Background: an optimization exercise with open tools, aiming at small area. Do not read the settings as production practice.
In this exercise RTL edits were held to simulation tests only and were not proved equivalent to the original.
The series may have gaps, and a smaller design here may also do less where the tests do not look.
Treat power and IR drop as tool artefacts here; the default activity estimate runs too high for this design.

===== design/flow/run.sh =====
#!/bin/bash
# synth_recipe.tcl (not shown) runs the flow's synth.tcl, then flattens the netlist and writes it again
# the make line also repeats each setting of config.mk as NAME=value (left out here)
make -C /OpenROAD-flow-scripts/flow DESIGN_CONFIG=/design/flow/config.mk WORK_HOME=/design/flow/orfs CLKGATE_MAP_FILE= SYNTH_SCRIPT=/design/flow/synth_recipe.tcl finish

===== design/flow/config.mk =====
export PLATFORM = sky130hd
export DESIGN_NAME = quadratic_sequence
export DESIGN_NICKNAME = quadratic_sequence
export VERILOG_FILES = /design/flow/design.v
export SDC_FILE = /design/flow/constraint.sdc
export NUM_CORES = 4
export LEC_CHECK = 0
export CAP_MARGIN = 20
export CORE_MARGIN = 2
export CORE_UTILIZATION = 40
export PLACE_DENSITY = 0.6
export SLEW_MARGIN = 20

===== design/flow/constraint.sdc =====
create_clock -name core_clock -period 80.0 [get_ports {i_clk}]
set_input_delay 16.0000 -clock core_clock [delete_from_list [all_inputs] [get_ports {i_clk}]]
set_output_delay 16.0000 -clock core_clock [all_outputs]
set_load 0.01 [all_outputs]

===== design/flow/design.v =====
module led_display (
    input wire signed [3:0] x1,    
    input wire signed [3:0] x2,    
    input wire display_select,     
    output reg [6:0] seg1,         
    output reg [6:0] seg2          
);
    reg signed [3:0] value;       
    reg [3:0] abs_value;          
    always @(*) begin
        value = (display_select == 0) ? x1 : x2;
        abs_value = (value < 0) ? -value : value;
    end
    always @(*) begin
        if (value < 0)
            seg1 = 7'b0111111;  
        else
            seg1 = 7'b1000000;  
    end
    always @(*) begin
        case (abs_value)
            4'd0: seg2 = 7'b1000000;  
            4'd1: seg2 = 7'b1111001;  
            4'd2: seg2 = 7'b0100100;  
            4'd3: seg2 = 7'b0110000;  
            4'd4: seg2 = 7'b0011001;  
            4'd5: seg2 = 7'b0010010;  
            4'd6: seg2 = 7'b0000010;  
            4'd7: seg2 = 7'b1111000;  
            4'd8: seg2 = 7'b0000000;  
            4'd9: seg2 = 7'b0010000;  
            4'd10: seg2 = 7'b0001000;  
            4'd11: seg2 = 7'b0000011;  
            4'd12: seg2 = 7'b1000110;  
            4'd13: seg2 = 7'b0100001;  
            4'd14: seg2 = 7'b0000110;  
            4'd15: seg2 = 7'b0001110;  
            default: seg2 = 7'b1111111;  
        endcase
    end
endmodule
module quadratic_sequence (
    input wire i_clk,              
    input wire i_rst_n,            
    input wire i_write_en,         
    input wire i_read_en,          
    input wire signed [4:0] i_data,  
    output reg [1:0] o_result,     
    output wire [6:0] led1_data,   
    output wire [6:0] led2_data,   
    output wire [6:0] led1_A, led2_A, led1_B, led2_B, led1_C, led2_C  
);
    parameter IDLE        = 4'b0000,
              GET_A       = 4'b0001,
              GET_B       = 4'b0010,
              GET_C       = 4'b0011,
              CALC_DELTA  = 4'b0100,
              CALC_SQRT   = 4'b0101,
              CALC_ROOTS  = 4'b0110,
              FINISH      = 4'b0111,
              READ_X      = 4'b1000,
              READ_X1     = 4'b1001,
              READ_X2     = 4'b1010;
    reg signed [3:0] reg_A, reg_B, reg_C;  
    reg signed [3:0] led_reg_A, led_reg_B, led_reg_C;  
    reg signed [15:0] delta;               
    reg signed [3:0] sqrt_delta;           
    reg signed [3:0] reg_X, reg_X1, reg_X2;  
    reg [2:0] CNT;                         
    reg [3:0] current_state;               
    reg i_write_en_prev, i_read_en_prev;   
	reg signed [3:0] o_data;
    reg signed [4:0] temp_value;  
    led_display display_data (
        .x1(o_data),
        .x2(o_data),  
        .display_select(1'b0),
        .seg1(led1_data),
        .seg2(led2_data)
    );
    led_display display_A (
        .x1(led_reg_A),
        .x2(led_reg_A),  
        .display_select(1'b0),
        .seg1(led1_A),
        .seg2(led2_A)
    );
    led_display display_B (
        .x1(led_reg_B),
        .x2(led_reg_B),  
        .display_select(1'b0),
        .seg1(led1_B),
        .seg2(led2_B)
    );
    led_display display_C (
        .x1(led_reg_C),
        .x2(led_reg_C),  
        .display_select(1'b0),
        .seg1(led1_C),
        .seg2(led2_C)
    );
    always @(posedge i_clk or negedge i_rst_n) begin
        if (!i_rst_n) begin
            reg_A <= 0;
            reg_B <= 0;
            reg_C <= 0;
            led_reg_A <= 0;
            led_reg_B <= 0;
            led_reg_C <= 0;
            delta <= 0;
            sqrt_delta <= 0;
            reg_X <= 0;
            reg_X1 <= 0;
            reg_X2 <= 0;
            o_result <= 0;
            o_data <= 0;
            CNT <= 0;
            current_state <= IDLE;
            i_write_en_prev <= 0;
            i_read_en_prev <= 0;
        end else begin
            i_write_en_prev <= !i_write_en;
            i_read_en_prev <= !i_read_en;
            if (!i_write_en && !i_write_en_prev) begin
                CNT <= CNT + 1;
            end
            if (i_data[4] == 1'b0) begin
                temp_value = $signed(i_data[3:0]);  
            end else begin
                temp_value = -$signed(i_data[3:0]);  
            end
            if (temp_value > 7) temp_value = 4'sd7;
            else if (temp_value < -8) temp_value = -4'sd8;
            case (current_state)
                IDLE: begin
                    CNT <= 0;
                    if (!i_read_en && !i_read_en_prev) begin
                        case (o_result)
                            2'b10: begin  
                                current_state <= READ_X;
                            end
                            2'b11: begin  
                                current_state <= READ_X1;
                            end
                            default: current_state <= IDLE;  
                        endcase
                    end else if (!i_write_en && !i_write_en_prev) begin
                        reg_A <= temp_value[3:0];
                        led_reg_A <= temp_value[3:0];
                        current_state <= GET_A;
                    end
                end
                GET_A: begin
                    if (!i_write_en && !i_write_en_prev) begin
                        reg_B <= temp_value[3:0];
                        led_reg_B <= temp_value[3:0];
                        current_state <= GET_B;
                    end
                end
                GET_B: begin
                    if (!i_write_en && !i_write_en_prev) begin
                        reg_C <= temp_value[3:0];
                        led_reg_C <= temp_value[3:0];
                        current_state <= GET_C;
                    end
                end
                GET_C: begin
                    if (CNT == 3'd2) begin
                        current_state <= CALC_DELTA;
                    end
                end
                CALC_DELTA: begin
                    delta <= (reg_B * reg_B) - (4 * reg_A * reg_C);
                    current_state <= CALC_SQRT;
                end
                CALC_SQRT: begin
                    case (delta)
                        16'd0:  sqrt_delta <= 4'd0;
                        16'd1:  sqrt_delta <= 4'd1;
                        16'd4:  sqrt_delta <= 4'd2;
                        16'd9:  sqrt_delta <= 4'd3;
                        16'd16: sqrt_delta <= 4'd4;
                        16'd25: sqrt_delta <= 4'd5;
                        16'd36: sqrt_delta <= 4'd6;
                        16'd49: sqrt_delta <= 4'd7;
                        16'd64: sqrt_delta <= 4'd8;
                        16'd81: sqrt_delta <= 4'd9;
                        16'd100: sqrt_delta <= 4'd10;
                        16'd121: sqrt_delta <= 4'd11;
                        16'd144: sqrt_delta <= 4'd12;
                        16'd169: sqrt_delta <= 4'd13;
                        16'd196: sqrt_delta <= 4'd14;
                        16'd225: sqrt_delta <= 4'd15;
                        default: sqrt_delta <= 4'd0;  
                    endcase
                    current_state <= CALC_ROOTS;
                end
                CALC_ROOTS: begin
                    if (reg_A != 0) begin
                        reg_X  <= (-reg_B) / (2 * reg_A);
                        reg_X1 <= (-reg_B + $signed({4'b0, sqrt_delta})) / (2 * reg_A);
                        reg_X2 <= (-reg_B - $signed({4'b0, sqrt_delta})) / (2 * reg_A);
                    end else begin
                        reg_X <= 0;
                        reg_X1 <= 0;
                        reg_X2 <= 0;
                    end
                    current_state <= FINISH;
                end
                FINISH: begin
                    if (delta < 0)
                        o_result <= 2'b01;  
                    else if (delta == 0)
                        o_result <= 2'b10;  
                    else
                        o_result <= 2'b11;  
                    current_state <= IDLE;
                end
                READ_X: begin
                    o_data <= reg_X;  
                    if (!i_read_en && !i_read_en_prev) begin
                        current_state <= IDLE;
                    end
                end
                READ_X1: begin
                    o_data <= reg_X1;  
                    if (!i_read_en && !i_read_en_prev) begin
                        current_state <= READ_X2;
                    end
                end
                READ_X2: begin
                    o_data <= reg_X2;  
                    if (!i_read_en && !i_read_en_prev) begin
                        current_state <= IDLE;
                    end
                end
                default: current_state <= IDLE;
            endcase
        end
    end
endmodule

==> impl_metrics.yaml, run 1 <==
critical_path:
  worstSetupEndpointType: "flip-flop"
  critPathBufInv: 24
  slowest_stage: "a2111oi_0"
  cpPeakStageDelay_ns: 0.64
  cp_max_fo: 32
  path_class: "flip-flop to flip-flop"
  cp.arrival_ns: 74.97
  path_delay_family: "compound AO/OA/AOI/OAI gates"
  worstPathRequired_ns: 80.20
  start_kind: "flip-flop"
  crit_top_cell: "ha_1"
sta:
  finalHoldViolCount: 0
  fin_crit_ns: 74.77
  relSlewSlack_pct: 22.98
  finalSetupViolCount: 0
  slew_violations: 0
  timing.hold.ws_ns: 0.4815
  max_freq_mhz: 13.37
  layout_worst_path_cycle_share_pct: 93.46
  worst_slew_pin_slew_ns: 1.143
  clock_skew_ns: 0.01992
  tns_ns: 0
synthesis:
  ys_warn_count: 2
  synth_top_cell_area_share_pct: 23.31
  synth_flop_cell: "dfrtp_1"
  netlist_area_mm2: 0.08415
  syn_area_per_cell_um2: 6.894
  yosys-top-cells-count: "1568 x ha_1, 1286 x nand2_1, 1133 x nor2_1"
  synth_cell_types: 121
  synthArstFlopShare_pct: 100.0
  synth_seq_area_share_pct: 1.576
  netlist_top_cells_area: "ha_1 23%, nand2_1 5.7%, a21oi_1 5.7%, xnor2_1 5.5%, nor2_1 5.1%"
  synth-edff-count: 0
  yosys.area.top_type: "ha_1"
  yosys_register_bits: 53
  yosysMostFrequentCell: "ha_1"
  syn_inst: 12210
global_routing:
  grt_usage_pct: 25.11
  grt_pass1_vias: 82980
  use_met2_pct: 41.44
  grt_pass1_wl_um: 447700
  grt_max_degree: 54
  use_met1_pct: 35.21
  top_usage_layer: "met2"
  overflow: 0
  antenna_found_initial: 4
  use_met3_pct: 1.376
clocking:
  cts_sinks: 53
  worstSkewPairLatency_ns: 0.34
  cts_tree: "built"
  clock_path_buffers: 2
  ctsRootBufferMaster: "clkbuf_16"
  cts_hold_buf: 0
  h-tree-depth: 2
  cts.clk_slew.worst_paths_ns: 0.08
  cts_buffers: 5
layout:
  final_layout_size_suffix_gt1_share_pct: 6.377
  antenna_cells: 0
  nNetsFinal: 15000
  area_growth_pct: 12.10
  most-common-layout-cells: "1565 x ha_1, 1281 x nand2_1, 1139 x conb_1"
  final_common_cell: "ha_1"
die:
  coreArea_mm2: 0.2094
  start_util_pct: 40.19
  ioPinCount: 67
  rows: 168
  die_x_um: 462.7
  die-area_mm2: 0.2141
  fp.dieH_um: 462.7
min_path:
  hp-class: "flip-flop to flip-flop"
routing:
  highest_layer: "met5"
  dr.pass1.iters: 6
  vias: 90850
  met2WireLength_um: 124500
  wl_per_cell_um: 17.43
  dr_wl_met3_um: 12670
  routed_wl_um: 282300
  ant_nets: 0
  drt-initial-drc-count: 6679
  vias_per_cell: 5.609
  routedLengthMet1_um: 136100
  drc: 0
place:
  dpl.hpwl_um: 239500
  io_buffers: 66
  place.gp.congestion: 0.9886
outcome:
  status: "no timing/DRC/antenna violations"
job:
  max_cap_violations: 0
==> run 1: through the flow <==
stage / instance area (µm²) / utilization (%) / setup WS, ns / std cells
2_1_floorplan: 88420 / - / 7.686 / 13340
3_3_place_gp: 93660 / 44.74 / -0.6867 / 16180
3_5_place_dp: 93660 / 44.74 / -0.6603 / 16180
4_1_cts: 93830 / 44.82 / 0.2558 / 16180
5_1_grt: 94330 / 45.06 / -0.05927 / 16200
6_report: 94330 / 45.06 / 5.231 / 16200
==> run 1: final timing paths <==
| path | start | endpoint | slack [ns] | cells past startpoint |
|---|---|---|---|---|
| max | led_reg_B[0] | reg_X[2] | 5.23 | 286 |
| min | reg_X[2] | reg_X[2] | 0.48 | 2 |
| max reg2reg | led_reg_B[0] | reg_X[2] | 5.23 | 286 |
| min reg2reg | reg_X[2] | reg_X[2] | 0.48 | 2 |
| max in group asynchronous | i_rst_n | led_reg_B[3] | 63.55 | 2 |
| min in group asynchronous | i_rst_n | reg_X2[2] | 15.85 | 2 |
==> run 1: registers in the layout (all words and copies together) (netlist names) <==
register	flops
CNT	3
current_state	4
delta	10
i_read_en_prev	1
i_write_en_prev	1
led_reg_A	4
led_reg_B	4
led_reg_C	4
o_data	4
o_result	2
reg_X	4
reg_X1	4
reg_X2	4
sqrt_delta	4
==> run 1: layout make-up <==
type	count	area, µm²
fillers	22230	115000
multi-input cells	12380	84070
well taps	2805	3510
repair buffers	390	3149
inverters	558	2118
flip-flops and latches	53	1329
clock buffers	5	125.1
clock inverters	3	25.02
==> run 1: cells by family after synthesis <==
kind of cell | Yosys count | synth area share (%)
and+or+nand+nor | 4347 | 24.45
other | 2 | 0.008924
adders and majority gates | 1598 | 24.03
xor gates and xnor gates | 877 | 9.172
muxes | 258 | 3.351
AOI/OAI and AO/OA | 4163 | 33.16
DFF | 53 | 1.576
buffers and inverters | 909 | 4.251
==> run 1: timing repair <==
action | CTS | global route
hold endpoints to repair | 0 | 0
pin swaps | 0 | 6
gates resized for setup | 6 | 90
setup buffers | 0 | 12
cloned | 0 | 1
setup endpoints to repair | 4 | 12
**Run 1: IR drop map**

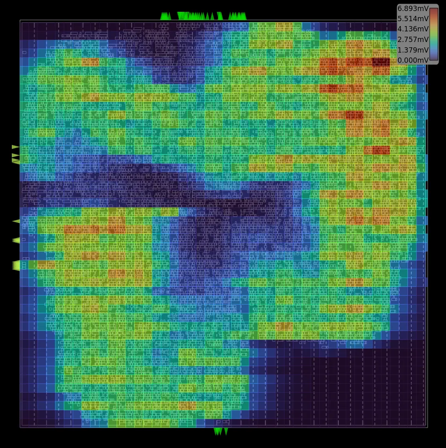

**Run 1: met4 routing**

Drawn at 1 px/µm. Supply wires on this layer in grey. Cells faint in the background.
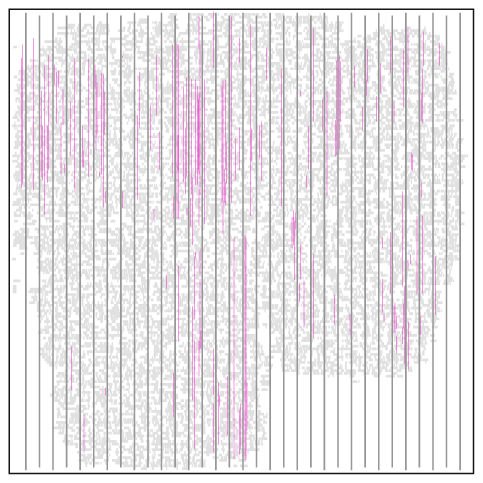
- longest straight run: 225 µm
- share of all routed wire: 3.2%
- main direction: vertical
- nets with wire on the layer: 142

**Run 1: wire density map**

23 x 23 tiles, from white (low) to dark blue (high), scaled to the fullest tile. Values are wire area over tile area, all layers added.
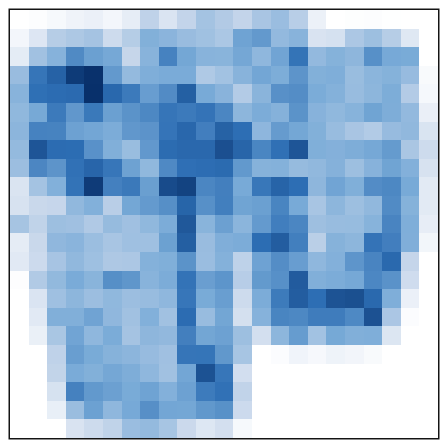
- densest ninth of the die: middle
- emptiest ninth of the die: bottom right
- tiles over half the peak: 35%
- nearly empty tiles: 15%

**Run 1: wiring by layer**

Drawn at 1 px/µm.
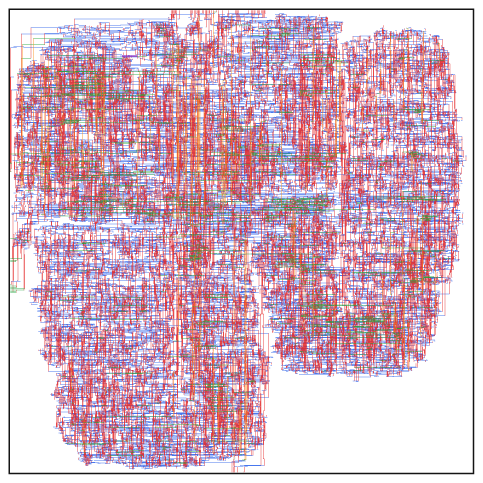
- met3: green (wire length 12700 µm)
- met5: purple (wire length 13.8 µm)
- met1: blue (wire length 136 mm)
- met2: red (wire length 124 mm)
- met4: orange (wire length 9030 µm)

==> run 2: changes to the inputs <==
==> design/flow/design.v (replaced) <==
module led_display (
    input  wire [3:0] v,
    output wire [6:0] seg1,
    output reg  [6:0] seg2
);
    assign seg1 = v[3] ? 7'b0111111 : 7'b1000000;
    always @(*) begin
        case (v)
            4'd0:  seg2 = 7'b1000000;
            4'd1:  seg2 = 7'b1111001;
            4'd2:  seg2 = 7'b0100100;
            4'd3:  seg2 = 7'b0110000;
            4'd4:  seg2 = 7'b0011001;
            4'd5:  seg2 = 7'b0010010;
            4'd6:  seg2 = 7'b0000010;
            4'd7:  seg2 = 7'b1111000;
            4'd8:  seg2 = 7'b0000000;  
            4'd9:  seg2 = 7'b1111000;  
            4'd10: seg2 = 7'b0000010;  
            4'd11: seg2 = 7'b0010010;  
            4'd12: seg2 = 7'b0011001;  
            4'd13: seg2 = 7'b0110000;  
            4'd14: seg2 = 7'b0100100;  
            default: seg2 = 7'b1111001;  
        endcase
    end
endmodule
module quadratic_sequence (
    input  wire       i_clk,
    input  wire       i_rst_n,
    input  wire       i_write_en,
    input  wire       i_read_en,
    input  wire [4:0] i_data,
    output reg  [1:0] o_result,
    output wire [6:0] led1_data,
    output wire [6:0] led2_data,
    output wire [6:0] led1_A, led2_A, led1_B, led2_B, led1_C, led2_C
);
    localparam IDLE = 4'd0, GET_A = 4'd1, GET_B = 4'd2, GET_C = 4'd3,
               CALC_DELTA = 4'd4, CALC_SQRT = 4'd5, CALC_ROOTS = 4'd6,
               FINISH = 4'd7, READ_1 = 4'd8, READ_2 = 4'd9;
    reg [3:0] reg_A, reg_B, reg_C, o_data, state;
    reg w_prev, r_prev;
    wire w_press = ~i_write_en & ~w_prev;
    wire r_press = ~i_read_en & ~r_prev;
    wire [3:0] m = i_data[3:0];
    wire [3:0] coef = i_data[4] ? ((m == 4'b1000) ? 4'd7 : -m) : m;
    wire signed [3:0] sa = reg_A, sb = reg_B, sc = reg_C;
    wire signed [9:0] delta = sb * sb - 4 * (sa * sc);
    reg [3:0] s;
    always @(*) begin
        case (delta)
            10'd0:   s = 4'd0;
            10'd1:   s = 4'd1;
            10'd4:   s = 4'd2;
            10'd9:   s = 4'd3;
            10'd16:  s = 4'd4;
            10'd25:  s = 4'd5;
            10'd36:  s = 4'd6;
            10'd49:  s = 4'd7;
            10'd64:  s = 4'd8;
            10'd81:  s = 4'd9;
            10'd100: s = 4'd10;
            10'd121: s = 4'd11;
            10'd144: s = 4'd12;
            10'd169: s = 4'd13;
            10'd196: s = 4'd14;
            10'd225: s = 4'd15;
            default: s = 4'd0;
        endcase
    end
    wire sel = state[0];
    wire signed [5:0] num = sel ? (-sb - $signed({1'b0, s})) : (-sb + $signed({1'b0, s}));
    wire [4:0] anum = num[5] ? -num[4:0] : num[4:0];
    wire [3:0] aa = sa[3] ? -sa : sa;
    wire [3:0] q = anum[4:1] / aa;
    wire [3:0] root = (sa == 0) ? 4'd0 : ((num[5] ^ sa[3]) ? -q : q);
    led_display d_data (.v(o_data), .seg1(led1_data), .seg2(led2_data));
    led_display d_a (.v(reg_A), .seg1(led1_A), .seg2(led2_A));
    led_display d_b (.v(reg_B), .seg1(led1_B), .seg2(led2_B));
    led_display d_c (.v(reg_C), .seg1(led1_C), .seg2(led2_C));
    always @(posedge i_clk or negedge i_rst_n) begin
        if (!i_rst_n) begin
            reg_A <= 0; reg_B <= 0; reg_C <= 0; o_data <= 0;
            o_result <= 0; state <= IDLE; w_prev <= 0; r_prev <= 0;
        end else begin
            w_prev <= ~i_write_en;
            r_prev <= ~i_read_en;
            case (state)
                IDLE:
                    if (r_press) begin
                        if (o_result[1]) state <= READ_1;
                    end else if (w_press) begin
                        reg_A <= coef; state <= GET_A;
                    end
                GET_A: if (w_press) begin reg_B <= coef; state <= GET_B; end
                GET_B: if (w_press) begin reg_C <= coef; state <= GET_C; end
                GET_C: state <= CALC_DELTA;
                CALC_DELTA: state <= CALC_SQRT;
                CALC_SQRT: state <= CALC_ROOTS;
                CALC_ROOTS: state <= FINISH;
                FINISH: begin
                    o_result <= {~delta[9], delta != 0};
                    state <= IDLE;
                end
                READ_1: begin
                    o_data <= root;
                    if (r_press) state <= o_result[0] ? READ_2 : IDLE;
                end
                READ_2: begin
                    o_data <= root;
                    if (r_press) state <= IDLE;
                end
                default: state <= IDLE;
            endcase
        end
    end
endmodule
==> design/flow/flow/run.sh (new file) <==
#!/bin/bash
bash standard.sh > standard.log 2>&1
==> design/flow/standard.sh (new file) <==
#!/bin/bash
# synth_recipe.tcl (not shown) runs the flow's synth.tcl, then flattens the netlist and writes it again
# the make line also repeats each setting of config.mk as NAME=value (left out here)
make -C /OpenROAD-flow-scripts/flow DESIGN_CONFIG=/design/flow/config.mk WORK_HOME=/design/flow/orfs CLKGATE_MAP_FILE= SYNTH_SCRIPT=/design/flow/synth_recipe.tcl "${@:-finish}"
removed: design/flow/run.sh
**Run 2: wire density map**

Drawn at 3 px/µm. 22 x 22 tiles, from white (low) to dark blue (high), scaled to the fullest tile. Values are wire area over tile area, all layers added.
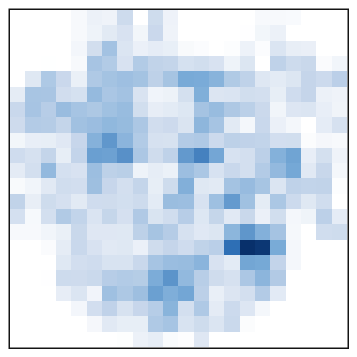
- tiles over half the peak: 4.1%
- fullest tile: 0.71
- nearly empty tiles: 23%
- mean over tiles: 0.13

**Run 2: selected gate families**

Drawn at 4 px/µm.
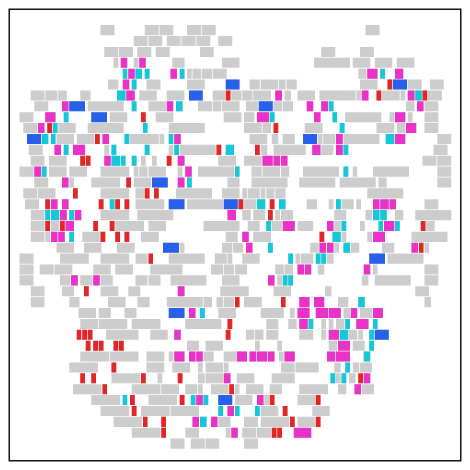
- inverting AOI/OAI gates: magenta (cells 99)
- inverters: red (cells 69)
- multiplexers: blue (cells 16)
- NAND gates: cyan (cells 76; where widely spread)

==> run 2 against run 1 <==
Still clean on timing, DRC and antenna. Non-clock buffer count decreased by 323. Synthesized cell count fell by 95%. Synthesized area is 94% lower. Via count shrank 96%. Maximum frequency increased to 4.0 times the previous value. Critical path type is now flip-flop to output pin. Critical endpoint is now led2_B[0]. Largest cell class unchanged.
==> impl_metrics.yaml, run 2 <==
sta:
  fin_crit_ns: 18.62
  clock_skew_ns: 0.004258
  finalSetupViolCount: 0
  worst_slew_pin_slew_ns: 0.7282
  relSlewSlack_pct: 50.94
  tns_ns: 0
  max_freq_mhz: 53.72
  slew_violations: 0
  layout_worst_path_cycle_share_pct: 23.27
  finalHoldViolCount: 0
  rsz0062_at_grt: "no"
synthesis:
  yosys_register_bits: 24
  synth_flop_cell: "dfrtp_1"
  yosys-top-cells-count: "69 x ha_1, 66 x inv_1, 57 x nand2_1"
  synth-edff-count: 0
  synth_top_cell_area_share_pct: 18.34
  syn_area_per_cell_um2: 7.992
  synth_cell_types: 63
  synth_seq_area_share_pct: 12.76
  netlist_top_cells_area: "ha_1 18%, dfrtp_1 13%, fa_1 11%, inv_1 5.3%, nand2_1 4.5%"
  yosys.area.top_type: "ha_1"
  netlist_area_mm2: 0.004707
  yosysMostFrequentCell: "ha_1"
  syn_inst: 589
  synthArstFlopShare_pct: 100.0
  ys_warn_count: 2
place:
  place.gp.congestion: 0.9598
  io_buffers: 66
  dpl.hpwl_um: 8687
layout:
  antenna_cells: 0
  most-common-layout-cells: "69 x ha_1, 66 x inv_1, 65 x clkdlybuf4s50_1"
  multi_input_area_mm2: 0.003596
  nFillCells: 1141
  nNetsFinal: 723
  final_common_cell: "ha_1"
  seq_area_um2: 600.6
  final_layout_size_suffix_gt1_share_pct: 3.896
  area_growth_pct: 14.14
clocking:
  h-tree-depth: 1
  cts_setup_buffers: 0
  cts_hold_buf: 0
  cts_resized: 0
  clock_path_buffers: 2
  cts_tree: "built"
  worstSkewPairLatency_ns: 0.26
  cts.clk_slew.worst_paths_ns: 0.06
  cts_sinks: 24
  ctsRootBufferMaster: "clkbuf_16"
  cts_buffers: 3
critical_path:
  worstSetupEndpointType: "output pin"
  cp.arrival_ns: 2.62
  worstPathRequired_ns: 64.00
  path_class: "flip-flop to output pin"
  slowest_stage: "dfrtp_1"
  start_kind: "flip-flop"
  path_delay_family: "buffers and inverters"
  cp_cell_sequence: "inv_1 -> ha_1 -> o21ai_0 -> a22o_1 -> clkdlybuf4s50_1"
  cp_max_fo: 17
  cpPeakStageDelay_ns: 0.73
  critPathBufInv: 2
die:
  die-area_mm2: 0.01265
  ioPinCount: 67
  die_x_um: 112.5
  coreArea_mm2: 0.01147
  fp.dieH_um: 112.5
  rows: 39
  start_util_pct: 41.05
global_routing:
  antenna_found_initial: 0
  grt_usage_pct: 17.43
  grt_pass1_wl_um: 18770
  grt_max_degree: 25
  grt_pass1_vias: 3961
  overflow: 0
routing:
  routed_wl_um: 10720
  wl_per_cell_um: 14.12
  drt-initial-drc-count: 200
  dr.pass1.iters: 4
  ant_nets: 0
  vias_per_cell: 5.265
  drc: 0
  vias: 3996
min_path:
  hp-class: "flip-flop to flip-flop"
job:
  max_cap_violations: 0
outcome:
  status: "no timing/DRC/antenna violations"
**Run 2: where the registers sit**

Drawn at 4 px/µm. Other sequential cells in the stronger grey, the rest of the logic in the fainter grey.
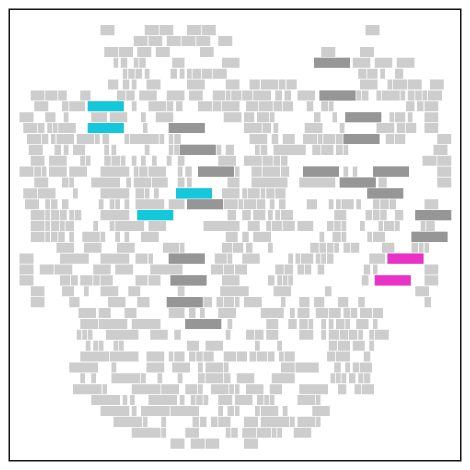
- reg_C: cyan (sequential cells 4)
- o_result: magenta (sequential cells 2)
- not coloured: 18

-- run 2: changes by cell type in the layout (fill, tap and decap cells not counted), sizes merged, moves of 477 or more --
cell,delta
ha,-1499
nand2,-1230
conb,-1139
nor2,-1083
a21oi,-939
o21ai,-739
xnor2,-513
inv,-486
a21o,-477
-- run 2: worst paths after layout --
| path | cells past startpoint | end | slack (ns) | from |
|---|---|---|---|---|
| min reg2reg | 1 | o_result[1] | 0.56 | o_result[1] |
| max | 5 | led2_B[0] | 61.38 | reg_B[0] |
| max in group asynchronous | 1 | state[1] | 63.89 | i_rst_n |
| min in group asynchronous | 1 | o_result[0] | 15.74 | i_rst_n |
| min | 1 | o_result[1] | 0.56 | o_result[1] |
| max reg2reg | 55 | o_data[1] | 65.27 | reg_A[3] |
-- run 2: worst register-to-register path, delay by kind of cell (launching register included) --
family,cells,cell delay [ns]
XOR/XNOR,3,0.71
multiplexers,2,0.37
buffers and inverters,8,1.01
AO/OA/AOI/OAI,19,4.28
adder cells (fa/ha/maj),15,5.49
flip-flops,1,0.70
AND/OR/NAND/NOR,8,2.04
-- run 2: per-stage QoR --
step                setup WS (ns)  area, µm²  util (%)  cells  hold slack [ns]
floorplan                   62.55       4707         -    589           0.5381
global placement            61.72       5303     46.24    756           0.5363
detailed placement          61.68       5303     46.24    756           0.5439
CTS                         61.39       5378     46.90    759           0.5586
global route                61.25       5373     46.85    759           0.5667
finish                      61.38       5373     46.85    759           0.5596
-- run 2: per-layer routing --
metal  global-route usage [%]  wire length (µm)  up-vias
li1                         -                 -     2028
met1                    24.70              5142     1867
met2                    29.36              5056       91
met3                    1.998               402       10
met4                    2.602               118        0
met5                        0                 0        -
-- run 2: layout make-up --
type	count	share of cell area [%]
Inverter	69	4.821
Tap cell	143	3.330
Timing Repair Buffer	67	12.34
Multi-Input combinational cell	453	66.93
Sequential cell	24	11.18
Clock buffer	3	1.397
-- run 2: cell families (layout without fill, tap and decap cells) --
family,count (synthesis),after routing,share of synthesized area (%)
AOI/OAI and AO/OA,123,123,16.64
DFF,24,24,12.76
and+or+nand+nor,178,178,17.54
buffers and inverters,112,139,10.85
muxes,16,16,3.589
xor gates and xnor gates,40,40,8.798
adders and majority gates,96,96,29.82
==> run 3: changes to the inputs <==
==> design/flow/run.sh (new file) <==
#!/bin/bash
# synth_recipe.tcl (not shown) runs the flow's synth.tcl, then flattens the netlist and writes it again
# the make line also repeats each setting of config.mk as NAME=value (left out here)
make -C /OpenROAD-flow-scripts/flow DESIGN_CONFIG=/design/flow/config.mk WORK_HOME=/design/flow/orfs CLKGATE_MAP_FILE= SYNTH_SCRIPT=/design/flow/synth_recipe.tcl finish
removed: design/flow/flow/run.sh
removed: design/flow/standard.sh
**Run 3: IR drop map**

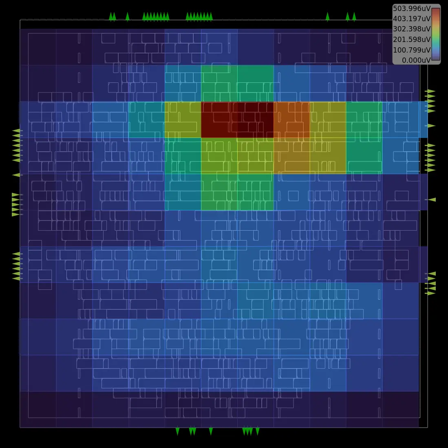

==> run 3 against run 2 <==
First-iteration DRC count is the same. Via count is the same. Synthesized area is the same. Critical path depth is the same. Register-to-register slack is essentially flat. Core utilization is the same. Maximum frequency is the same. Worst setup slack is the same. Clock skew is the same. Still clean. Final cell count is the same.
==> impl_metrics.yaml, run 3 <==
outcome:
  status: "no timing/DRC/antenna violations"
synthesis:
  yosys-top-cells-count: "69 x ha_1, 66 x inv_1, 57 x nand2_1"
  yosys_register_bits: 24
  synth_seq_area_share_pct: 12.76
  yosysMostFrequentCell: "ha_1"
  syn_area_per_cell_um2: 7.992
  synth_top_cell_area_share_pct: 18.34
  yosys.area.top_type: "ha_1"
  netlist_top_cells_area: "ha_1 18%, dfrtp_1 13%, fa_1 11%, inv_1 5.3%, nand2_1 4.5%"
  syn_inst: 589
  netlist_area_mm2: 0.004707
  synthArstFlopShare_pct: 100.0
  synth-edff-count: 0
  synth_cell_types: 63
  ys_warn_count: 2
clocking:
  cts_setup_buffers: 0
  ctsRootBufferMaster: "clkbuf_16"
  cts.clk_slew.worst_paths_ns: 0.06
  h-tree-depth: 1
  clock_path_buffers: 2
  cts_hold_buf: 0
  cts_sinks: 24
  worstSkewPairLatency_ns: 0.26
  cts_buffers: 3
  cts_tree: "built"
place:
  io_buffers: 66
  place.gp.congestion: 0.9598
  place_area_mm2: 0.005303
  dpl.hpwl_um: 8687
die:
  die-area_mm2: 0.01265
  rows: 39
  ioPinCount: 67
  die_x_um: 112.5
  start_util_pct: 41.05
  fp.dieH_um: 112.5
  coreArea_mm2: 0.01147
sta:
  finalSetupViolCount: 0
  max_freq_mhz: 53.72
  rsz0062_at_grt: "no"
  fin_crit_ns: 18.62
  layout_worst_path_cycle_share_pct: 23.27
  clock_skew_ns: 0.004258
  timing.hold.ws_ns: 0.5596
  slew_violations: 0
  relSlewSlack_pct: 50.94
  worst_slew_pin_slew_ns: 0.7282
  tns_ns: 0
  finalHoldViolCount: 0
global_routing:
  grt_pass1_vias: 3961
  antenna_found_initial: 0
  grt_pass1_wl_um: 18770
critical_path:
  path_class: "flip-flop to output pin"
  cp_max_fo: 17
  worstSetupEndpointType: "output pin"
  worstPathRequired_ns: 64.00
  cp_cell_sequence: "inv_1 -> ha_1 -> o21ai_0 -> a22o_1 -> clkdlybuf4s50_1"
  slowest_stage: "dfrtp_1"
  cpPeakStageDelay_ns: 0.73
  start_kind: "flip-flop"
layout:
  area_growth_pct: 14.14
  most-common-layout-cells: "69 x ha_1, 66 x inv_1, 65 x clkdlybuf4s50_1"
  final_common_cell: "ha_1"
  final_core_util_pct: 46.85
  final_layout_size_suffix_gt1_share_pct: 3.896
  nNetsFinal: 723
  antenna_cells: 0
routing:
  drt-initial-drc-count: 200
  dr.pass1.iters: 4
  drc: 0
  ant_nets: 0
  vias_per_cell: 5.265
job:
  max_cap_violations: 0
min_path:
  hp-class: "flip-flop to flip-flop"
**Run 3: wiring by layer**

Drawn at 4 px/µm.
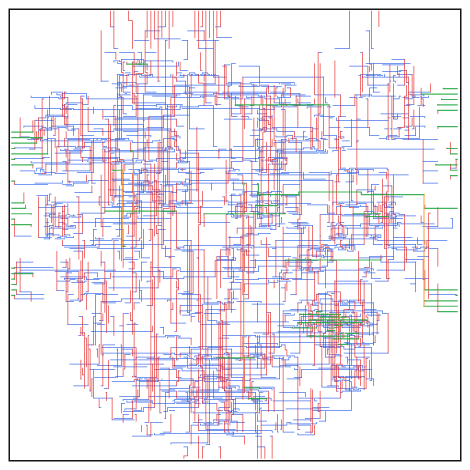
Routed WL: 10720 µm
Avg WL per Cell: 14.12 µm
Total GRT Usage: 17.43%
Vias: 3996

run 3: layout make-up:
| type | instances | area [µm²] |
|---|---|---|
| flip-flops and latches | 24 | 600.6 |
| well taps | 143 | 178.9 |
| clock buffers | 3 | 75.07 |
| fillers | 1141 | 6095 |
| inverters | 69 | 259.0 |
| multi-input cells | 453 | 3596 |
| repair buffers | 67 | 663.1 |
run 3: critical path, delay by kind of cell (launching register included):
family                     cells  cell delay (ns)
adders and majority gates      1             0.46
AOI/OAI and AO/OA              2             0.33
buffers and inverters          2             0.84
DFF                            1             0.73
run 3: final timing paths:
kind | start | end | slack [ns] | cells past startpoint
max | reg_B[0] | led2_B[0] | 61.38 | 5
min | o_result[1] | o_result[1] | 0.56 | 1
max reg2reg | reg_A[3] | o_data[1] | 65.27 | 55
min reg2reg | o_result[1] | o_result[1] | 0.56 | 1
max in group asynchronous | i_rst_n | state[1] | 63.89 | 1
min in group asynchronous | i_rst_n | o_result[0] | 15.74 | 1
run 3: logic make-up after synthesis:
group                    share of synthesized area, %
AND/OR/NAND/NOR                                 17.54
AO/OA/AOI/OAI                                   16.64
buffers and inverters                           10.85
adder cells (fa/ha/maj)                         29.82
XOR/XNOR                                        8.798
flip-flops                                      12.76
multiplexers                                    3.589
run 3: metal layers:
layer | track usage [%] | up-vias | wire [µm]
met1 | 24.70 | 1867 | 5142
met3 | 1.998 | 10 | 402
met4 | 2.602 | 0 | 118
met5 | 0 | - | 0
li1 | - | 2028 | -
met2 | 29.36 | 91 | 5056
run 3: through the flow:
| step | std cells | setup slack [ns] |
|---|---|---|
| 2_1_floorplan | 589 | 62.55 |
| 5_1_grt | 759 | 61.25 |
| 3_3_place_gp | 756 | 61.72 |
| 6_report | 759 | 61.38 |
| 3_5_place_dp | 756 | 61.68 |
| 4_1_cts | 759 | 61.39 |
==> run 4: changes to the inputs <==
==> design/flow/flow/run.sh (new file) <==
#!/bin/bash
set -euo pipefail
WORK=$PWD
export MY_ABC_SCRIPT=$WORK/flow/abc.script
export FLOW_SYNTH_TCL=$WORK/synth_recipe.tcl
bash standard.sh ADDER_MAP_FILE= SYNTH_SCRIPT=$WORK/flow/synth.tcl \
  "BUFFER_PORTS_ARGS=-buffer_cell sky130_fd_sc_hd__buf_1" finish > $WORK/standard.log 2>&1
==> design/flow/flow/abc.script (new file) <==
strash
&get -n
&deepsyn -T 60
&put
dch
map -a
topo
==> design/flow/flow/synth.tcl (new file) <==
# The standard flow's synthesis script (synth_recipe.tcl) unchanged, except that every abc call
# runs flow/abc.script instead of ORFS's abc script.
proc abc {args} {
  set i [lsearch -exact $args -script]
  if {$i >= 0} { set args [lreplace $args $i [expr {$i + 1}] -script $::env(MY_ABC_SCRIPT)] }
  yosys abc {*}$args
}
source $::env(FLOW_SYNTH_TCL)
==> design/flow/standard.sh (new file) <==
#!/bin/bash
# synth_recipe.tcl (not shown) runs the flow's synth.tcl, then flattens the netlist and writes it again
# the make line also repeats each setting of config.mk as NAME=value (left out here)
make -C /OpenROAD-flow-scripts/flow DESIGN_CONFIG=/design/flow/config.mk WORK_HOME=/design/flow/orfs CLKGATE_MAP_FILE= SYNTH_SCRIPT=/design/flow/synth_recipe.tcl "${@:-finish}"
removed: design/flow/run.sh
**Run 4: wiring by layer**

Drawn at 6 px/µm.
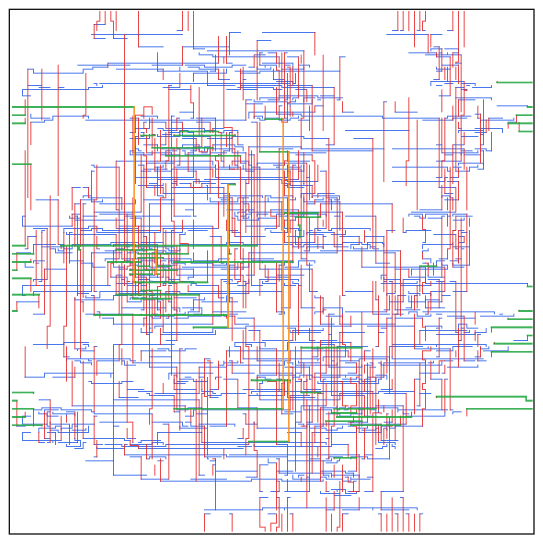
- met1: blue (wire length 3710 µm)
- met3: green (wire length 437 µm)
- met4: orange (wire length 154 µm)
- met2: red (wire length 3400 µm)

**Run 4: wire density map**

Drawn at 4 px/µm. 17 x 17 tiles, from white (low) to dark blue (high), scaled to the fullest tile. Values are wire area over tile area, all layers added.
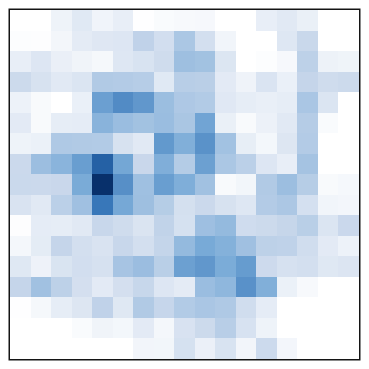
- nearly empty tiles: 16%
- fullest tile: 0.81
- emptiest ninth of the die: top right
- tiles over half the peak: 6.6%
- mean over tiles: 0.16

==> run 4 against run 3 <==
Critical path type unchanged. Maximum frequency up 1.5%. Final cell count down 20%. Largest cell class unchanged. Die area down 40%. Worst setup slack better by 0.28 ns. Sequential cell count unchanged. First-iteration DRC count up 9.5%. Synthesized area down 41%.
==> impl_metrics.yaml, run 4 <==
routing:
  dr.pass1.iters: 7
  drc: 0
  ant_nets: 0
  routed_wl_um: 7697
  wl_per_cell_um: 12.74
global_routing:
  grt_max_degree: 25
  antenna_found_initial: 0
  grt_pass1_vias: 2714
critical_path:
  cp.arrival_ns: 2.34
  worstSetupEndpointType: "output pin"
  start_kind: "flip-flop"
  path_class: "flip-flop to output pin"
sta:
  worst_slew_pin_slew_ns: 1.023
  relSlewSlack_pct: 31.29
  rsz0062_at_grt: "no"
  clock_skew_ns: 0.006770
  layout_worst_path_cycle_share_pct: 22.92
layout:
  most-common-layout-cells: "97 x nor2_1, 94 x nand2_1, 69 x clkinv_1"
  area_growth_pct: 8.311
  final_layout_size_suffix_gt1_share_pct: 2.481
min_path:
  hp-class: "flip-flop to flip-flop"
synthesis:
  yosys_register_bits: 24
  yosys.area.top_type: "dfrtp_1"
  syn_area_per_cell_um2: 5.807
  synth_flop_cell: "dfrtp_1"
  synth_cell_types: 31
  syn_inst: 477
  yosys.area_share.xor_xnor_pct: 5.059
  synth_adder_area_share_pct: 0
  synth-compound-area-share_pct: 24.75
  synth_top_cell_area_share_pct: 21.68
  yosys.area_share.simple_pct: 32.25
  netlist_area_mm2: 0.002770
  yosysMostFrequentCell: "nor2_1"
place:
  dp.cells: 600
die:
  die_x_um: 87.22
  rows: 30
  start_util_pct: 41.00
  die-area_mm2: 0.007607
clocking:
  worstSkewPairLatency_ns: 0.27
  ctsRootBufferMaster: "clkbuf_8"
  cts_sinks: 24
job:
  max_cap_violations: 0
outcome:
  status: "no timing/DRC/antenna violations"
**Run 4: where the registers sit**

Drawn at 6 px/µm. Other sequential cells in the stronger grey, the rest of the logic in the fainter grey.
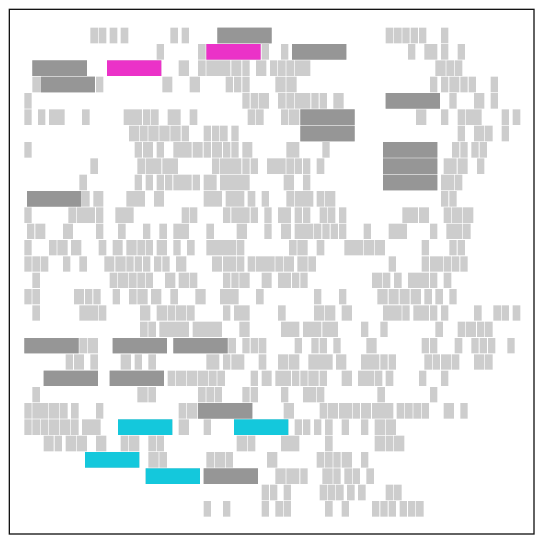
- reg_C: cyan (sequential cells 4)
- o_result: magenta (sequential cells 2)

-- run 4: changes by cell type in the layout (fill, tap and decap cells not counted), sizes merged, moves of 8 or more --
cell / change
inv: -68
nand2: +37
fa: -27
buf: +65
clkinv: +68
a21o: -10
mux2i: -9
o21ai: +11
clkdlybuf4s50: -65
xnor2: -19
ha: -69
and2: -8
nor2: +46
-- run 4: final timing paths --
| path | slack [ns] | end | depth (start not counted) | from |
|---|---|---|---|---|
| max | 61.66 | led2_B[5] | 9 | reg_B[1] |
| min | 0.55 | o_result[1] | 1 | o_result[1] |
| max reg2reg | 70.85 | o_data[2] | 50 | reg_A[0] |
| min reg2reg | 0.55 | o_result[1] | 1 | o_result[1] |
| max in group asynchronous | 64.06 | reg_A[0] | 2 | i_rst_n |
| min in group asynchronous | 15.69 | r_prev | 2 | i_rst_n |
-- run 4: worst max-delay path, stage by stage (launching register included) --
cell	delay, ns
dfrtp_1	0.53
clkinv_1	0.31
nor2_1	0.18
clkinv_1	0.12
a21oi_1	0.15
clkinv_1	0.10
o21ai_0	0.17
clkinv_1	0.19
a21oi_1	0.15
buf_1	0.16
-- run 4: cell families (layout without fill, tap and decap cells) --
group	after synthesis	after routing
DFF	24	24
muxes	1	1
xor gates and xnor gates	16	16
and+or+nand+nor	225	225
buffers and inverters	93	140
AOI/OAI and AO/OA	118	118
-- run 4: final cells by class --
type	instances	area, µm²	area share [%]
clock buffer	4	55.05	1.835
timing repair buffer	67	255.2	8.507
tap	80	100.1	3.336
sequential	24	600.6	20.02
multi-input combinational	360	1730	57.67
inverter	69	259.0	8.632
-- run 4: metal layers --
metal	share of wire, %	vias up	track usage, %
met1	48	1412	29.56
met2	44	108	32.41
met4	2.0	0	6.294
met5	0	-	0
met3	5.7	11	1.801
li1	-	1655	-
-- run 4: through the flow --
stage / hold slack [ns] / utilization, % / area (µm²) / setup slack [ns]
2_1_floorplan: 0.4852 / - / 2770 / 62.23
3_3_place_gp: 0.5329 / 43.59 / 2945 / 62.07
3_5_place_dp: 0.5324 / 43.59 / 2945 / 62.00
4_1_cts: 0.5549 / 44.41 / 3000 / 61.68
5_1_grt: 0.5712 / 44.41 / 3000 / 61.47
6_report: 0.5538 / 44.41 / 3000 / 61.66
--- run 5 (changed files replaced; the others as in run 4) ---
==> design/flow/design.v <==
module led_display (
    input  wire [3:0] v,
    output wire [6:0] seg1,    
    output reg  [6:0] seg2     
);
    assign seg1 = v[3] ? 7'b0111111 : 7'b1000000;
    always @(*) begin
        case (v[2:0])
            3'd0:    seg2 = v[3] ? 7'b0000000 : 7'b1000000;  
            3'd1:    seg2 = 7'b1111001;
            3'd2:    seg2 = 7'b0100100;
            3'd3:    seg2 = 7'b0110000;
            3'd4:    seg2 = 7'b0011001;
            3'd5:    seg2 = 7'b0010010;
            3'd6:    seg2 = 7'b0000010;
            default: seg2 = 7'b1111000;
        endcase
    end
endmodule
module quadratic_sequence (
    input  wire       i_clk,
    input  wire       i_rst_n,
    input  wire       i_write_en,
    input  wire       i_read_en,
    input  wire [4:0] i_data,
    output reg  [1:0] o_result,
    output wire [6:0] led1_data,
    output wire [6:0] led2_data,
    output wire [6:0] led1_A, led2_A, led1_B, led2_B, led1_C, led2_C
);
    localparam IDLE = 4'd0, GET_A = 4'd1, GET_B = 4'd2, GET_C = 4'd3,
               CALC_DELTA = 4'd4, CALC_SQRT = 4'd5, CALC_ROOTS = 4'd6,
               FINISH = 4'd7, READ_1 = 4'd8, READ_2 = 4'd9;
    reg [3:0] reg_A, reg_B, reg_C, o_data, state;
    reg w_prev, r_prev;
    wire w_press = ~i_write_en & ~w_prev;
    wire r_press = ~i_read_en & ~r_prev;
    wire [3:0] m = i_data[3:0];
    wire [2:0] m_mag = m[3] ? 3'd0 - m[2:0] : m[2:0];
    wire [3:0] coef = {i_data[4] ? (~m[3] & (m[2:0] != 3'd0)) : m[3],
                       m_mag | {3{i_data[4] & (m == 4'b1000)}}};
    wire a8 = reg_A[3] & (reg_A[2:0] == 3'd0);
    wire b8 = reg_B[3] & (reg_B[2:0] == 3'd0);
    wire c8 = reg_C[3] & (reg_C[2:0] == 3'd0);
    wire [3:0] ma = {a8, reg_A[2:0]}, mc = {c8, reg_C[2:0]};
    wire e = reg_B[0];
    wire [2:0] kap = {b8, reg_B[2:1]};
    reg [4:0] u;
    always @(*) begin
        case ({kap, e})
            4'b0000: u = 5'd0;
            4'b0001: u = 5'd0;
            4'b0010: u = 5'd1;
            4'b0011: u = 5'd2;
            4'b0100: u = 5'd4;
            4'b0101: u = 5'd6;
            4'b0110: u = 5'd9;
            4'b0111: u = 5'd12;
            default: u = 5'd16;
        endcase
    end
    wire [6:0] p = ma * mc;
    wire ac_neg = reg_A[3] ^ reg_C[3];
    wire [7:0] dp = ac_neg ? {3'b0, u} + {1'b0, p} : {3'b0, u} - {1'b0, p};
    wire delta_neg = dp[7];
    wire delta_nz = (dp != 8'd0) | e;
    reg [2:0] j;
    reg ok;
    always @(*) begin
        ok = 1'b1;
        j = 3'd0;
        case ({e, dp[6:0]})
            {1'b0, 7'd0}:  j = 3'd0;
            {1'b0, 7'd1}:  j = 3'd1;
            {1'b0, 7'd4}:  j = 3'd2;
            {1'b0, 7'd9}:  j = 3'd3;
            {1'b0, 7'd16}: j = 3'd4;
            {1'b0, 7'd25}: j = 3'd5;
            {1'b0, 7'd36}: j = 3'd6;
            {1'b0, 7'd49}: j = 3'd7;
            {1'b1, 7'd0}:  j = 3'd0;
            {1'b1, 7'd2}:  j = 3'd1;
            {1'b1, 7'd6}:  j = 3'd2;
            {1'b1, 7'd12}: j = 3'd3;
            {1'b1, 7'd20}: j = 3'd4;
            {1'b1, 7'd30}: j = 3'd5;
            {1'b1, 7'd42}: j = 3'd6;
            {1'b1, 7'd56}: j = 3'd7;
            default:       ok = 1'b0;
        endcase
    end
    wire sel = state[0];
    wire t = sel ^ reg_B[3];
    wire jlt = j < kap;
    wire [2:0] jmk = jlt ? kap - j : j - kap;
    wire [3:0] h = ok ? (t ? j + kap + e : {1'b0, jmk}) : {1'b0, kap};
    wire m_neg = ok ? (~t & jlt) : ~t;
    wire [3:0] q = h / ma;
    wire rneg = reg_A[3] ^ sel ^ m_neg;
    wire [2:0] wq = q[3] ? 3'd0 - q[2:0] : q[2:0];
    wire rs = (q == 4'd0) ? 1'b0 : (rneg ? ~(q[3] & (q[2:0] != 3'd0)) : q[3]);
    wire [3:0] root = (ma == 4'd0) ? 4'd0 : {rs, wq};
    led_display d_data (.v(o_data), .seg1(led1_data), .seg2(led2_data));
    led_display d_a    (.v(reg_A),  .seg1(led1_A),    .seg2(led2_A));
    led_display d_b    (.v(reg_B),  .seg1(led1_B),    .seg2(led2_B));
    led_display d_c    (.v(reg_C),  .seg1(led1_C),    .seg2(led2_C));
    always @(posedge i_clk or negedge i_rst_n) begin
        if (!i_rst_n) begin
            reg_A <= 0; reg_B <= 0; reg_C <= 0; o_data <= 0;
            o_result <= 0; state <= IDLE; w_prev <= 0; r_prev <= 0;
        end else begin
            w_prev <= ~i_write_en;
            r_prev <= ~i_read_en;
            case (state)
                IDLE:
                    if (r_press) begin
                        if (o_result[1]) state <= READ_1;
                    end else if (w_press) begin
                        reg_A <= coef; state <= GET_A;
                    end
                GET_A: if (w_press) begin reg_B <= coef; state <= GET_B; end
                GET_B: if (w_press) begin reg_C <= coef; state <= GET_C; end
                GET_C: state <= CALC_DELTA;
                CALC_DELTA: state <= CALC_SQRT;
                CALC_SQRT: state <= CALC_ROOTS;
                CALC_ROOTS: state <= FINISH;
                FINISH: begin
                    o_result <= {~delta_neg, delta_nz};
                    state <= IDLE;
                end
                READ_1: begin
                    o_data <= root;
                    if (r_press) state <= o_result[0] ? READ_2 : IDLE;
                end
                READ_2: begin
                    o_data <= root;
                    if (r_press) state <= IDLE;
                end
                default: state <= IDLE;
            endcase
        end
    end
endmodule
==> design/flow/flow/run.sh <==
#!/bin/bash
set -euo pipefail
WORK=$PWD
export MY_ABC_SCRIPT=$WORK/flow/abc.script
export FLOW_SYNTH_TCL=$WORK/synth_recipe.tcl
CTS="-sink_clustering_enable -repair_clock_nets -dont_use_dummy_load"
if [[ -f $WORK/flow/cts_args ]]; then CTS=$(cat $WORK/flow/cts_args); fi
bash standard.sh ADDER_MAP_FILE= SYNTH_SCRIPT=$WORK/flow/synth.tcl \
  "BUFFER_PORTS_ARGS=-buffer_cell sky130_fd_sc_hd__buf_1" \
  "CTS_ARGS=$CTS" finish > $WORK/standard.log 2>&1
==> design/flow/flow/abc.script <==
strash
&get -n
&deepsyn -J 200
&put
dch
amap
topo
**Run 5: IR drop map**

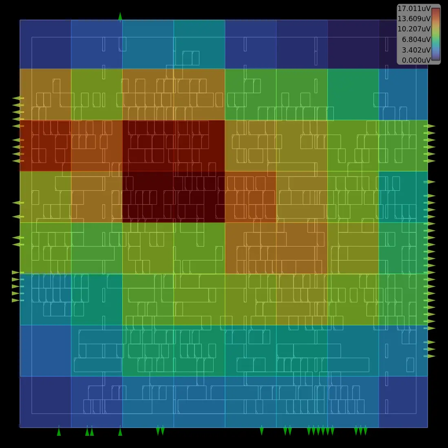

**Run 5: wire density map**

Drawn at 4 px/µm. 16 x 16 tiles, from white (low) to dark blue (high), scaled to the fullest tile. Values are wire area over tile area, all layers added.
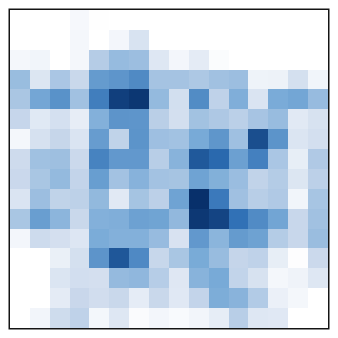
- nearly empty tiles: 18%
- tiles over half the peak: 17%
- emptiest ninth of the die: top right

==> run 5 against run 4 <==
Worst setup slack better by 0.37 ns. Clock skew is 0.0075 ns higher. Register-to-register slack worse by 1.3 ns. Wire length is 18% lower.
==> impl_metrics.yaml, run 5 <==
outcome:
  status: "no timing/DRC/antenna violations"
global_routing:
  grt_usage_pct: 20.30
  overflow: 0
  grt_pass1_wl_um: 10390
  grt_max_degree: 25
  antenna_found_initial: 0
  grt_pass1_vias: 2195
critical_path:
  cp_max_fo: 8
  cp.arrival_ns: 1.97
  start_kind: "flip-flop"
  r2r_cells: 50
  reg2reg_to: "o_data[3]"
  worstSetupEndpointType: "output pin"
  path_class: "flip-flop to output pin"
  startpoint: "reg_A[1]"
  worstPathRequired_ns: 64.00
  setup.worst_path.end: "led2_A[0]"
  timing.rr.start: "reg_A[0]"
  r2r_setup_slack_ns: 69.59
place:
  place.gp.congestion: 0.8818
  dpl.hpwl_um: 4957
  io_buffers: 66
  pre_cts_slack_ns: 62.35
sta:
  fin_crit_ns: 17.97
  slew_violations: 0
  finalHoldViolCount: 0
  finalSetupViolCount: 0
  max_freq_mhz: 55.64
  relSlewSlack_pct: 49.54
  fin_ws_ns: 62.03
  worst_slew_pin_slew_ns: 0.7546
  tns_ns: 0
  layout_worst_path_cycle_share_pct: 22.46
  clock_skew_ns: 0.01424
  rsz0062_at_grt: "no"
layout:
  nNetsFinal: 414
  most-common-layout-cells: "75 x nor2_1, 66 x buf_1, 56 x clkinv_1"
  final_common_cell: "nor2_1"
  nFillCells: 597
  area_growth_pct: 9.051
  antenna_cells: 0
  seq_area_um2: 600.6
  final_core_util_pct: 45.17
  multi_input_area_mm2: 0.001290
  final_layout_size_suffix_gt1_share_pct: 0.9926
die:
  ioPinCount: 67
  fp.dieH_um: 79.52
  die-area_mm2: 0.006323
  rows: 27
  die_x_um: 79.52
  start_util_pct: 41.42
  coreArea_mm2: 0.005507
synthesis:
  syn_area_per_cell_um2: 6.389
  yosys.area.top_type: "dfrtp_1"
  yosys_register_bits: 24
  synth-edff-count: 0
  synth_seq_area_share_pct: 26.33
  netlist_top_cells_area: "dfrtp_1 26%, nor2_1 12%, clkinv_1 9.2%, buf_4 7.9%, o21ai_0 6.8%"
  synth_top_cell_area_share_pct: 26.33
  netlist_area_mm2: 0.002281
  ys_warn_count: 2
  yosys-top-cells-count: "75 x nor2_1, 56 x clkinv_1, 31 x o21ai_0"
  synth_flop_cell: "dfrtp_1"
  synthArstFlopShare_pct: 100.0
  syn_inst: 357
  yosysMostFrequentCell: "nor2_1"
  synth_cell_types: 32
clocking:
  cts_buffers: 3
  worstSkewPairLatency_ns: 0.27
  cts_resized: 0
  cts_hold_buf: 0
  clock_path_buffers: 2
  cts_sinks: 24
  cts_setup_buffers: 0
  cts_tree: "built"
  ctsRootBufferMaster: "clkbuf_8"
  cts.clk_slew.worst_paths_ns: 0.09
  h-tree-depth: 1
routing:
  dr.pass1.iters: 5
  ant_nets: 0
  drc: 0
  wl_per_cell_um: 13.35
  vias: 2610
  vias_per_cell: 5.495
  routed_wl_um: 6339
  drt-initial-drc-count: 267
min_path:
  hp-class: "flip-flop to flip-flop"
job:
  max_cap_violations: 0
**Run 5: selected gate families**

Drawn at 6 px/µm.
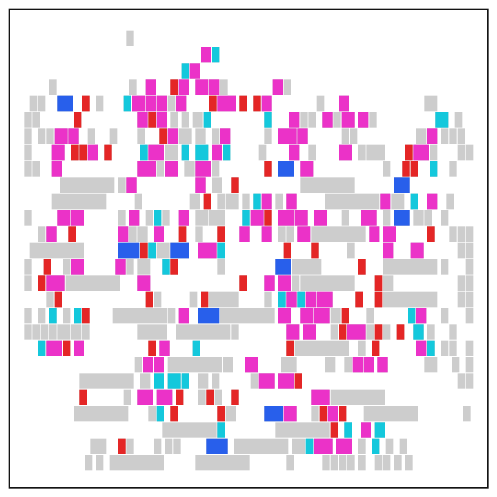
- inverters: red (cells 56)
- inverting AOI/OAI gates: magenta (cells 102)
- AND-OR and OR-AND gates: blue (cells 10)
- NAND gates: cyan (cells 36)

[run 5: cell types whose count changed in the layout (fill, tap and decap cells not counted), moves of 9 or more]
cell / change
nand3_1: -9
nand2_1: -64
clkinv_1: -13
nor2_1: -22
o21ai_0: -15
a21oi_1: -11
o22ai_1: +14
or2_0: +9
xor2_1: -12
[run 5: through the flow]
| stage | cell area [µm²] | hold WS (ns) | std cells |
|---|---|---|---|
| final | 2487 | 0.5840 | 475 |
| after global routing | 2487 | 0.6217 | 475 |
| after CTS | 2487 | 0.5825 | 475 |
| after detailed placement | 2446 | 0.5492 | 472 |
| after global placement | 2446 | 0.5636 | 472 |
| after floorplan | 2281 | 0.5331 | 357 |
[run 5: worst max-delay path: stages, from the launching register on]
cell and delay, ns:
dfrtp_1 0.48, clkinv_1 0.28, nor2_1 0.21, clkinv_1 0.16, nand3_1 0.14, o21ai_0 0.14
nor2b_1 0.17, buf_1 0.13
[run 5: layer usage]
layer | track usage, % | part of all wire (%) | vias up
met3 | 2.376 | 7.8 | 8
met5 | 0 | 0 | -
met1 | 28.96 | 46 | 1161
li1 | - | - | 1310
met4 | 3.103 | 0.74 | 0
met2 | 33.45 | 45 | 131
[run 5: logic make-up after synthesis]
logic type / after synthesis / share of synthesized area (%)
buf+inv: 80 / 17.11
compound gates: 112 / 30.23
xor+xnor: 1 / 0.3841
flops: 24 / 26.33
simple gates: 140 / 25.95
[run 5: layout make-up]
cell class	count	area share (%)
well taps	72	3.622
inverters	56	8.451
flip-flops and latches	24	24.14
repair buffers	67	10.26
multi-input cells	253	51.86
clock buffers	3	1.660
[run 5: worst min path at each step]
stage                      from     endpoint  slack, ns  depth (start not counted)
floorplan             o_data[1]    o_data[1]       0.53                          1
global placement    o_result[1]  o_result[1]       0.56                          1
detailed placement  o_result[1]  o_result[1]       0.55                          1
CTS                 o_result[1]  o_result[1]       0.58                          1
global route        o_result[1]  o_result[1]       0.62                          1
finish              o_result[1]  o_result[1]       0.58                          1
==> run 6: changes to the inputs <==
==> design/flow/flow/cts_args (new file) <==
-repair_clock_nets -dont_use_dummy_load -buf_list sky130_fd_sc_hd__clkbuf_8 -root_buf sky130_fd_sc_hd__clkbuf_8
**Run 6: wiring by layer**

Drawn at 6 px/µm.
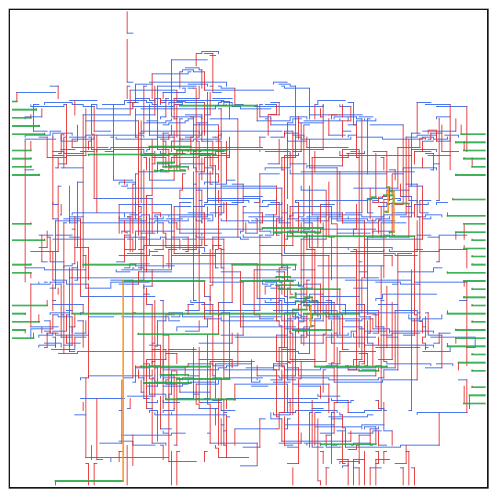
- met3: green (wire length 497 µm)
- met2: red (wire length 2860 µm)
- met1: blue (wire length 2930 µm)
- met4: orange (wire length 47.6 µm)

==> run 6 against run 5 <==
Final cell count unchanged. Wire length unchanged. Design area unchanged. Worst hold slack unchanged. Largest cell class unchanged. Critical endpoint unchanged.
==> impl_metrics.yaml, run 6 <==
synthesis:
  synth-edff-count: 0
  ys_warn_count: 2
  yosys_register_bits: 24
  syn_area_per_cell_um2: 6.389
  netlist_top_cells_area: "dfrtp_1 26%, nor2_1 12%, clkinv_1 9.2%, buf_4 7.9%, o21ai_0 6.8%"
  yosys.area.top_type: "dfrtp_1"
  yosysMostFrequentCell: "nor2_1"
  synth_cell_types: 32
  syn_inst: 357
routing:
  dr.pass1.iters: 5
  ant_nets: 0
  drt-initial-drc-count: 267
  vias: 2610
  vias_per_cell: 5.495
place:
  place_area_mm2: 0.002446
  dpl.hpwl_um: 4957
clocking:
  cts_resized: 0
  cts_sinks: 24
  h-tree-depth: 1
  cts_hold_buf: 0
  cts_setup_buffers: 0
layout:
  antenna_cells: 0
  fin_area_mm2: 0.002487
  final_common_cell: "nor2_1"
outcome:
  status: "no timing/DRC/antenna violations"
sta:
  clock_skew_ns: 0.01424
  worst_slew_pin_slew_ns: 0.7546
  tns_ns: 0
global_routing:
  grt_pass1_vias: 2195
  grt_usage_pct: 20.30
  grt_pass1_wl_um: 10390
die:
  coreArea_mm2: 0.005507
  fp.dieH_um: 79.52
  ioPinCount: 67
critical_path:
  worstPathRequired_ns: 64.00
  worstSetupEndpointType: "output pin"
  r2r_cells: 50
  cp.arrival_ns: 1.97
**Run 6: where the registers sit**

Drawn at 8 px/µm. Other sequential cells in the stronger grey, the rest of the logic in the fainter grey.
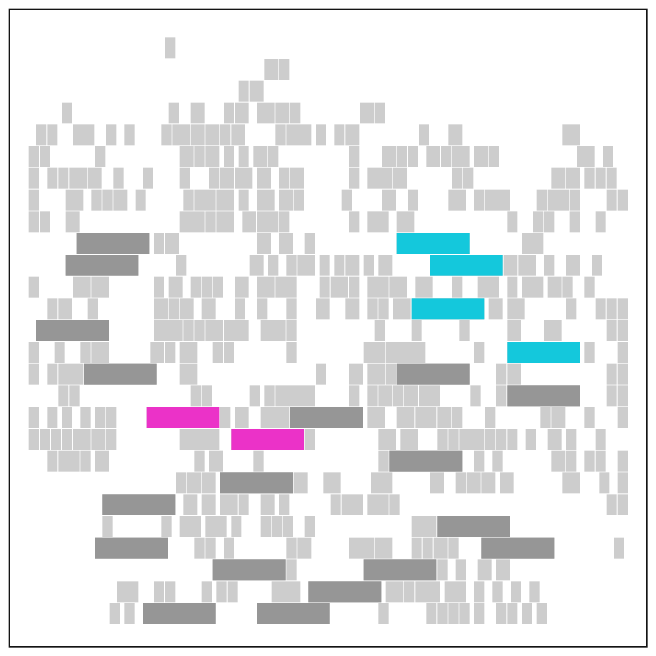
- reg_C: cyan (sequential cells 4)
- o_result: magenta (sequential cells 2)

run 6: cell counts after synthesis:
Identical to the previous run, type by type.
run 6: final timing paths:
kind	start	endpoint	slack, ns
setup / recovery	reg_A[1]	led2_A[0]	62.03
max in group asynchronous	i_rst_n	state[2]	64.05
hold reg to reg	o_result[1]	o_result[1]	0.58
hold / removal	o_result[1]	o_result[1]	0.58
min in group asynchronous	i_rst_n	o_result[1]	15.70
setup reg to reg	reg_A[0]	o_data[3]	69.59
run 6: per-layer routing:
layer / global-route usage [%] / vias to the layer above
li1: - / 1310
met1: 28.96 / 1161
met2: 33.45 / 131
met3: 2.376 / 8
met4: 3.103 / 0
met5: 0 / -
run 6: area by class of cell:
cell class                      instances  area [µm²]  share of cell area [%]
Timing Repair Buffer                   67       255.2                   10.26
Multi-Input combinational cell        253        1290                   51.86
Sequential cell                        24       600.6                   24.14
Tap cell                               72       90.09                   3.622
Clock buffer                            3       41.29                   1.660
Inverter                               56       210.2                   8.451
run 6: critical path: stages, from the launching register on:
cell      delay (ns)
dfrtp_1         0.48
clkinv_1        0.28
nor2_1          0.21
clkinv_1        0.16
nand3_1         0.14
o21ai_0         0.14
nor2b_1         0.17
buf_1           0.13
run 6: kinds of logic after synthesis:
family                    after synthesis  synth area share [%]
and+or+nand+nor                       140                 25.95
buffers and inverters                  80                 17.11
DFF                                    24                 26.33
AOI/OAI and AO/OA                     112                 30.23
xor gates and xnor gates                1                0.3841
run 6: stage by stage:
step | std cells | utilization, %
after global routing | 475 | 45.17
after CTS | 475 | 45.17
after global placement | 472 | 44.42
final | 475 | 45.17
after floorplan | 357 | -
after detailed placement | 472 | 44.42
==> run 7: changes to the inputs <==
==> design/flow/flow/cts_args (replaced) <==
-sink_clustering_enable -sink_clustering_size 30 -sink_clustering_max_diameter 200 -repair_clock_nets -dont_use_dummy_load -buf_list sky130_fd_sc_hd__clkbuf_8 -root_buf sky130_fd_sc_hd__clkbuf_8
==> run 7 against run 6 <==
Still clean on timing, DRC and antenna. Critical path depth did not move. Design area did not move. Wire length did not move. Sequential cell count did not move. Core utilization did not move. Sequential share of layout area did not move. Worst setup slack did not move. Critical path type unchanged. Critical endpoint unchanged.
==> impl_metrics.yaml, run 7 <==
clocking:
  ctsRootBufferMaster: "clkbuf_8"
  clock_path_buffers: 2
  cts_setup_buffers: 0
  cts_tree: "built"
  cts_buffers: 3
  cts_resized: 0
  worstSkewPairLatency_ns: 0.27
  cts_sinks: 24
  h-tree-depth: 1
  cts.clk_slew.worst_paths_ns: 0.09
  cts_hold_buf: 0
layout:
  nFillCells: 597
  antenna_cells: 0
  final_layout_size_suffix_gt1_share_pct: 0.9926
  final_core_util_pct: 45.17
  multi_input_area_mm2: 0.001290
  area_growth_pct: 9.051
  nNetsFinal: 414
  layout.cells.non_filler: 475
  seq_area_um2: 600.6
  final_common_cell: "nor2_1"
  most-common-layout-cells: "75 x nor2_1, 66 x buf_1, 56 x clkinv_1"
die:
  fp.dieH_um: 79.52
  die_x_um: 79.52
  die-area_mm2: 0.006323
  start_util_pct: 41.42
  coreArea_mm2: 0.005507
  rows: 27
  ioPinCount: 67
global_routing:
  grt_max_degree: 25
  antenna_found_initial: 0
  grt_usage_pct: 20.30
  grt_pass1_wl_um: 10390
  grt_pass1_vias: 2195
  overflow: 0
synthesis:
  synth_flop_cell: "dfrtp_1"
  ys_warn_count: 2
  yosys.area_share.xor_xnor_pct: 0.3840
  yosysMostFrequentCell: "nor2_1"
  syn_area_per_cell_um2: 6.389
  synthArstFlopShare_pct: 100.0
  yosys.area.top_type: "dfrtp_1"
  netlist_area_mm2: 0.002281
  syn_inst: 357
  yosys_register_bits: 24
  synth_adder_area_share_pct: 0
  yosys-top-cells-count: "75 x nor2_1, 56 x clkinv_1, 31 x o21ai_0"
  muxShareOfSynthArea_pct: 0
  netlist_top_cells_area: "dfrtp_1 26%, nor2_1 12%, clkinv_1 9.2%, buf_4 7.9%, o21ai_0 6.8%"
  synth_top_family_by_area: "compound AO/OA/AOI/OAI gates"
  synth_cell_types: 32
  synth-edff-count: 0
  yosys.area_share.simple_pct: 25.95
  synth_top_cell_area_share_pct: 26.33
  synth-compound-area-share_pct: 30.22
  synth_seq_area_share_pct: 26.33
critical_path:
  cp.arrival_ns: 1.97
  cp_cell_sequence: "clkinv_1 -> nor2_1 -> clkinv_1 -> nand3_1 -> o21ai_0 -> nor2b_1 -> buf_1"
  worstPathRequired_ns: 64.00
  slowest_stage: "dfrtp_1"
  crit_top_cell: "clkinv_1"
  path_class: "flip-flop to output pin"
  start_kind: "flip-flop"
  worstSetupEndpointType: "output pin"
  cpPeakStageDelay_ns: 0.48
  critPathBufInv: 3
  path_delay_family: "buffers and inverters"
  cp_max_fo: 8
sta:
  relSlewSlack_pct: 49.54
  max_freq_mhz: 55.64
  slew_violations: 0
  finalHoldViolCount: 0
  worst_slew_pin_slew_ns: 0.7546
  fin_crit_ns: 17.97
  clock_skew_ns: 0.01424
  layout_worst_path_cycle_share_pct: 22.46
  tns_ns: 0
  finalSetupViolCount: 0
  rsz0062_at_grt: "no"
routing:
  vias: 2610
  drc: 0
  vias_per_cell: 5.495
  drt-initial-drc-count: 267
  ant_nets: 0
  wl_per_cell_um: 13.35
  dr.pass1.iters: 5
  routed_wl_um: 6339
place:
  dp.cells: 472
  io_buffers: 66
  dpl.hpwl_um: 4957
  place.gp.congestion: 0.8818
job:
  max_cap_violations: 0
min_path:
  hp-class: "flip-flop to flip-flop"
outcome:
  status: "no timing/DRC/antenna violations"
==> run 7: cell counts after synthesis <==
No cell type changed its count.
==> run 7: cells by family (layout without fill, tap and decap cells) <==
group                     after synthesis  count (layout)
buffers and inverters                  80             126
DFF                                    24              24
xor gates and xnor gates                1               1
and+or+nand+nor                       140             140
AOI/OAI and AO/OA                     112             112
==> run 7: layout make-up <==
type,count,area share (%)
clock buffer,3,1.660
inverter,56,8.451
multi-input combinational,253,51.86
sequential,24,24.14
tap,72,3.622
timing repair buffer,67,10.26
==> run 7: final timing paths <==
| kind | slack (ns) | startpoint | cells after the start | end |
|---|---|---|---|---|
| max | 62.03 | reg_A[1] | 7 | led2_A[0] |
| min | 0.58 | o_result[1] | 1 | o_result[1] |
| max reg2reg | 69.59 | reg_A[0] | 50 | o_data[3] |
| min reg2reg | 0.58 | o_result[1] | 1 | o_result[1] |
| max in group asynchronous | 64.05 | i_rst_n | 2 | state[2] |
| min in group asynchronous | 15.70 | i_rst_n | 2 | o_result[1] |
==> run 7: layer usage <==
layer	global-route usage, %	wire length, µm	up-vias
met4	3.103	47	0
li1	-	-	1310
met1	28.96	2932	1161
met3	2.376	496	8
met5	0	0	-
met2	33.45	2863	131
==> run 7: through the flow <==
step           area, µm²  setup WS, ns  hold WS [ns]
6_report            2487         62.03        0.5840
3_5_place_dp        2446         62.35        0.5492
4_1_cts             2487         62.05        0.5825
3_3_place_gp        2446         62.42        0.5636
5_1_grt             2487         61.77        0.6217
2_1_floorplan       2281         62.40        0.5331
==> run 8: changes to the inputs <==
--- a/design/flow/design.v
+++ b/design/flow/design.v
@@ -42,21 +42,19 @@
     wire a8 = reg_A[3] & (reg_A[2:0] == 3'd0);
     wire b8 = reg_B[3] & (reg_B[2:0] == 3'd0);
     wire c8 = reg_C[3] & (reg_C[2:0] == 3'd0);
-    wire [3:0] ma = {a8, reg_A[2:0]}, mc = {c8, reg_C[2:0]};
+    wire [3:0] ma = {a8, reg_A[2:0]}, mb = {b8, reg_B[2:0]}, mc = {c8, reg_C[2:0]};
     wire e = reg_B[0];
-    wire [2:0] kap = {b8, reg_B[2:1]};
     reg [4:0] u;
     always @(*) begin
-        case ({kap, e})
-            4'b0000: u = 5'd0;
-            4'b0001: u = 5'd0;
-            4'b0010: u = 5'd1;
-            4'b0011: u = 5'd2;
-            4'b0100: u = 5'd4;
-            4'b0101: u = 5'd6;
-            4'b0110: u = 5'd9;
-            4'b0111: u = 5'd12;
-            default: u = 5'd16;
+        case (reg_B[2:0])
+            3'd0:    u = b8 ? 5'd16 : 5'd0;
+            3'd1:    u = 5'd0;
+            3'd2:    u = 5'd1;
+            3'd3:    u = 5'd2;
+            3'd4:    u = 5'd4;
+            3'd5:    u = 5'd6;
+            3'd6:    u = 5'd9;
+            default: u = 5'd12;
         endcase
     end
     wire [6:0] p = ma * mc;
@@ -89,14 +87,14 @@
             default:       ok = 1'b0;
         endcase
     end
+    wire [3:0] s = ok ? {j, e} : 4'd0;
     wire sel = state[0];
     wire t = sel ^ reg_B[3];
-    wire jlt = j < kap;
-    wire [2:0] jmk = jlt ? kap - j : j - kap;
-    wire [3:0] h = ok ? (t ? j + kap + e : {1'b0, jmk}) : {1'b0, kap};
-    wire m_neg = ok ? (~t & jlt) : ~t;
-    wire [3:0] q = h / ma;
-    wire rneg = reg_A[3] ^ sel ^ m_neg;
+    wire signed [5:0] mm = t ? $signed({2'b0, s}) + $signed({2'b0, mb})
+                             : $signed({2'b0, s}) - $signed({2'b0, mb});
+    wire [4:0] am = mm[5] ? 5'd0 - mm[4:0] : mm[4:0];
+    wire [3:0] q = am[4:1] / ma;
+    wire rneg = reg_A[3] ^ sel ^ mm[5];
     wire [2:0] wq = q[3] ? 3'd0 - q[2:0] : q[2:0];
     wire rs = (q == 4'd0) ? 1'b0 : (rneg ? ~(q[3] & (q[2:0] != 3'd0)) : q[3]);
     wire [3:0] root = (ma == 4'd0) ? 4'd0 : {rs, wq};
==> design/flow/flow/run.sh (replaced) <==
#!/bin/bash
set -euo pipefail
WORK=$PWD
export MY_ABC_SCRIPT=$WORK/flow/abc.script
export FLOW_SYNTH_TCL=$WORK/synth_recipe.tcl
bash standard.sh ADDER_MAP_FILE= SYNTH_SCRIPT=$WORK/flow/synth.tcl \
  "BUFFER_PORTS_ARGS=-buffer_cell sky130_fd_sc_hd__buf_1" finish > $WORK/standard.log 2>&1
removed: design/flow/flow/cts_args
**Run 8: wire density map**

Drawn at 4 px/µm. 16 x 16 tiles, from white (low) to dark blue (high), scaled to the fullest tile. Values are wire area over tile area, all layers added.
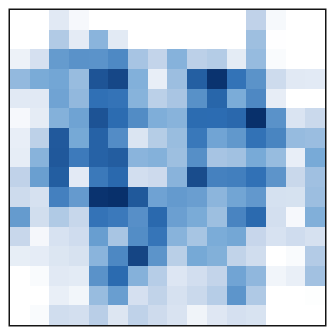
- nearly empty tiles: 15%
- mean over tiles: 0.16
- tiles over half the peak: 32%
- fullest tile: 0.44

**Run 8: wiring by layer**

Drawn at 6 px/µm.
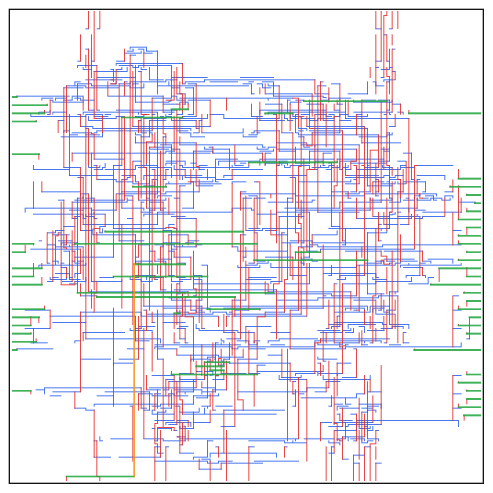
Routed WL: 6085 µm
Avg WL per Cell: 12.97 µm

==> run 8 against run 7 <==
Worst setup slack improved by 0.18 ns. Critical path type unchanged. Largest cell class unchanged. Synthesized cell count shrank 2.0%. Still clean. Via count shrank 3.2%. Wire length decreased by 4.0%.
==> impl_metrics.yaml, run 8 <==
layout:
  final_common_cell: "nor2_1"
  area_growth_pct: 10.58
  antenna_cells: 0
  nNetsFinal: 407
  multi_input_area_mm2: 0.001267
  nFillCells: 606
synthesis:
  synth-edff-count: 0
  netlist_top_cells_area: "dfrtp_1 27%, nor2_1 12%, clkinv_1 8.4%, o21ai_0 8.1%, buf_4 8.1%"
  synth_seq_area_share_pct: 26.86
  yosysMostFrequentCell: "nor2_1"
  syn_inst: 350
  yosys-top-cells-count: "70 x nor2_1, 50 x clkinv_1, 36 x nand2_1, 36 x o21ai_0, 26 x a21oi_1"
  synth_cell_types: 34
  ys_warn_count: 2
  synth_top_cell_area_share_pct: 26.86
critical_path:
  slowest_stage: "dfrtp_1"
  worstPathRequired_ns: 64.00
  path_delay_family: "flip-flops"
  r2r_setup_slack_ns: 71.52
  worstSetupEndpointType: "output pin"
  cpPeakStageDelay_ns: 0.47
  crit_top_cell: "nor2_1"
  cp.arrival_ns: 1.79
  cp_cell_sequence: "clkinv_1 -> nor2_1 -> a22oi_1 -> nand2_1 -> o21ai_0 -> nor2_1 -> buf_1"
  path_class: "flip-flop to output pin"
outcome:
  status: "no timing/DRC/antenna violations"
clocking:
  h-tree-depth: 1
  cts_setup_buffers: 0
  cts_resized: 0
  cts.clk_slew.worst_paths_ns: 0.09
  cts_sinks: 24
  cts_hold_buf: 0
  cts_buffers: 3
die:
  die_x_um: 78.77
  rows: 27
  ioPinCount: 67
  die-area_mm2: 0.006204
  coreArea_mm2: 0.005439
  start_util_pct: 41.11
  fp.dieH_um: 78.77
sta:
  slew_violations: 0
  relSlewSlack_pct: 37.96
global_routing:
  grt_pass1_wl_um: 10180
  antenna_found_initial: 0
  grt_pass1_vias: 2166
place:
  io_buffers: 66
  dpl.hpwl_um: 4903
routing:
  dr.pass1.iters: 5
  drc: 0
**Run 8: where the registers sit**

Drawn at 8 px/µm. Other sequential cells in the stronger grey, the rest of the logic in the fainter grey.
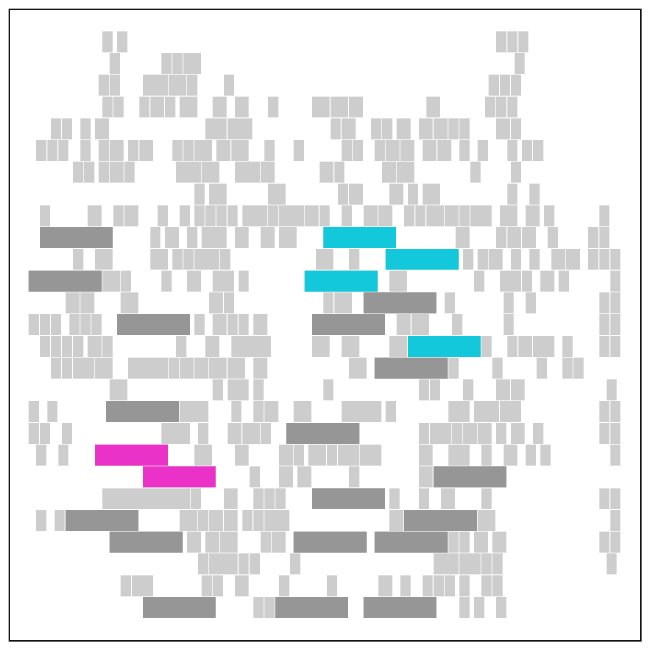
- reg_C: cyan (sequential cells 4; where middle)
- o_result: magenta (sequential cells 2)
- not coloured: 18

## run 8: final timing paths
check | startpoint | end | depth (start not counted)
max in group asynchronous | i_rst_n | reg_B[0] | 2
hold reg to reg | state[3] | state[2] | 1
setup / recovery | reg_A[1] | led2_A[1] | 7
setup reg to reg | reg_A[3] | o_data[3] | 38
hold / removal | state[3] | state[2] | 1
min in group asynchronous | i_rst_n | r_prev | 2
## run 8: final cells by class
class	count	share of cell area, %
well taps	72	3.644
repair buffers	67	10.32
clock inverters	1	1.215
clock buffers	3	1.670
multi-input cells	252	51.27
flip-flops and latches	24	24.29
inverters	50	7.591
## run 8: metal layers
layer / wire (µm) / global-route usage, % / part of all wire (%) / vias to the layer above
met1: 2963 / 29.55 / 49 / 1137
met2: 2665 / 32.05 / 44 / 87
li1: - / - / - / 1300
met3: 421 / 2.614 / 6.9 / 2
met5: 0 / 0 / 0 / -
met4: 35 / 3.158 / 0.58 / 0
## run 8: kinds of logic after synthesis
| kind of cell | after synthesis | synth area share, % |
|---|---|---|
| simple gates | 138 | 25.80 |
| compound gates | 113 | 30.50 |
| buf+inv | 74 | 16.45 |
| flops | 24 | 26.86 |
| xor+xnor | 1 | 0.3918 |
## run 8: through the flow
step / worst slack, ns / cells
after floorplan: 62.49 / 350
after global placement: 62.46 / 465
after detailed placement: 62.41 / 465
after CTS: 62.19 / 469
after global routing: 61.97 / 469
final: 62.21 / 469
==> run 9: changes to the inputs <==
--- a/design/flow/design.v
+++ b/design/flow/design.v
@@ -42,19 +42,21 @@
     wire a8 = reg_A[3] & (reg_A[2:0] == 3'd0);
     wire b8 = reg_B[3] & (reg_B[2:0] == 3'd0);
     wire c8 = reg_C[3] & (reg_C[2:0] == 3'd0);
-    wire [3:0] ma = {a8, reg_A[2:0]}, mb = {b8, reg_B[2:0]}, mc = {c8, reg_C[2:0]};
+    wire [3:0] ma = {a8, reg_A[2:0]}, mc = {c8, reg_C[2:0]};
     wire e = reg_B[0];
+    wire [2:0] kap = {b8, reg_B[2:1]};
     reg [4:0] u;
     always @(*) begin
-        case (reg_B[2:0])
-            3'd0:    u = b8 ? 5'd16 : 5'd0;
-            3'd1:    u = 5'd0;
-            3'd2:    u = 5'd1;
-            3'd3:    u = 5'd2;
-            3'd4:    u = 5'd4;
-            3'd5:    u = 5'd6;
-            3'd6:    u = 5'd9;
-            default: u = 5'd12;
+        case ({kap, e})
+            4'b0000: u = 5'd0;
+            4'b0001: u = 5'd0;
+            4'b0010: u = 5'd1;
+            4'b0011: u = 5'd2;
+            4'b0100: u = 5'd4;
+            4'b0101: u = 5'd6;
+            4'b0110: u = 5'd9;
+            4'b0111: u = 5'd12;
+            default: u = 5'd16;
         endcase
     end
     wire [6:0] p = ma * mc;
@@ -87,14 +89,14 @@
             default:       ok = 1'b0;
         endcase
     end
-    wire [3:0] s = ok ? {j, e} : 4'd0;
     wire sel = state[0];
     wire t = sel ^ reg_B[3];
-    wire signed [5:0] mm = t ? $signed({2'b0, s}) + $signed({2'b0, mb})
-                             : $signed({2'b0, s}) - $signed({2'b0, mb});
-    wire [4:0] am = mm[5] ? 5'd0 - mm[4:0] : mm[4:0];
-    wire [3:0] q = am[4:1] / ma;
-    wire rneg = reg_A[3] ^ sel ^ mm[5];
+    wire jlt = j < kap;
+    wire [2:0] jmk = jlt ? kap - j : j - kap;
+    wire [3:0] h = ok ? (t ? j + kap + e : {1'b0, jmk}) : {1'b0, kap};
+    wire m_neg = ok ? (~t & jlt) : ~t;
+    wire [3:0] q = h / ma;
+    wire rneg = reg_A[3] ^ sel ^ m_neg;
     wire [2:0] wq = q[3] ? 3'd0 - q[2:0] : q[2:0];
     wire rs = (q == 4'd0) ? 1'b0 : (rneg ? ~(q[3] & (q[2:0] != 3'd0)) : q[3]);
     wire [3:0] root = (ma == 4'd0) ? 4'd0 : {rs, wq};
==> design/flow/flow/run.sh (replaced) <==
#!/bin/bash
set -euo pipefail
WORK=$PWD
export MY_ABC_DIR=$WORK/flow
export FLOW_SYNTH_TCL=$WORK/synth_recipe.tcl
CTS="-sink_clustering_enable -repair_clock_nets -dont_use_dummy_load"
if [[ -f $WORK/flow/cts_args ]]; then CTS=$(cat $WORK/flow/cts_args); fi
bash standard.sh ADDER_MAP_FILE= SYNTH_SCRIPT=$WORK/flow/synth.tcl \
  "BUFFER_PORTS_ARGS=-buffer_cell sky130_fd_sc_hd__buf_1" \
  "CTS_ARGS=$CTS" finish > $WORK/standard.log 2>&1
==> design/flow/flow/abc_0.script (new file) <==
strash
&get -n
&deepsyn -J 200 -S 0
&put
dch
amap
topo
==> design/flow/flow/abc_1.script (new file) <==
strash
&get -n
&deepsyn -J 200 -S 1
&put
dch
amap
topo
==> design/flow/flow/abc_2.script (new file) <==
strash
&get -n
&deepsyn -J 200 -S 2
&put
dch
amap
topo
==> design/flow/flow/abc_3.script (new file) <==
strash
&get -n
&deepsyn -J 200 -S 3
&put
dch
amap
topo
==> design/flow/flow/abc_4.script (new file) <==
strash
&get -n
&deepsyn -J 200 -S 4
&put
dch
amap
topo
==> design/flow/flow/abc_5.script (new file) <==
strash
&get -n
&deepsyn -J 200 -S 5
&put
dch
amap
topo
==> design/flow/flow/synth.tcl (replaced) <==
# The standard flow's synthesis script (synth_recipe.tcl) unchanged, except for the abc calls:
# each abc call maps the combinational logic with every script flow/abc_*.script in turn,
# starting from the same netlist, and keeps the result with the smallest cell area.
proc abc {args} {
  set i [lsearch -exact $args -script]
  if {$i >= 0} { set args [lreplace $args $i [expr {$i + 1}]] }
  set lib ""
  set j [lsearch -exact $args -liberty]
  if {$j >= 0} { set lib [lindex $args [expr {$j + 1}]] }
  design -save my_pre_abc
  set best ""
  set best_area 0
  foreach scr [lsort [glob $::env(MY_ABC_DIR)/abc_*.script]] {
    design -load my_pre_abc
    yosys abc -script $scr {*}$args
    set report [tee -q -s result.string stat -liberty $lib]
    if {![regexp {Chip area for module '[^']*': ([0-9.]+)} $report -> area]} { error "no area for $scr" }
    puts "abc script [file tail $scr]: cell area $area"
    if {$best eq "" || $area < $best_area} {
      set best $scr
      set best_area $area
      design -save my_best_abc
    }
  }
  puts "abc: kept [file tail $best], cell area $best_area"
  design -load my_best_abc
}
source $::env(FLOW_SYNTH_TCL)
removed: design/flow/flow/abc.script
**Run 9: selected gate families**

Drawn at 6 px/µm.
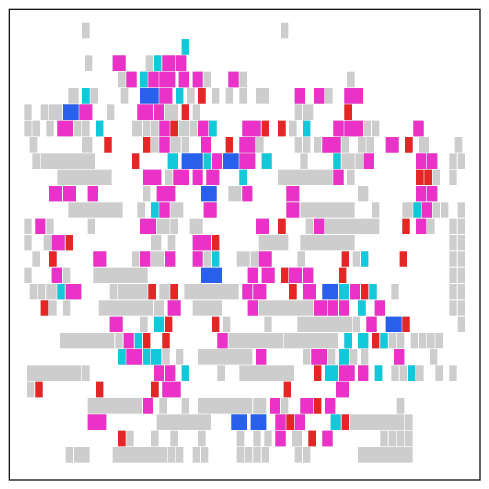
- NAND gates: cyan (cells 35)
- inverting AOI/OAI gates: magenta (cells 101)
- AND-OR and OR-AND gates: blue (cells 10)
- inverters: red (cells 43)

**Run 9: IR drop map**

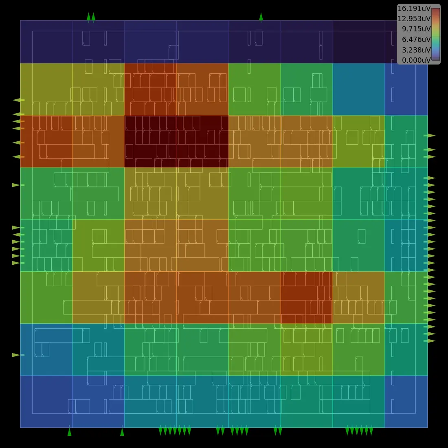

==> run 9 against run 8 <==
Still clean on timing, DRC and antenna. Sequential share of layout area grew 0.63 points. Worst hold slack gained 0.077 ns. Die area shrank 1.4%. Register-to-register slack gained 2.1 ns. Maximum frequency shrank 1.0%.
==> impl_metrics.yaml, run 9 <==
routing:
  wl_per_cell_um: 13.28
  vias_per_cell: 5.550
  ant_nets: 0
  routed_wl_um: 6110
outcome:
  status: "no timing/DRC/antenna violations"
global_routing:
  antenna_found_initial: 0
  grt_pass1_wl_um: 9956
  grt_max_degree: 25
  overflow: 0
  grt_pass1_vias: 2143
critical_path:
  cp.arrival_ns: 1.98
  worstPathRequired_ns: 64.00
  cpPeakStageDelay_ns: 0.54
  startpoint: "reg_A[2]"
  cp_max_fo: 10
  cp_cell_sequence: "clkinv_1 -> nor2_1 -> nor2_1 -> a21o_1 -> nor2_1 -> nor2_1 -> buf_1"
  slowest_stage: "dfrtp_1"
  start_kind: "flip-flop"
  worstSetupEndpointType: "output pin"
  crit_top_cell: "nor2_1"
synthesis:
  syn_inst: 342
  synth_seq_area_share_pct: 27.26
  synth_flop_cell: "dfrtp_1"
  syn_area_per_cell_um2: 6.443
  synth-edff-count: 0
  yosys-top-cells-count: "80 x nor2_1, 43 x clkinv_1, 29 x a21oi_1"
  ys_warn_count: 2
  synth_top_cell_area_share_pct: 27.26
  synthArstFlopShare_pct: 100.0
layout:
  layout.cells.non_filler: 460
  nNetsFinal: 399
  final_core_util_pct: 44.58
  final_layout_size_suffix_gt1_share_pct: 1.031
place:
  io_buffers: 66
  place.gp.congestion: 0.9421
  dpl.hpwl_um: 4937
  place_area_mm2: 0.002369
clocking:
  cts_sinks: 24
  cts_buffers: 3
  cts.clk_slew.worst_paths_ns: 0.09
  cts_setup_buffers: 0
  cts_resized: 0
  clock_path_buffers: 2
  cts_hold_buf: 0
die:
  die_x_um: 78.22
  start_util_pct: 40.76
min_path:
  hp-class: "flip-flop to flip-flop"
sta:
  slew_violations: 0
  relSlewSlack_pct: 39.30
  clock_skew_ns: 0.01562
  finalSetupViolCount: 0
  rsz0062_at_grt: "no"
  worst_slew_pin_slew_ns: 0.9010
  fin_crit_ns: 17.98
**Run 9: where the registers sit**

Drawn at 8 px/µm. Other sequential cells in the stronger grey, the rest of the logic in the fainter grey.
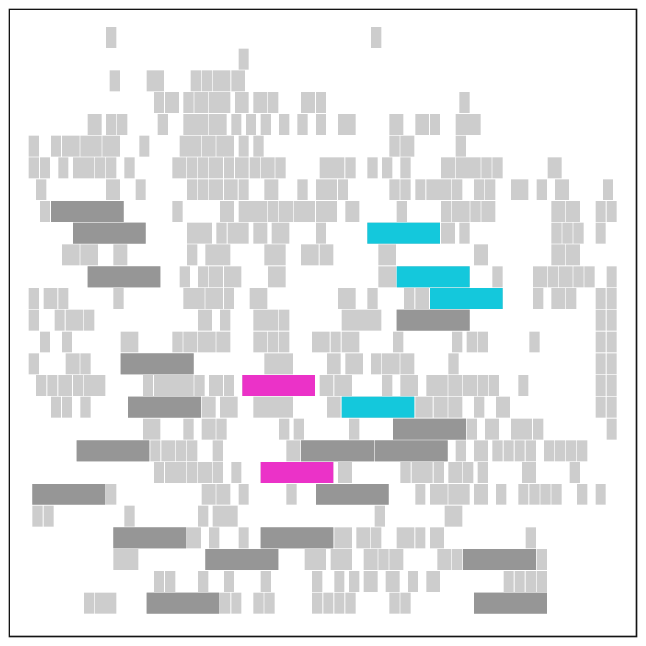
- reg_C: cyan (sequential cells 4)
- o_result: magenta (sequential cells 2)
- not coloured: 18

[run 9: cell count changes in the layout (fill, tap and decap cells not counted), moves of 3 or more]
cell	previous run	this run
a21o_1	0	3
a21oi_1	26	29
clkinv_1	50	43
nand2_1	36	26
nand3_1	5	8
nor2_1	70	80
o21ai_0	36	28
o221ai_1	2	5
[run 9: metal layers]
| metal | vias to the layer above | wire length (µm) | part of all wire [%] | GRT usage (%) |
|---|---|---|---|---|
| li1 | 1274 | - | - | - |
| met1 | 1172 | 2814 | 46 | 27.61 |
| met2 | 97 | 2781 | 46 | 31.72 |
| met3 | 10 | 442 | 7.2 | 4.828 |
| met4 | 0 | 71 | 1.2 | 3.509 |
| met5 | - | 0 | 0 | 0 |
[run 9: worst paths after layout]
path | slack, ns | endpoint | cells past startpoint
max in group asynchronous | 64.05 | o_result[0] | 2
min in group asynchronous | 15.69 | state[3] | 2
setup / recovery | 62.02 | led2_A[6] | 7
hold / removal | 0.54 | state[3] | 3
hold reg to reg | 0.54 | state[3] | 3
setup reg to reg | 73.62 | o_data[3] | 25
[run 9: critical path, delay by kind of cell, from the launching register on]
family	cells	cell delay, ns
and+or+nand+nor	4	0.53
buffers and inverters	2	0.43
AOI/OAI and AO/OA	1	0.22
DFF	1	0.54
[run 9: cell type report]
type / count / area [µm²] / area share [%]
multi-input cells: 251 / 1261 / 52.34
flip-flops and latches: 24 / 600.6 / 24.92
repair buffers: 67 / 255.2 / 10.59
inverters: 43 / 161.4 / 6.698
well taps: 72 / 90.09 / 3.738
clock buffers: 3 / 41.29 / 1.713
[run 9: stage by stage]
step	hold WS (ns)	setup slack, ns
final	0.5360	62.02
after global routing	0.5804	61.77
after CTS	0.5423	62.04
after detailed placement	0.5550	62.36
after global placement	0.5445	62.42
after floorplan	0.5170	62.52
[run 9: kinds of logic after synthesis]
group                  count (synthesis)  share of synthesized area [%]
and+or+nand+nor                      140                          26.46
AOI/OAI and AO/OA                    111                          30.78
buffers and inverters                 67                          15.50
DFF                                   24                          27.26
--- run 10: outline of the changes from run 9 ---
design/flow/design.v: 143 -> 406 lines; modules unchanged: 1
  quadratic_sequence: edited, 124 -> 387 lines
==> design/flow/flow/abc_p0.script (new file) <==
strash
&get -n
&deepsyn -J 200 -S 0
&put
dch
amap
topo
==> design/flow/flow/abc_p1.script (new file) <==
strash
&get -n
&deepsyn -J 200 -S 1
&put
dch
amap
topo
==> design/flow/flow/abc_p2.script (new file) <==
strash
&get -n
&deepsyn -J 200 -S 2
&put
dch
amap
topo
==> design/flow/flow/abc_p3.script (new file) <==
strash
&get -n
&deepsyn -J 200 -S 3
&put
dch
amap
topo
==> design/flow/flow/abc_p4.script (new file) <==
strash
&get -n
&deepsyn -J 200 -S 4
&put
dch
amap
topo
==> design/flow/flow/abc_p5.script (new file) <==
strash
&get -n
&deepsyn -J 200 -S 5
&put
dch
amap
topo
==> design/flow/flow/abc_p6.script (new file) <==
strash
&get -n
&deepsyn -J 200 -S 6
&put
dch
amap
topo
==> design/flow/flow/abc_p7.script (new file) <==
strash
&get -n
&deepsyn -J 200 -S 7
&put
dch
amap
topo
==> design/flow/flow/abc_t0.script (new file) <==
strash
&get -n
&deepsyn -J 200 -t -S 0
&put
dch
amap
topo
==> design/flow/flow/abc_t1.script (new file) <==
strash
&get -n
&deepsyn -J 200 -t -S 1
&put
dch
amap
topo
==> design/flow/flow/abc_t2.script (new file) <==
strash
&get -n
&deepsyn -J 200 -t -S 2
&put
dch
amap
topo
==> design/flow/flow/abc_t3.script (new file) <==
strash
&get -n
&deepsyn -J 200 -t -S 3
&put
dch
amap
topo
==> design/flow/flow/abc_t4.script (new file) <==
strash
&get -n
&deepsyn -J 200 -t -S 4
&put
dch
amap
topo
==> design/flow/flow/abc_t5.script (new file) <==
strash
&get -n
&deepsyn -J 200 -t -S 5
&put
dch
amap
topo
==> design/flow/flow/abc_t6.script (new file) <==
strash
&get -n
&deepsyn -J 200 -t -S 6
&put
dch
amap
topo
==> design/flow/flow/abc_t7.script (new file) <==
strash
&get -n
&deepsyn -J 200 -t -S 7
&put
dch
amap
topo
removed: design/flow/flow/abc_0.script
removed: design/flow/flow/abc_1.script
removed: design/flow/flow/abc_2.script
removed: design/flow/flow/abc_3.script
removed: design/flow/flow/abc_4.script
removed: design/flow/flow/abc_5.script
**Run 10: wire density map**

Drawn at 4 px/µm. 16 x 16 tiles, from white (low) to dark blue (high), scaled to the fullest tile. Values are wire area over tile area, all layers added.
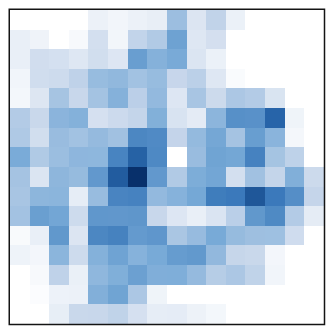
- densest ninth of the die: middle
- emptiest ninth of the die: top right
- mean over tiles: 0.16
- fullest tile: 0.56

**Run 10: selected gate families**

Drawn at 6 px/µm.
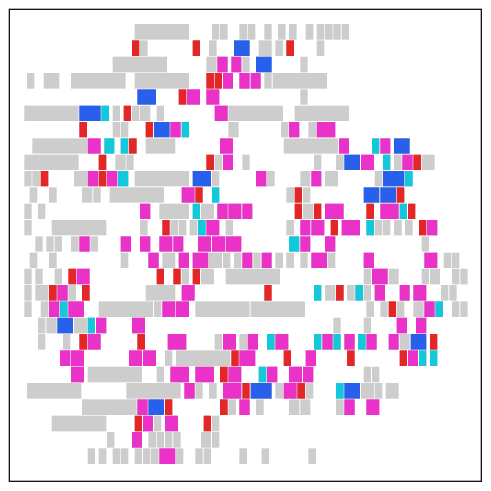
- inverters: red (cells 48; where widely spread)
- NAND gates: cyan (cells 27)
- inverting AOI/OAI gates: magenta (cells 102)
- AND-OR and OR-AND gates: blue (cells 16)

==> run 10 against run 9 <==
Still clean. Sequential cell count did not move. Clock-buffer cell count did not move. Design area rose by 0.52%. Final cell count fell by 0.43%. Largest cell class unchanged. Highest routed layer unchanged.
==> impl_metrics.yaml, run 10 <==
synthesis:
  synth_top_cell_area_share_pct: 27.10
  syn_area_per_cell_um2: 6.517
  netlist_area_mm2: 0.002216
  synth_flop_cell: "dfrtp_1"
  yosys_register_bits: 24
  yosysMostFrequentCell: "nor2_1"
  ys_warn_count: 2
  yosys-top-cells-count: "71 x nor2_1, 48 x clkinv_1, 28 x o21ai_0"
  synth-edff-count: 0
  syn_inst: 340
  yosys.area.top_type: "dfrtp_1"
  netlist_top_cells_area: "dfrtp_1 27%, nor2_1 12%, buf_4 8.1%, clkinv_1 8.1%, o22ai_1 7.3%"
  synth_cell_types: 32
  synthArstFlopShare_pct: 100.0
  synth_seq_area_share_pct: 27.10
die:
  fp.dieH_um: 78.43
  ioPinCount: 67
  rows: 27
  start_util_pct: 40.74
  die_x_um: 78.43
  coreArea_mm2: 0.005439
  die-area_mm2: 0.006151
sta:
  worst_slew_pin_slew_ns: 0.7740
  tns_ns: 0
  finalSetupViolCount: 0
  clock_skew_ns: 0.01496
  rsz0062_at_grt: "no"
  layout_worst_path_cycle_share_pct: 22.41
  fin_crit_ns: 17.93
  max_freq_mhz: 55.77
  timing.hold.ws_ns: 0.5937
  relSlewSlack_pct: 48.40
  slew_violations: 0
  finalHoldViolCount: 0
global_routing:
  antenna_found_initial: 0
  grt_usage_pct: 20.31
  grt_max_degree: 25
  overflow: 0
  grt_pass1_vias: 2121
  grt_pass1_wl_um: 10030
layout:
  most-common-layout-cells: "71 x nor2_1, 66 x buf_1, 48 x clkinv_1"
  final_common_cell: "nor2_1"
  final_layout_size_suffix_gt1_share_pct: 1.036
  nNetsFinal: 397
  area_growth_pct: 9.317
  multi_input_area_mm2: 0.001255
  antenna_cells: 0
  fin_area_mm2: 0.002422
  nFillCells: 587
clocking:
  cts.clk_slew.worst_paths_ns: 0.09
  cts_buffers: 3
  ctsRootBufferMaster: "clkbuf_8"
  h-tree-depth: 1
  cts_setup_buffers: 0
  cts_resized: 0
  cts_hold_buf: 0
  cts_tree: "built"
  cts_sinks: 24
  worstSkewPairLatency_ns: 0.27
  clock_path_buffers: 2
routing:
  dr.pass1.iters: 4
  vias: 2441
  drt-initial-drc-count: 131
  drc: 0
  routed_wl_um: 6023
  wl_per_cell_um: 13.15
  vias_per_cell: 5.330
  ant_nets: 0
place:
  place.gp.congestion: 0.8619
  io_buffers: 66
  dpl.hpwl_um: 4812
  place_area_mm2: 0.002381
job:
  max_cap_violations: 0
critical_path:
  crit_top_cell: "clkinv_1"
  worstSetupEndpointType: "output pin"
  worstPathRequired_ns: 64.00
  cpPeakStageDelay_ns: 0.52
  start_kind: "flip-flop"
  cp_max_fo: 9
  slowest_stage: "dfrtp_1"
  path_class: "flip-flop to output pin"
  cp_cell_sequence: "clkinv_1 -> nor2_1 -> clkinv_1 -> o21ai_0 -> buf_1"
  cp.arrival_ns: 1.93
outcome:
  status: "no timing/DRC/antenna violations"
min_path:
  hp-class: "flip-flop to flip-flop"
**Run 10: where the registers sit**

Drawn at 8 px/µm. Other sequential cells in the stronger grey, the rest of the logic in the fainter grey.
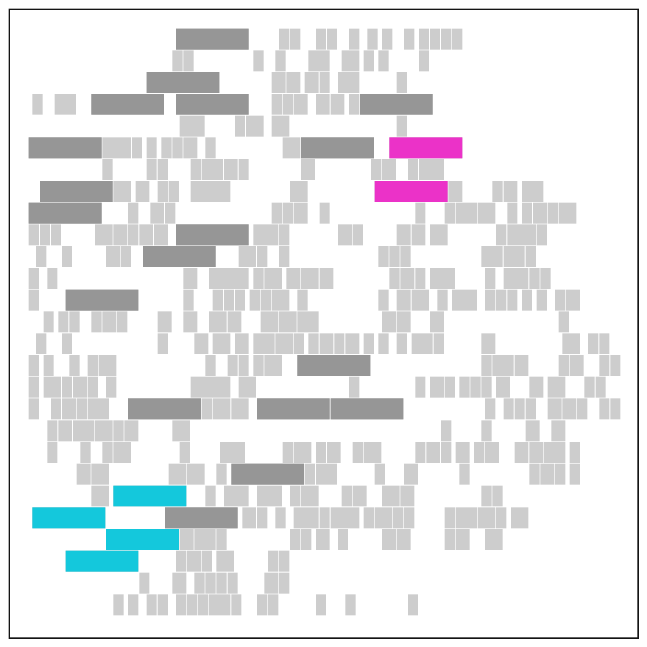
final core utilization: 44.54%
register area: 600.6 µm²
fraction of area in registers: 24.79%

==> run 10: cell types whose count changed after synthesis, sizes merged, moves of 3 or more <==
cell	delta
o22ai	+7
nor2	-9
clkinv	+5
nand3	-5
o21a	+5
a211oi	-3
==> run 10: through the flow <==
stage	cells	setup slack, ns
CTS	458	62.10
finish	458	62.07
floorplan	340	62.51
global route	458	61.92
global placement	455	62.40
detailed placement	455	62.39
==> run 10: cell type report <==
class                      count  area share [%]
sequential                    24           24.79
timing repair buffer          67           10.54
tap                           72           3.719
clock buffer                   3           1.705
inverter                      48           7.438
multi-input combinational    244           51.81
==> run 10: kinds of logic (layout without fill, tap and decap cells) <==
group / after synthesis / count (layout) / synth area share, %
buffers and inverters: 72 / 118 / 16.26
AOI/OAI and AO/OA: 118 / 118 / 32.86
and+or+nand+nor: 126 / 126 / 23.77
DFF: 24 / 24 / 27.10
==> run 10: final timing paths <==
check | from | endpoint | cells past startpoint | slack (ns)
setup / recovery | reg_B[2] | led2_B[6] | 5 | 62.07
hold / removal | state[2] | state[2] | 1 | 0.59
setup reg to reg | reg_A[1] | o_data[3] | 38 | 72.31
hold reg to reg | state[2] | state[2] | 1 | 0.59
max in group asynchronous | i_rst_n | reg_B[0] | 2 | 64.05
min in group asynchronous | i_rst_n | state[3] | 2 | 15.69
==> run 10: worst max-delay path: cells and delay by family, from the launching register on <==
kind	cells	cell delay (ns)
AO/OA/AOI/OAI	1	0.27
buffers and inverters	3	0.66
AND/OR/NAND/NOR	1	0.22
flip-flops	1	0.52
==> run 10: routing by layer <==
layer  GRT usage [%]  share of wire, %  up-vias
met3           1.379               5.0        8
li1                -                 -     1280
met2           32.07                44       76
met5               0                 0        -
met1           30.21                50     1077
met4           5.088               1.3        0
==> run 11: changes to the inputs <==
==> design/flow/flow/abc_p00.script (new file) <==
strash
&get -n
&deepsyn -J 200 -S 0
&put
dch
amap
topo
==> design/flow/flow/abc_p01.script (new file) <==
strash
&get -n
&deepsyn -J 200 -S 1
&put
dch
amap
topo
==> design/flow/flow/abc_p02.script (new file) <==
strash
&get -n
&deepsyn -J 200 -S 2
&put
dch
amap
topo
==> design/flow/flow/abc_p03.script (new file) <==
strash
&get -n
&deepsyn -J 200 -S 3
&put
dch
amap
topo
==> design/flow/flow/abc_p04.script (new file) <==
strash
&get -n
&deepsyn -J 200 -S 4
&put
dch
amap
topo
==> design/flow/flow/abc_p05.script (new file) <==
strash
&get -n
&deepsyn -J 200 -S 5
&put
dch
amap
topo
==> design/flow/flow/abc_p06.script (new file) <==
strash
&get -n
&deepsyn -J 200 -S 6
&put
dch
amap
topo
==> design/flow/flow/abc_p07.script (new file) <==
strash
&get -n
&deepsyn -J 200 -S 7
&put
dch
amap
topo
==> design/flow/flow/abc_p08.script (new file) <==
strash
&get -n
&deepsyn -J 200 -S 8
&put
dch
amap
topo
==> design/flow/flow/abc_p09.script (new file) <==
strash
&get -n
&deepsyn -J 200 -S 9
&put
dch
amap
topo
==> design/flow/flow/abc_p10.script (new file) <==
strash
&get -n
&deepsyn -J 200 -S 10
&put
dch
amap
topo
==> design/flow/flow/abc_p11.script (new file) <==
strash
&get -n
&deepsyn -J 200 -S 11
&put
dch
amap
topo
==> design/flow/flow/abc_t00.script (new file) <==
strash
&get -n
&deepsyn -J 200 -t -S 0
&put
dch
amap
topo
==> design/flow/flow/abc_t01.script (new file) <==
strash
&get -n
&deepsyn -J 200 -t -S 1
&put
dch
amap
topo
==> design/flow/flow/abc_t02.script (new file) <==
strash
&get -n
&deepsyn -J 200 -t -S 2
&put
dch
amap
topo
==> design/flow/flow/abc_t03.script (new file) <==
strash
&get -n
&deepsyn -J 200 -t -S 3
&put
dch
amap
topo
==> design/flow/flow/abc_t04.script (new file) <==
strash
&get -n
&deepsyn -J 200 -t -S 4
&put
dch
amap
topo
==> design/flow/flow/abc_t05.script (new file) <==
strash
&get -n
&deepsyn -J 200 -t -S 5
&put
dch
amap
topo
==> design/flow/flow/abc_t06.script (new file) <==
strash
&get -n
&deepsyn -J 200 -t -S 6
&put
dch
amap
topo
==> design/flow/flow/abc_t07.script (new file) <==
strash
&get -n
&deepsyn -J 200 -t -S 7
&put
dch
amap
topo
==> design/flow/flow/abc_t08.script (new file) <==
strash
&get -n
&deepsyn -J 200 -t -S 8
&put
dch
amap
topo
==> design/flow/flow/abc_t09.script (new file) <==
strash
&get -n
&deepsyn -J 200 -t -S 9
&put
dch
amap
topo
==> design/flow/flow/abc_t10.script (new file) <==
strash
&get -n
&deepsyn -J 200 -t -S 10
&put
dch
amap
topo
==> design/flow/flow/abc_t11.script (new file) <==
strash
&get -n
&deepsyn -J 200 -t -S 11
&put
dch
amap
topo
removed: design/flow/flow/abc_p0.script
removed: design/flow/flow/abc_p1.script
removed: design/flow/flow/abc_p2.script
removed: design/flow/flow/abc_p3.script
removed: design/flow/flow/abc_p4.script
removed: design/flow/flow/abc_p5.script
removed: design/flow/flow/abc_p6.script
removed: design/flow/flow/abc_p7.script
removed: design/flow/flow/abc_t0.script
removed: design/flow/flow/abc_t1.script
removed: design/flow/flow/abc_t2.script
removed: design/flow/flow/abc_t3.script
removed: design/flow/flow/abc_t4.script
removed: design/flow/flow/abc_t5.script
removed: design/flow/flow/abc_t6.script
removed: design/flow/flow/abc_t7.script
**Run 11: where the registers sit**

Drawn at 8 px/µm. Other sequential cells in the stronger grey, the rest of the logic in the fainter grey.
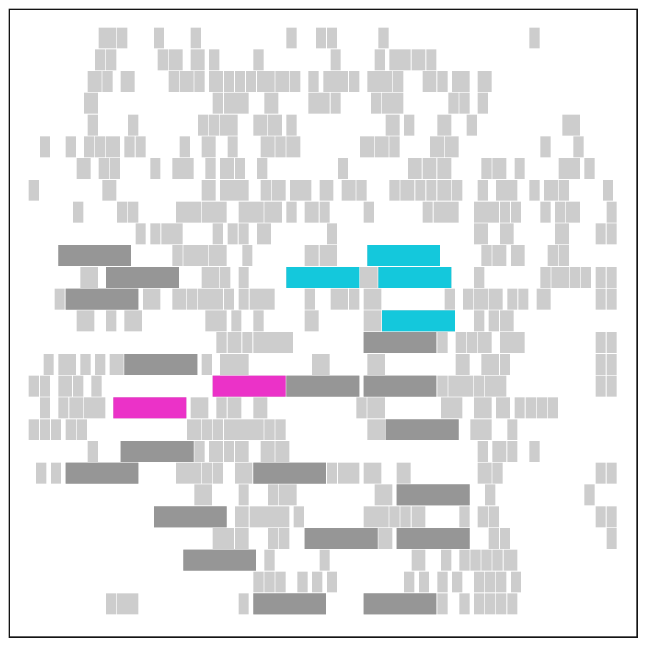
fraction of area in registers: 24.87%
final core utilization: 44.68%

**Run 11: IR drop map**

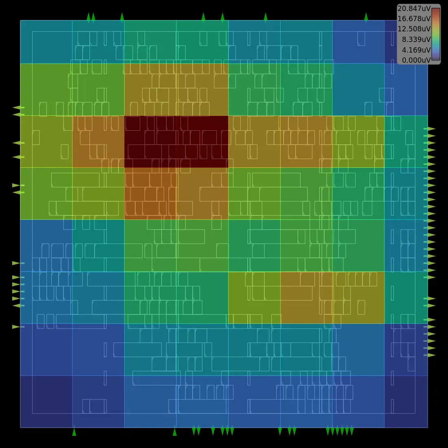

==> run 11 against run 10 <==
Still clean. Synthesized area is 0.34% lower. Worst setup slack better by 0.0061 ns. Final cell count is 0.87% higher. Critical path type unchanged. Largest cell class unchanged. Highest routed layer unchanged.
==> impl_metrics.yaml, run 11 <==
outcome:
  status: "no timing/DRC/antenna violations"
routing:
  dr.pass1.iters: 4
  vias: 2519
  wl_per_cell_um: 13.55
clocking:
  cts_setup_buffers: 0
  ctsRootBufferMaster: "clkbuf_8"
  clock_path_buffers: 2
  cts_sinks: 24
  cts.clk_slew.worst_paths_ns: 0.09
critical_path:
  path_class: "flip-flop to output pin"
  cp.arrival_ns: 1.92
  cp_max_fo: 9
  timing.rr.start: "reg_A[3]"
  worstPathRequired_ns: 64.00
  startpoint: "reg_A[2]"
  start_kind: "flip-flop"
sta:
  tns_ns: 0
  relSlewSlack_pct: 60.09
  finalHoldViolCount: 0
  fin_ws_ns: 62.08
  fin_crit_ns: 17.92
  worst_slew_pin_slew_ns: 0.5936
  finalSetupViolCount: 0
  rsz0062_at_grt: "no"
  layout_worst_path_cycle_share_pct: 22.40
global_routing:
  grt_pass1_vias: 2174
  grt_pass1_wl_um: 10340
  grt_usage_pct: 20.76
  antenna_found_initial: 0
  grt_max_degree: 25
place:
  pre_cts_slack_ns: 62.40
  io_buffers: 66
  place.gp.congestion: 0.9489
synthesis:
  yosys-top-cells-count: "70 x nor2_1, 45 x clkinv_1, 42 x nand2_1"
  synth_seq_area_share_pct: 27.20
  syn_inst: 344
  ys_warn_count: 2
  yosys_register_bits: 24
  yosysMostFrequentCell: "nor2_1"
  synth_flop_cell: "dfrtp_1"
  yosys.area.top_type: "dfrtp_1"
  synth_top_cell_area_share_pct: 27.20
  netlist_area_mm2: 0.002208
layout:
  area_growth_pct: 9.349
  nNetsFinal: 401
  final_layout_size_suffix_gt1_share_pct: 1.026
die:
  start_util_pct: 40.86
  coreArea_mm2: 0.005405
min_path:
  hold_start: "state[3]"
  hp-class: "flip-flop to flip-flop"
job:
  max_cap_violations: 0
**Run 11: wiring by layer**

Drawn at 6 px/µm.
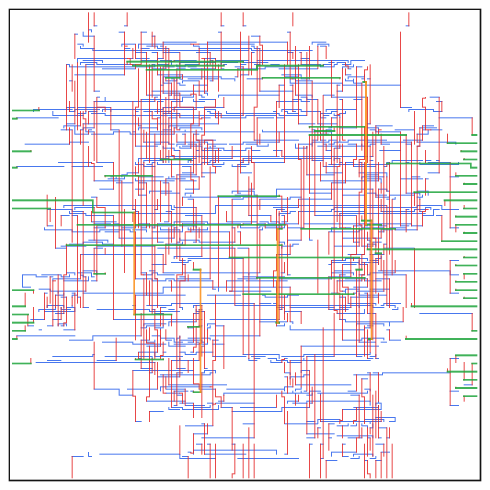
- met3: green (wire length 492 µm)
- met2: red (wire length 2750 µm)
- met1: blue (wire length 2920 µm)
- met4: orange (wire length 96.6 µm)

==> run 11: changes by cell type after synthesis, sizes merged, moves of 6 or more <==
cell / delta
a21oi: -7
nand2: +18
nor3: -6
o21a: -7
o21ai: +11
o22ai: -8
==> run 11: logic make-up after synthesis <==
group	after synthesis	synth area share, %
and+or+nand+nor	141	26.40
AOI/OAI and AO/OA	109	30.20
buffers and inverters	69	15.81
DFF	24	27.20
xor gates and xnor gates	1	0.3967
==> run 11: path summary, 6_finish.rpt <==
| path | cells past startpoint | end | slack [ns] |
|---|---|---|---|
| setup / recovery | 7 | led2_A[1] | 62.08 |
| setup reg to reg | 41 | o_data[3] | 71.74 |
| hold / removal | 1 | state[2] | 0.55 |
| min in group asynchronous | 2 | reg_A[0] | 15.69 |
| hold reg to reg | 1 | state[2] | 0.55 |
| max in group asynchronous | 2 | r_prev | 64.06 |
==> run 11: stage by stage <==
step	area, µm²	hold slack, ns	util, %	instances
after floorplan	2208	0.4803	-	344
after global placement	2374	0.5270	43.91	459
after detailed placement	2374	0.5195	43.91	459
after CTS	2415	0.5361	44.68	462
after global routing	2415	0.5954	44.68	462
final	2415	0.5454	44.68	462
==> run 11: cell type report <==
cell class,instances,area [µm²]
well taps,72,90.09
inverters,45,168.9
clock buffers,3,41.29
repair buffers,67,255.2
flip-flops and latches,24,600.6
fillers,576,2990
multi-input cells,251,1259
==> run 11: critical path, cell delays in order (launching register included) <==
cell	delay [ns]
dfrtp_1	0.45
clkinv_1	0.26
nor2_1	0.19
clkinv_1	0.15
nand3_1	0.12
o21ai_0	0.12
nor2_1	0.19
buf_1	0.17
==> run 11: metal layers <==
| layer | track usage, % | vias up | share of wire [%] |
|---|---|---|---|
| met2 | 32.50 | 98 | 44 |
| met5 | 0 | - | 0 |
| li1 | - | 1273 | - |
| met1 | 30.66 | 1137 | 47 |
| met4 | 5.439 | 0 | 1.5 |
| met3 | 1.839 | 11 | 7.9 |

==> gallery <==
Selected gate families.
Drawn at 6 px/µm.
(a)
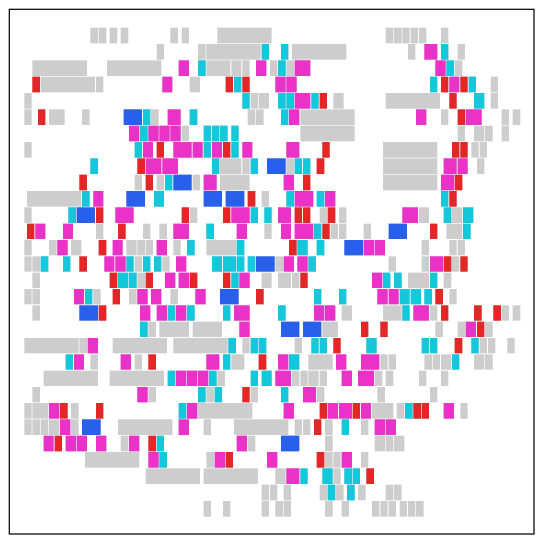
(b)
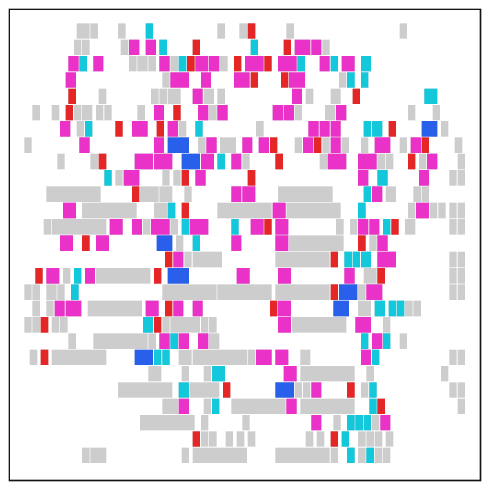
(c)
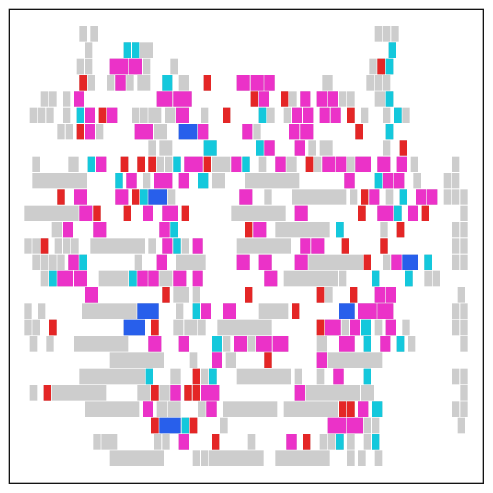
run 8: (c)
run 4: (a)
run 11: (b)
Of these, largest die: (a)
Of these, most cells: (a)

Key to (c):
- inverting AOI/OAI gates: magenta (cells 106)
- NAND gates: cyan (cells 42)
- inverters: red (cells 50; where widely spread)
- AND-OR and OR-AND gates: blue (cells 7)

## port drivers added, routing unchanged
No port has a modelled driver above. Below, the same layouts with a new extraction and two added sets of constraints. Step 1 (the two cells are an assumption about what drives the block):
set clk [get_ports {i_clk}]
set_driving_cell -lib_cell sky130_fd_sc_hd__clkbuf_16 $clk
set_driving_cell -lib_cell sky130_fd_sc_hd__buf_2 [delete_from_list [all_inputs] $clk]
Step 2, shift: input delay + t, output delay - t, t = (earliest + latest rising clock arrival at the registers) / 2. This alone moves slack from input paths to output paths. Slacks: ideal ports / drivers / drivers and shift; pairs: ideal ports / drivers.
| run | shift t [ns] | slack for setup (ns) | latest minus earliest clock arrival (ns) | pins driven straight from the clock port |
|---|---|---|---|---|
| run 1 | 0.394 | 5.231 / 5.231 / 5.231 | 0.021 / 0.021 | 1 |
| run 2 | 0.288 | 61.385 / 61.350 / 61.638 | 0.004 / 0.004 | 1 |
| run 3 | 0.288 | 61.385 / 61.350 / 61.638 | 0.004 / 0.004 | 1 |
| run 4 | 0.299 | 61.663 / 61.633 / 61.933 | 0.007 / 0.007 | 1 |
| run 5 | 0.291 | 62.028 / 62.001 / 62.293 | 0.014 / 0.015 | 1 |
| run 6 | 0.291 | 62.028 / 62.001 / 62.293 | 0.014 / 0.015 | 1 |
| run 7 | 0.291 | 62.028 / 62.001 / 62.293 | 0.014 / 0.015 | 1 |
| run 8 | 0.293 | 62.207 / 62.181 / 62.396 | 0.004 / 0.005 | 1 |
| run 9 | 0.289 | 62.021 / 61.996 / 62.285 | 0.015 / 0.016 | 1 |
| run 10 | 0.287 | 62.070 / 62.047 / 62.334 | 0.015 / 0.015 | 1 |
| run 11 | 0.286 | 62.077 / 62.051 / 62.337 | 0.014 / 0.014 | 1 |
After both steps every run listed still meets setup and hold.
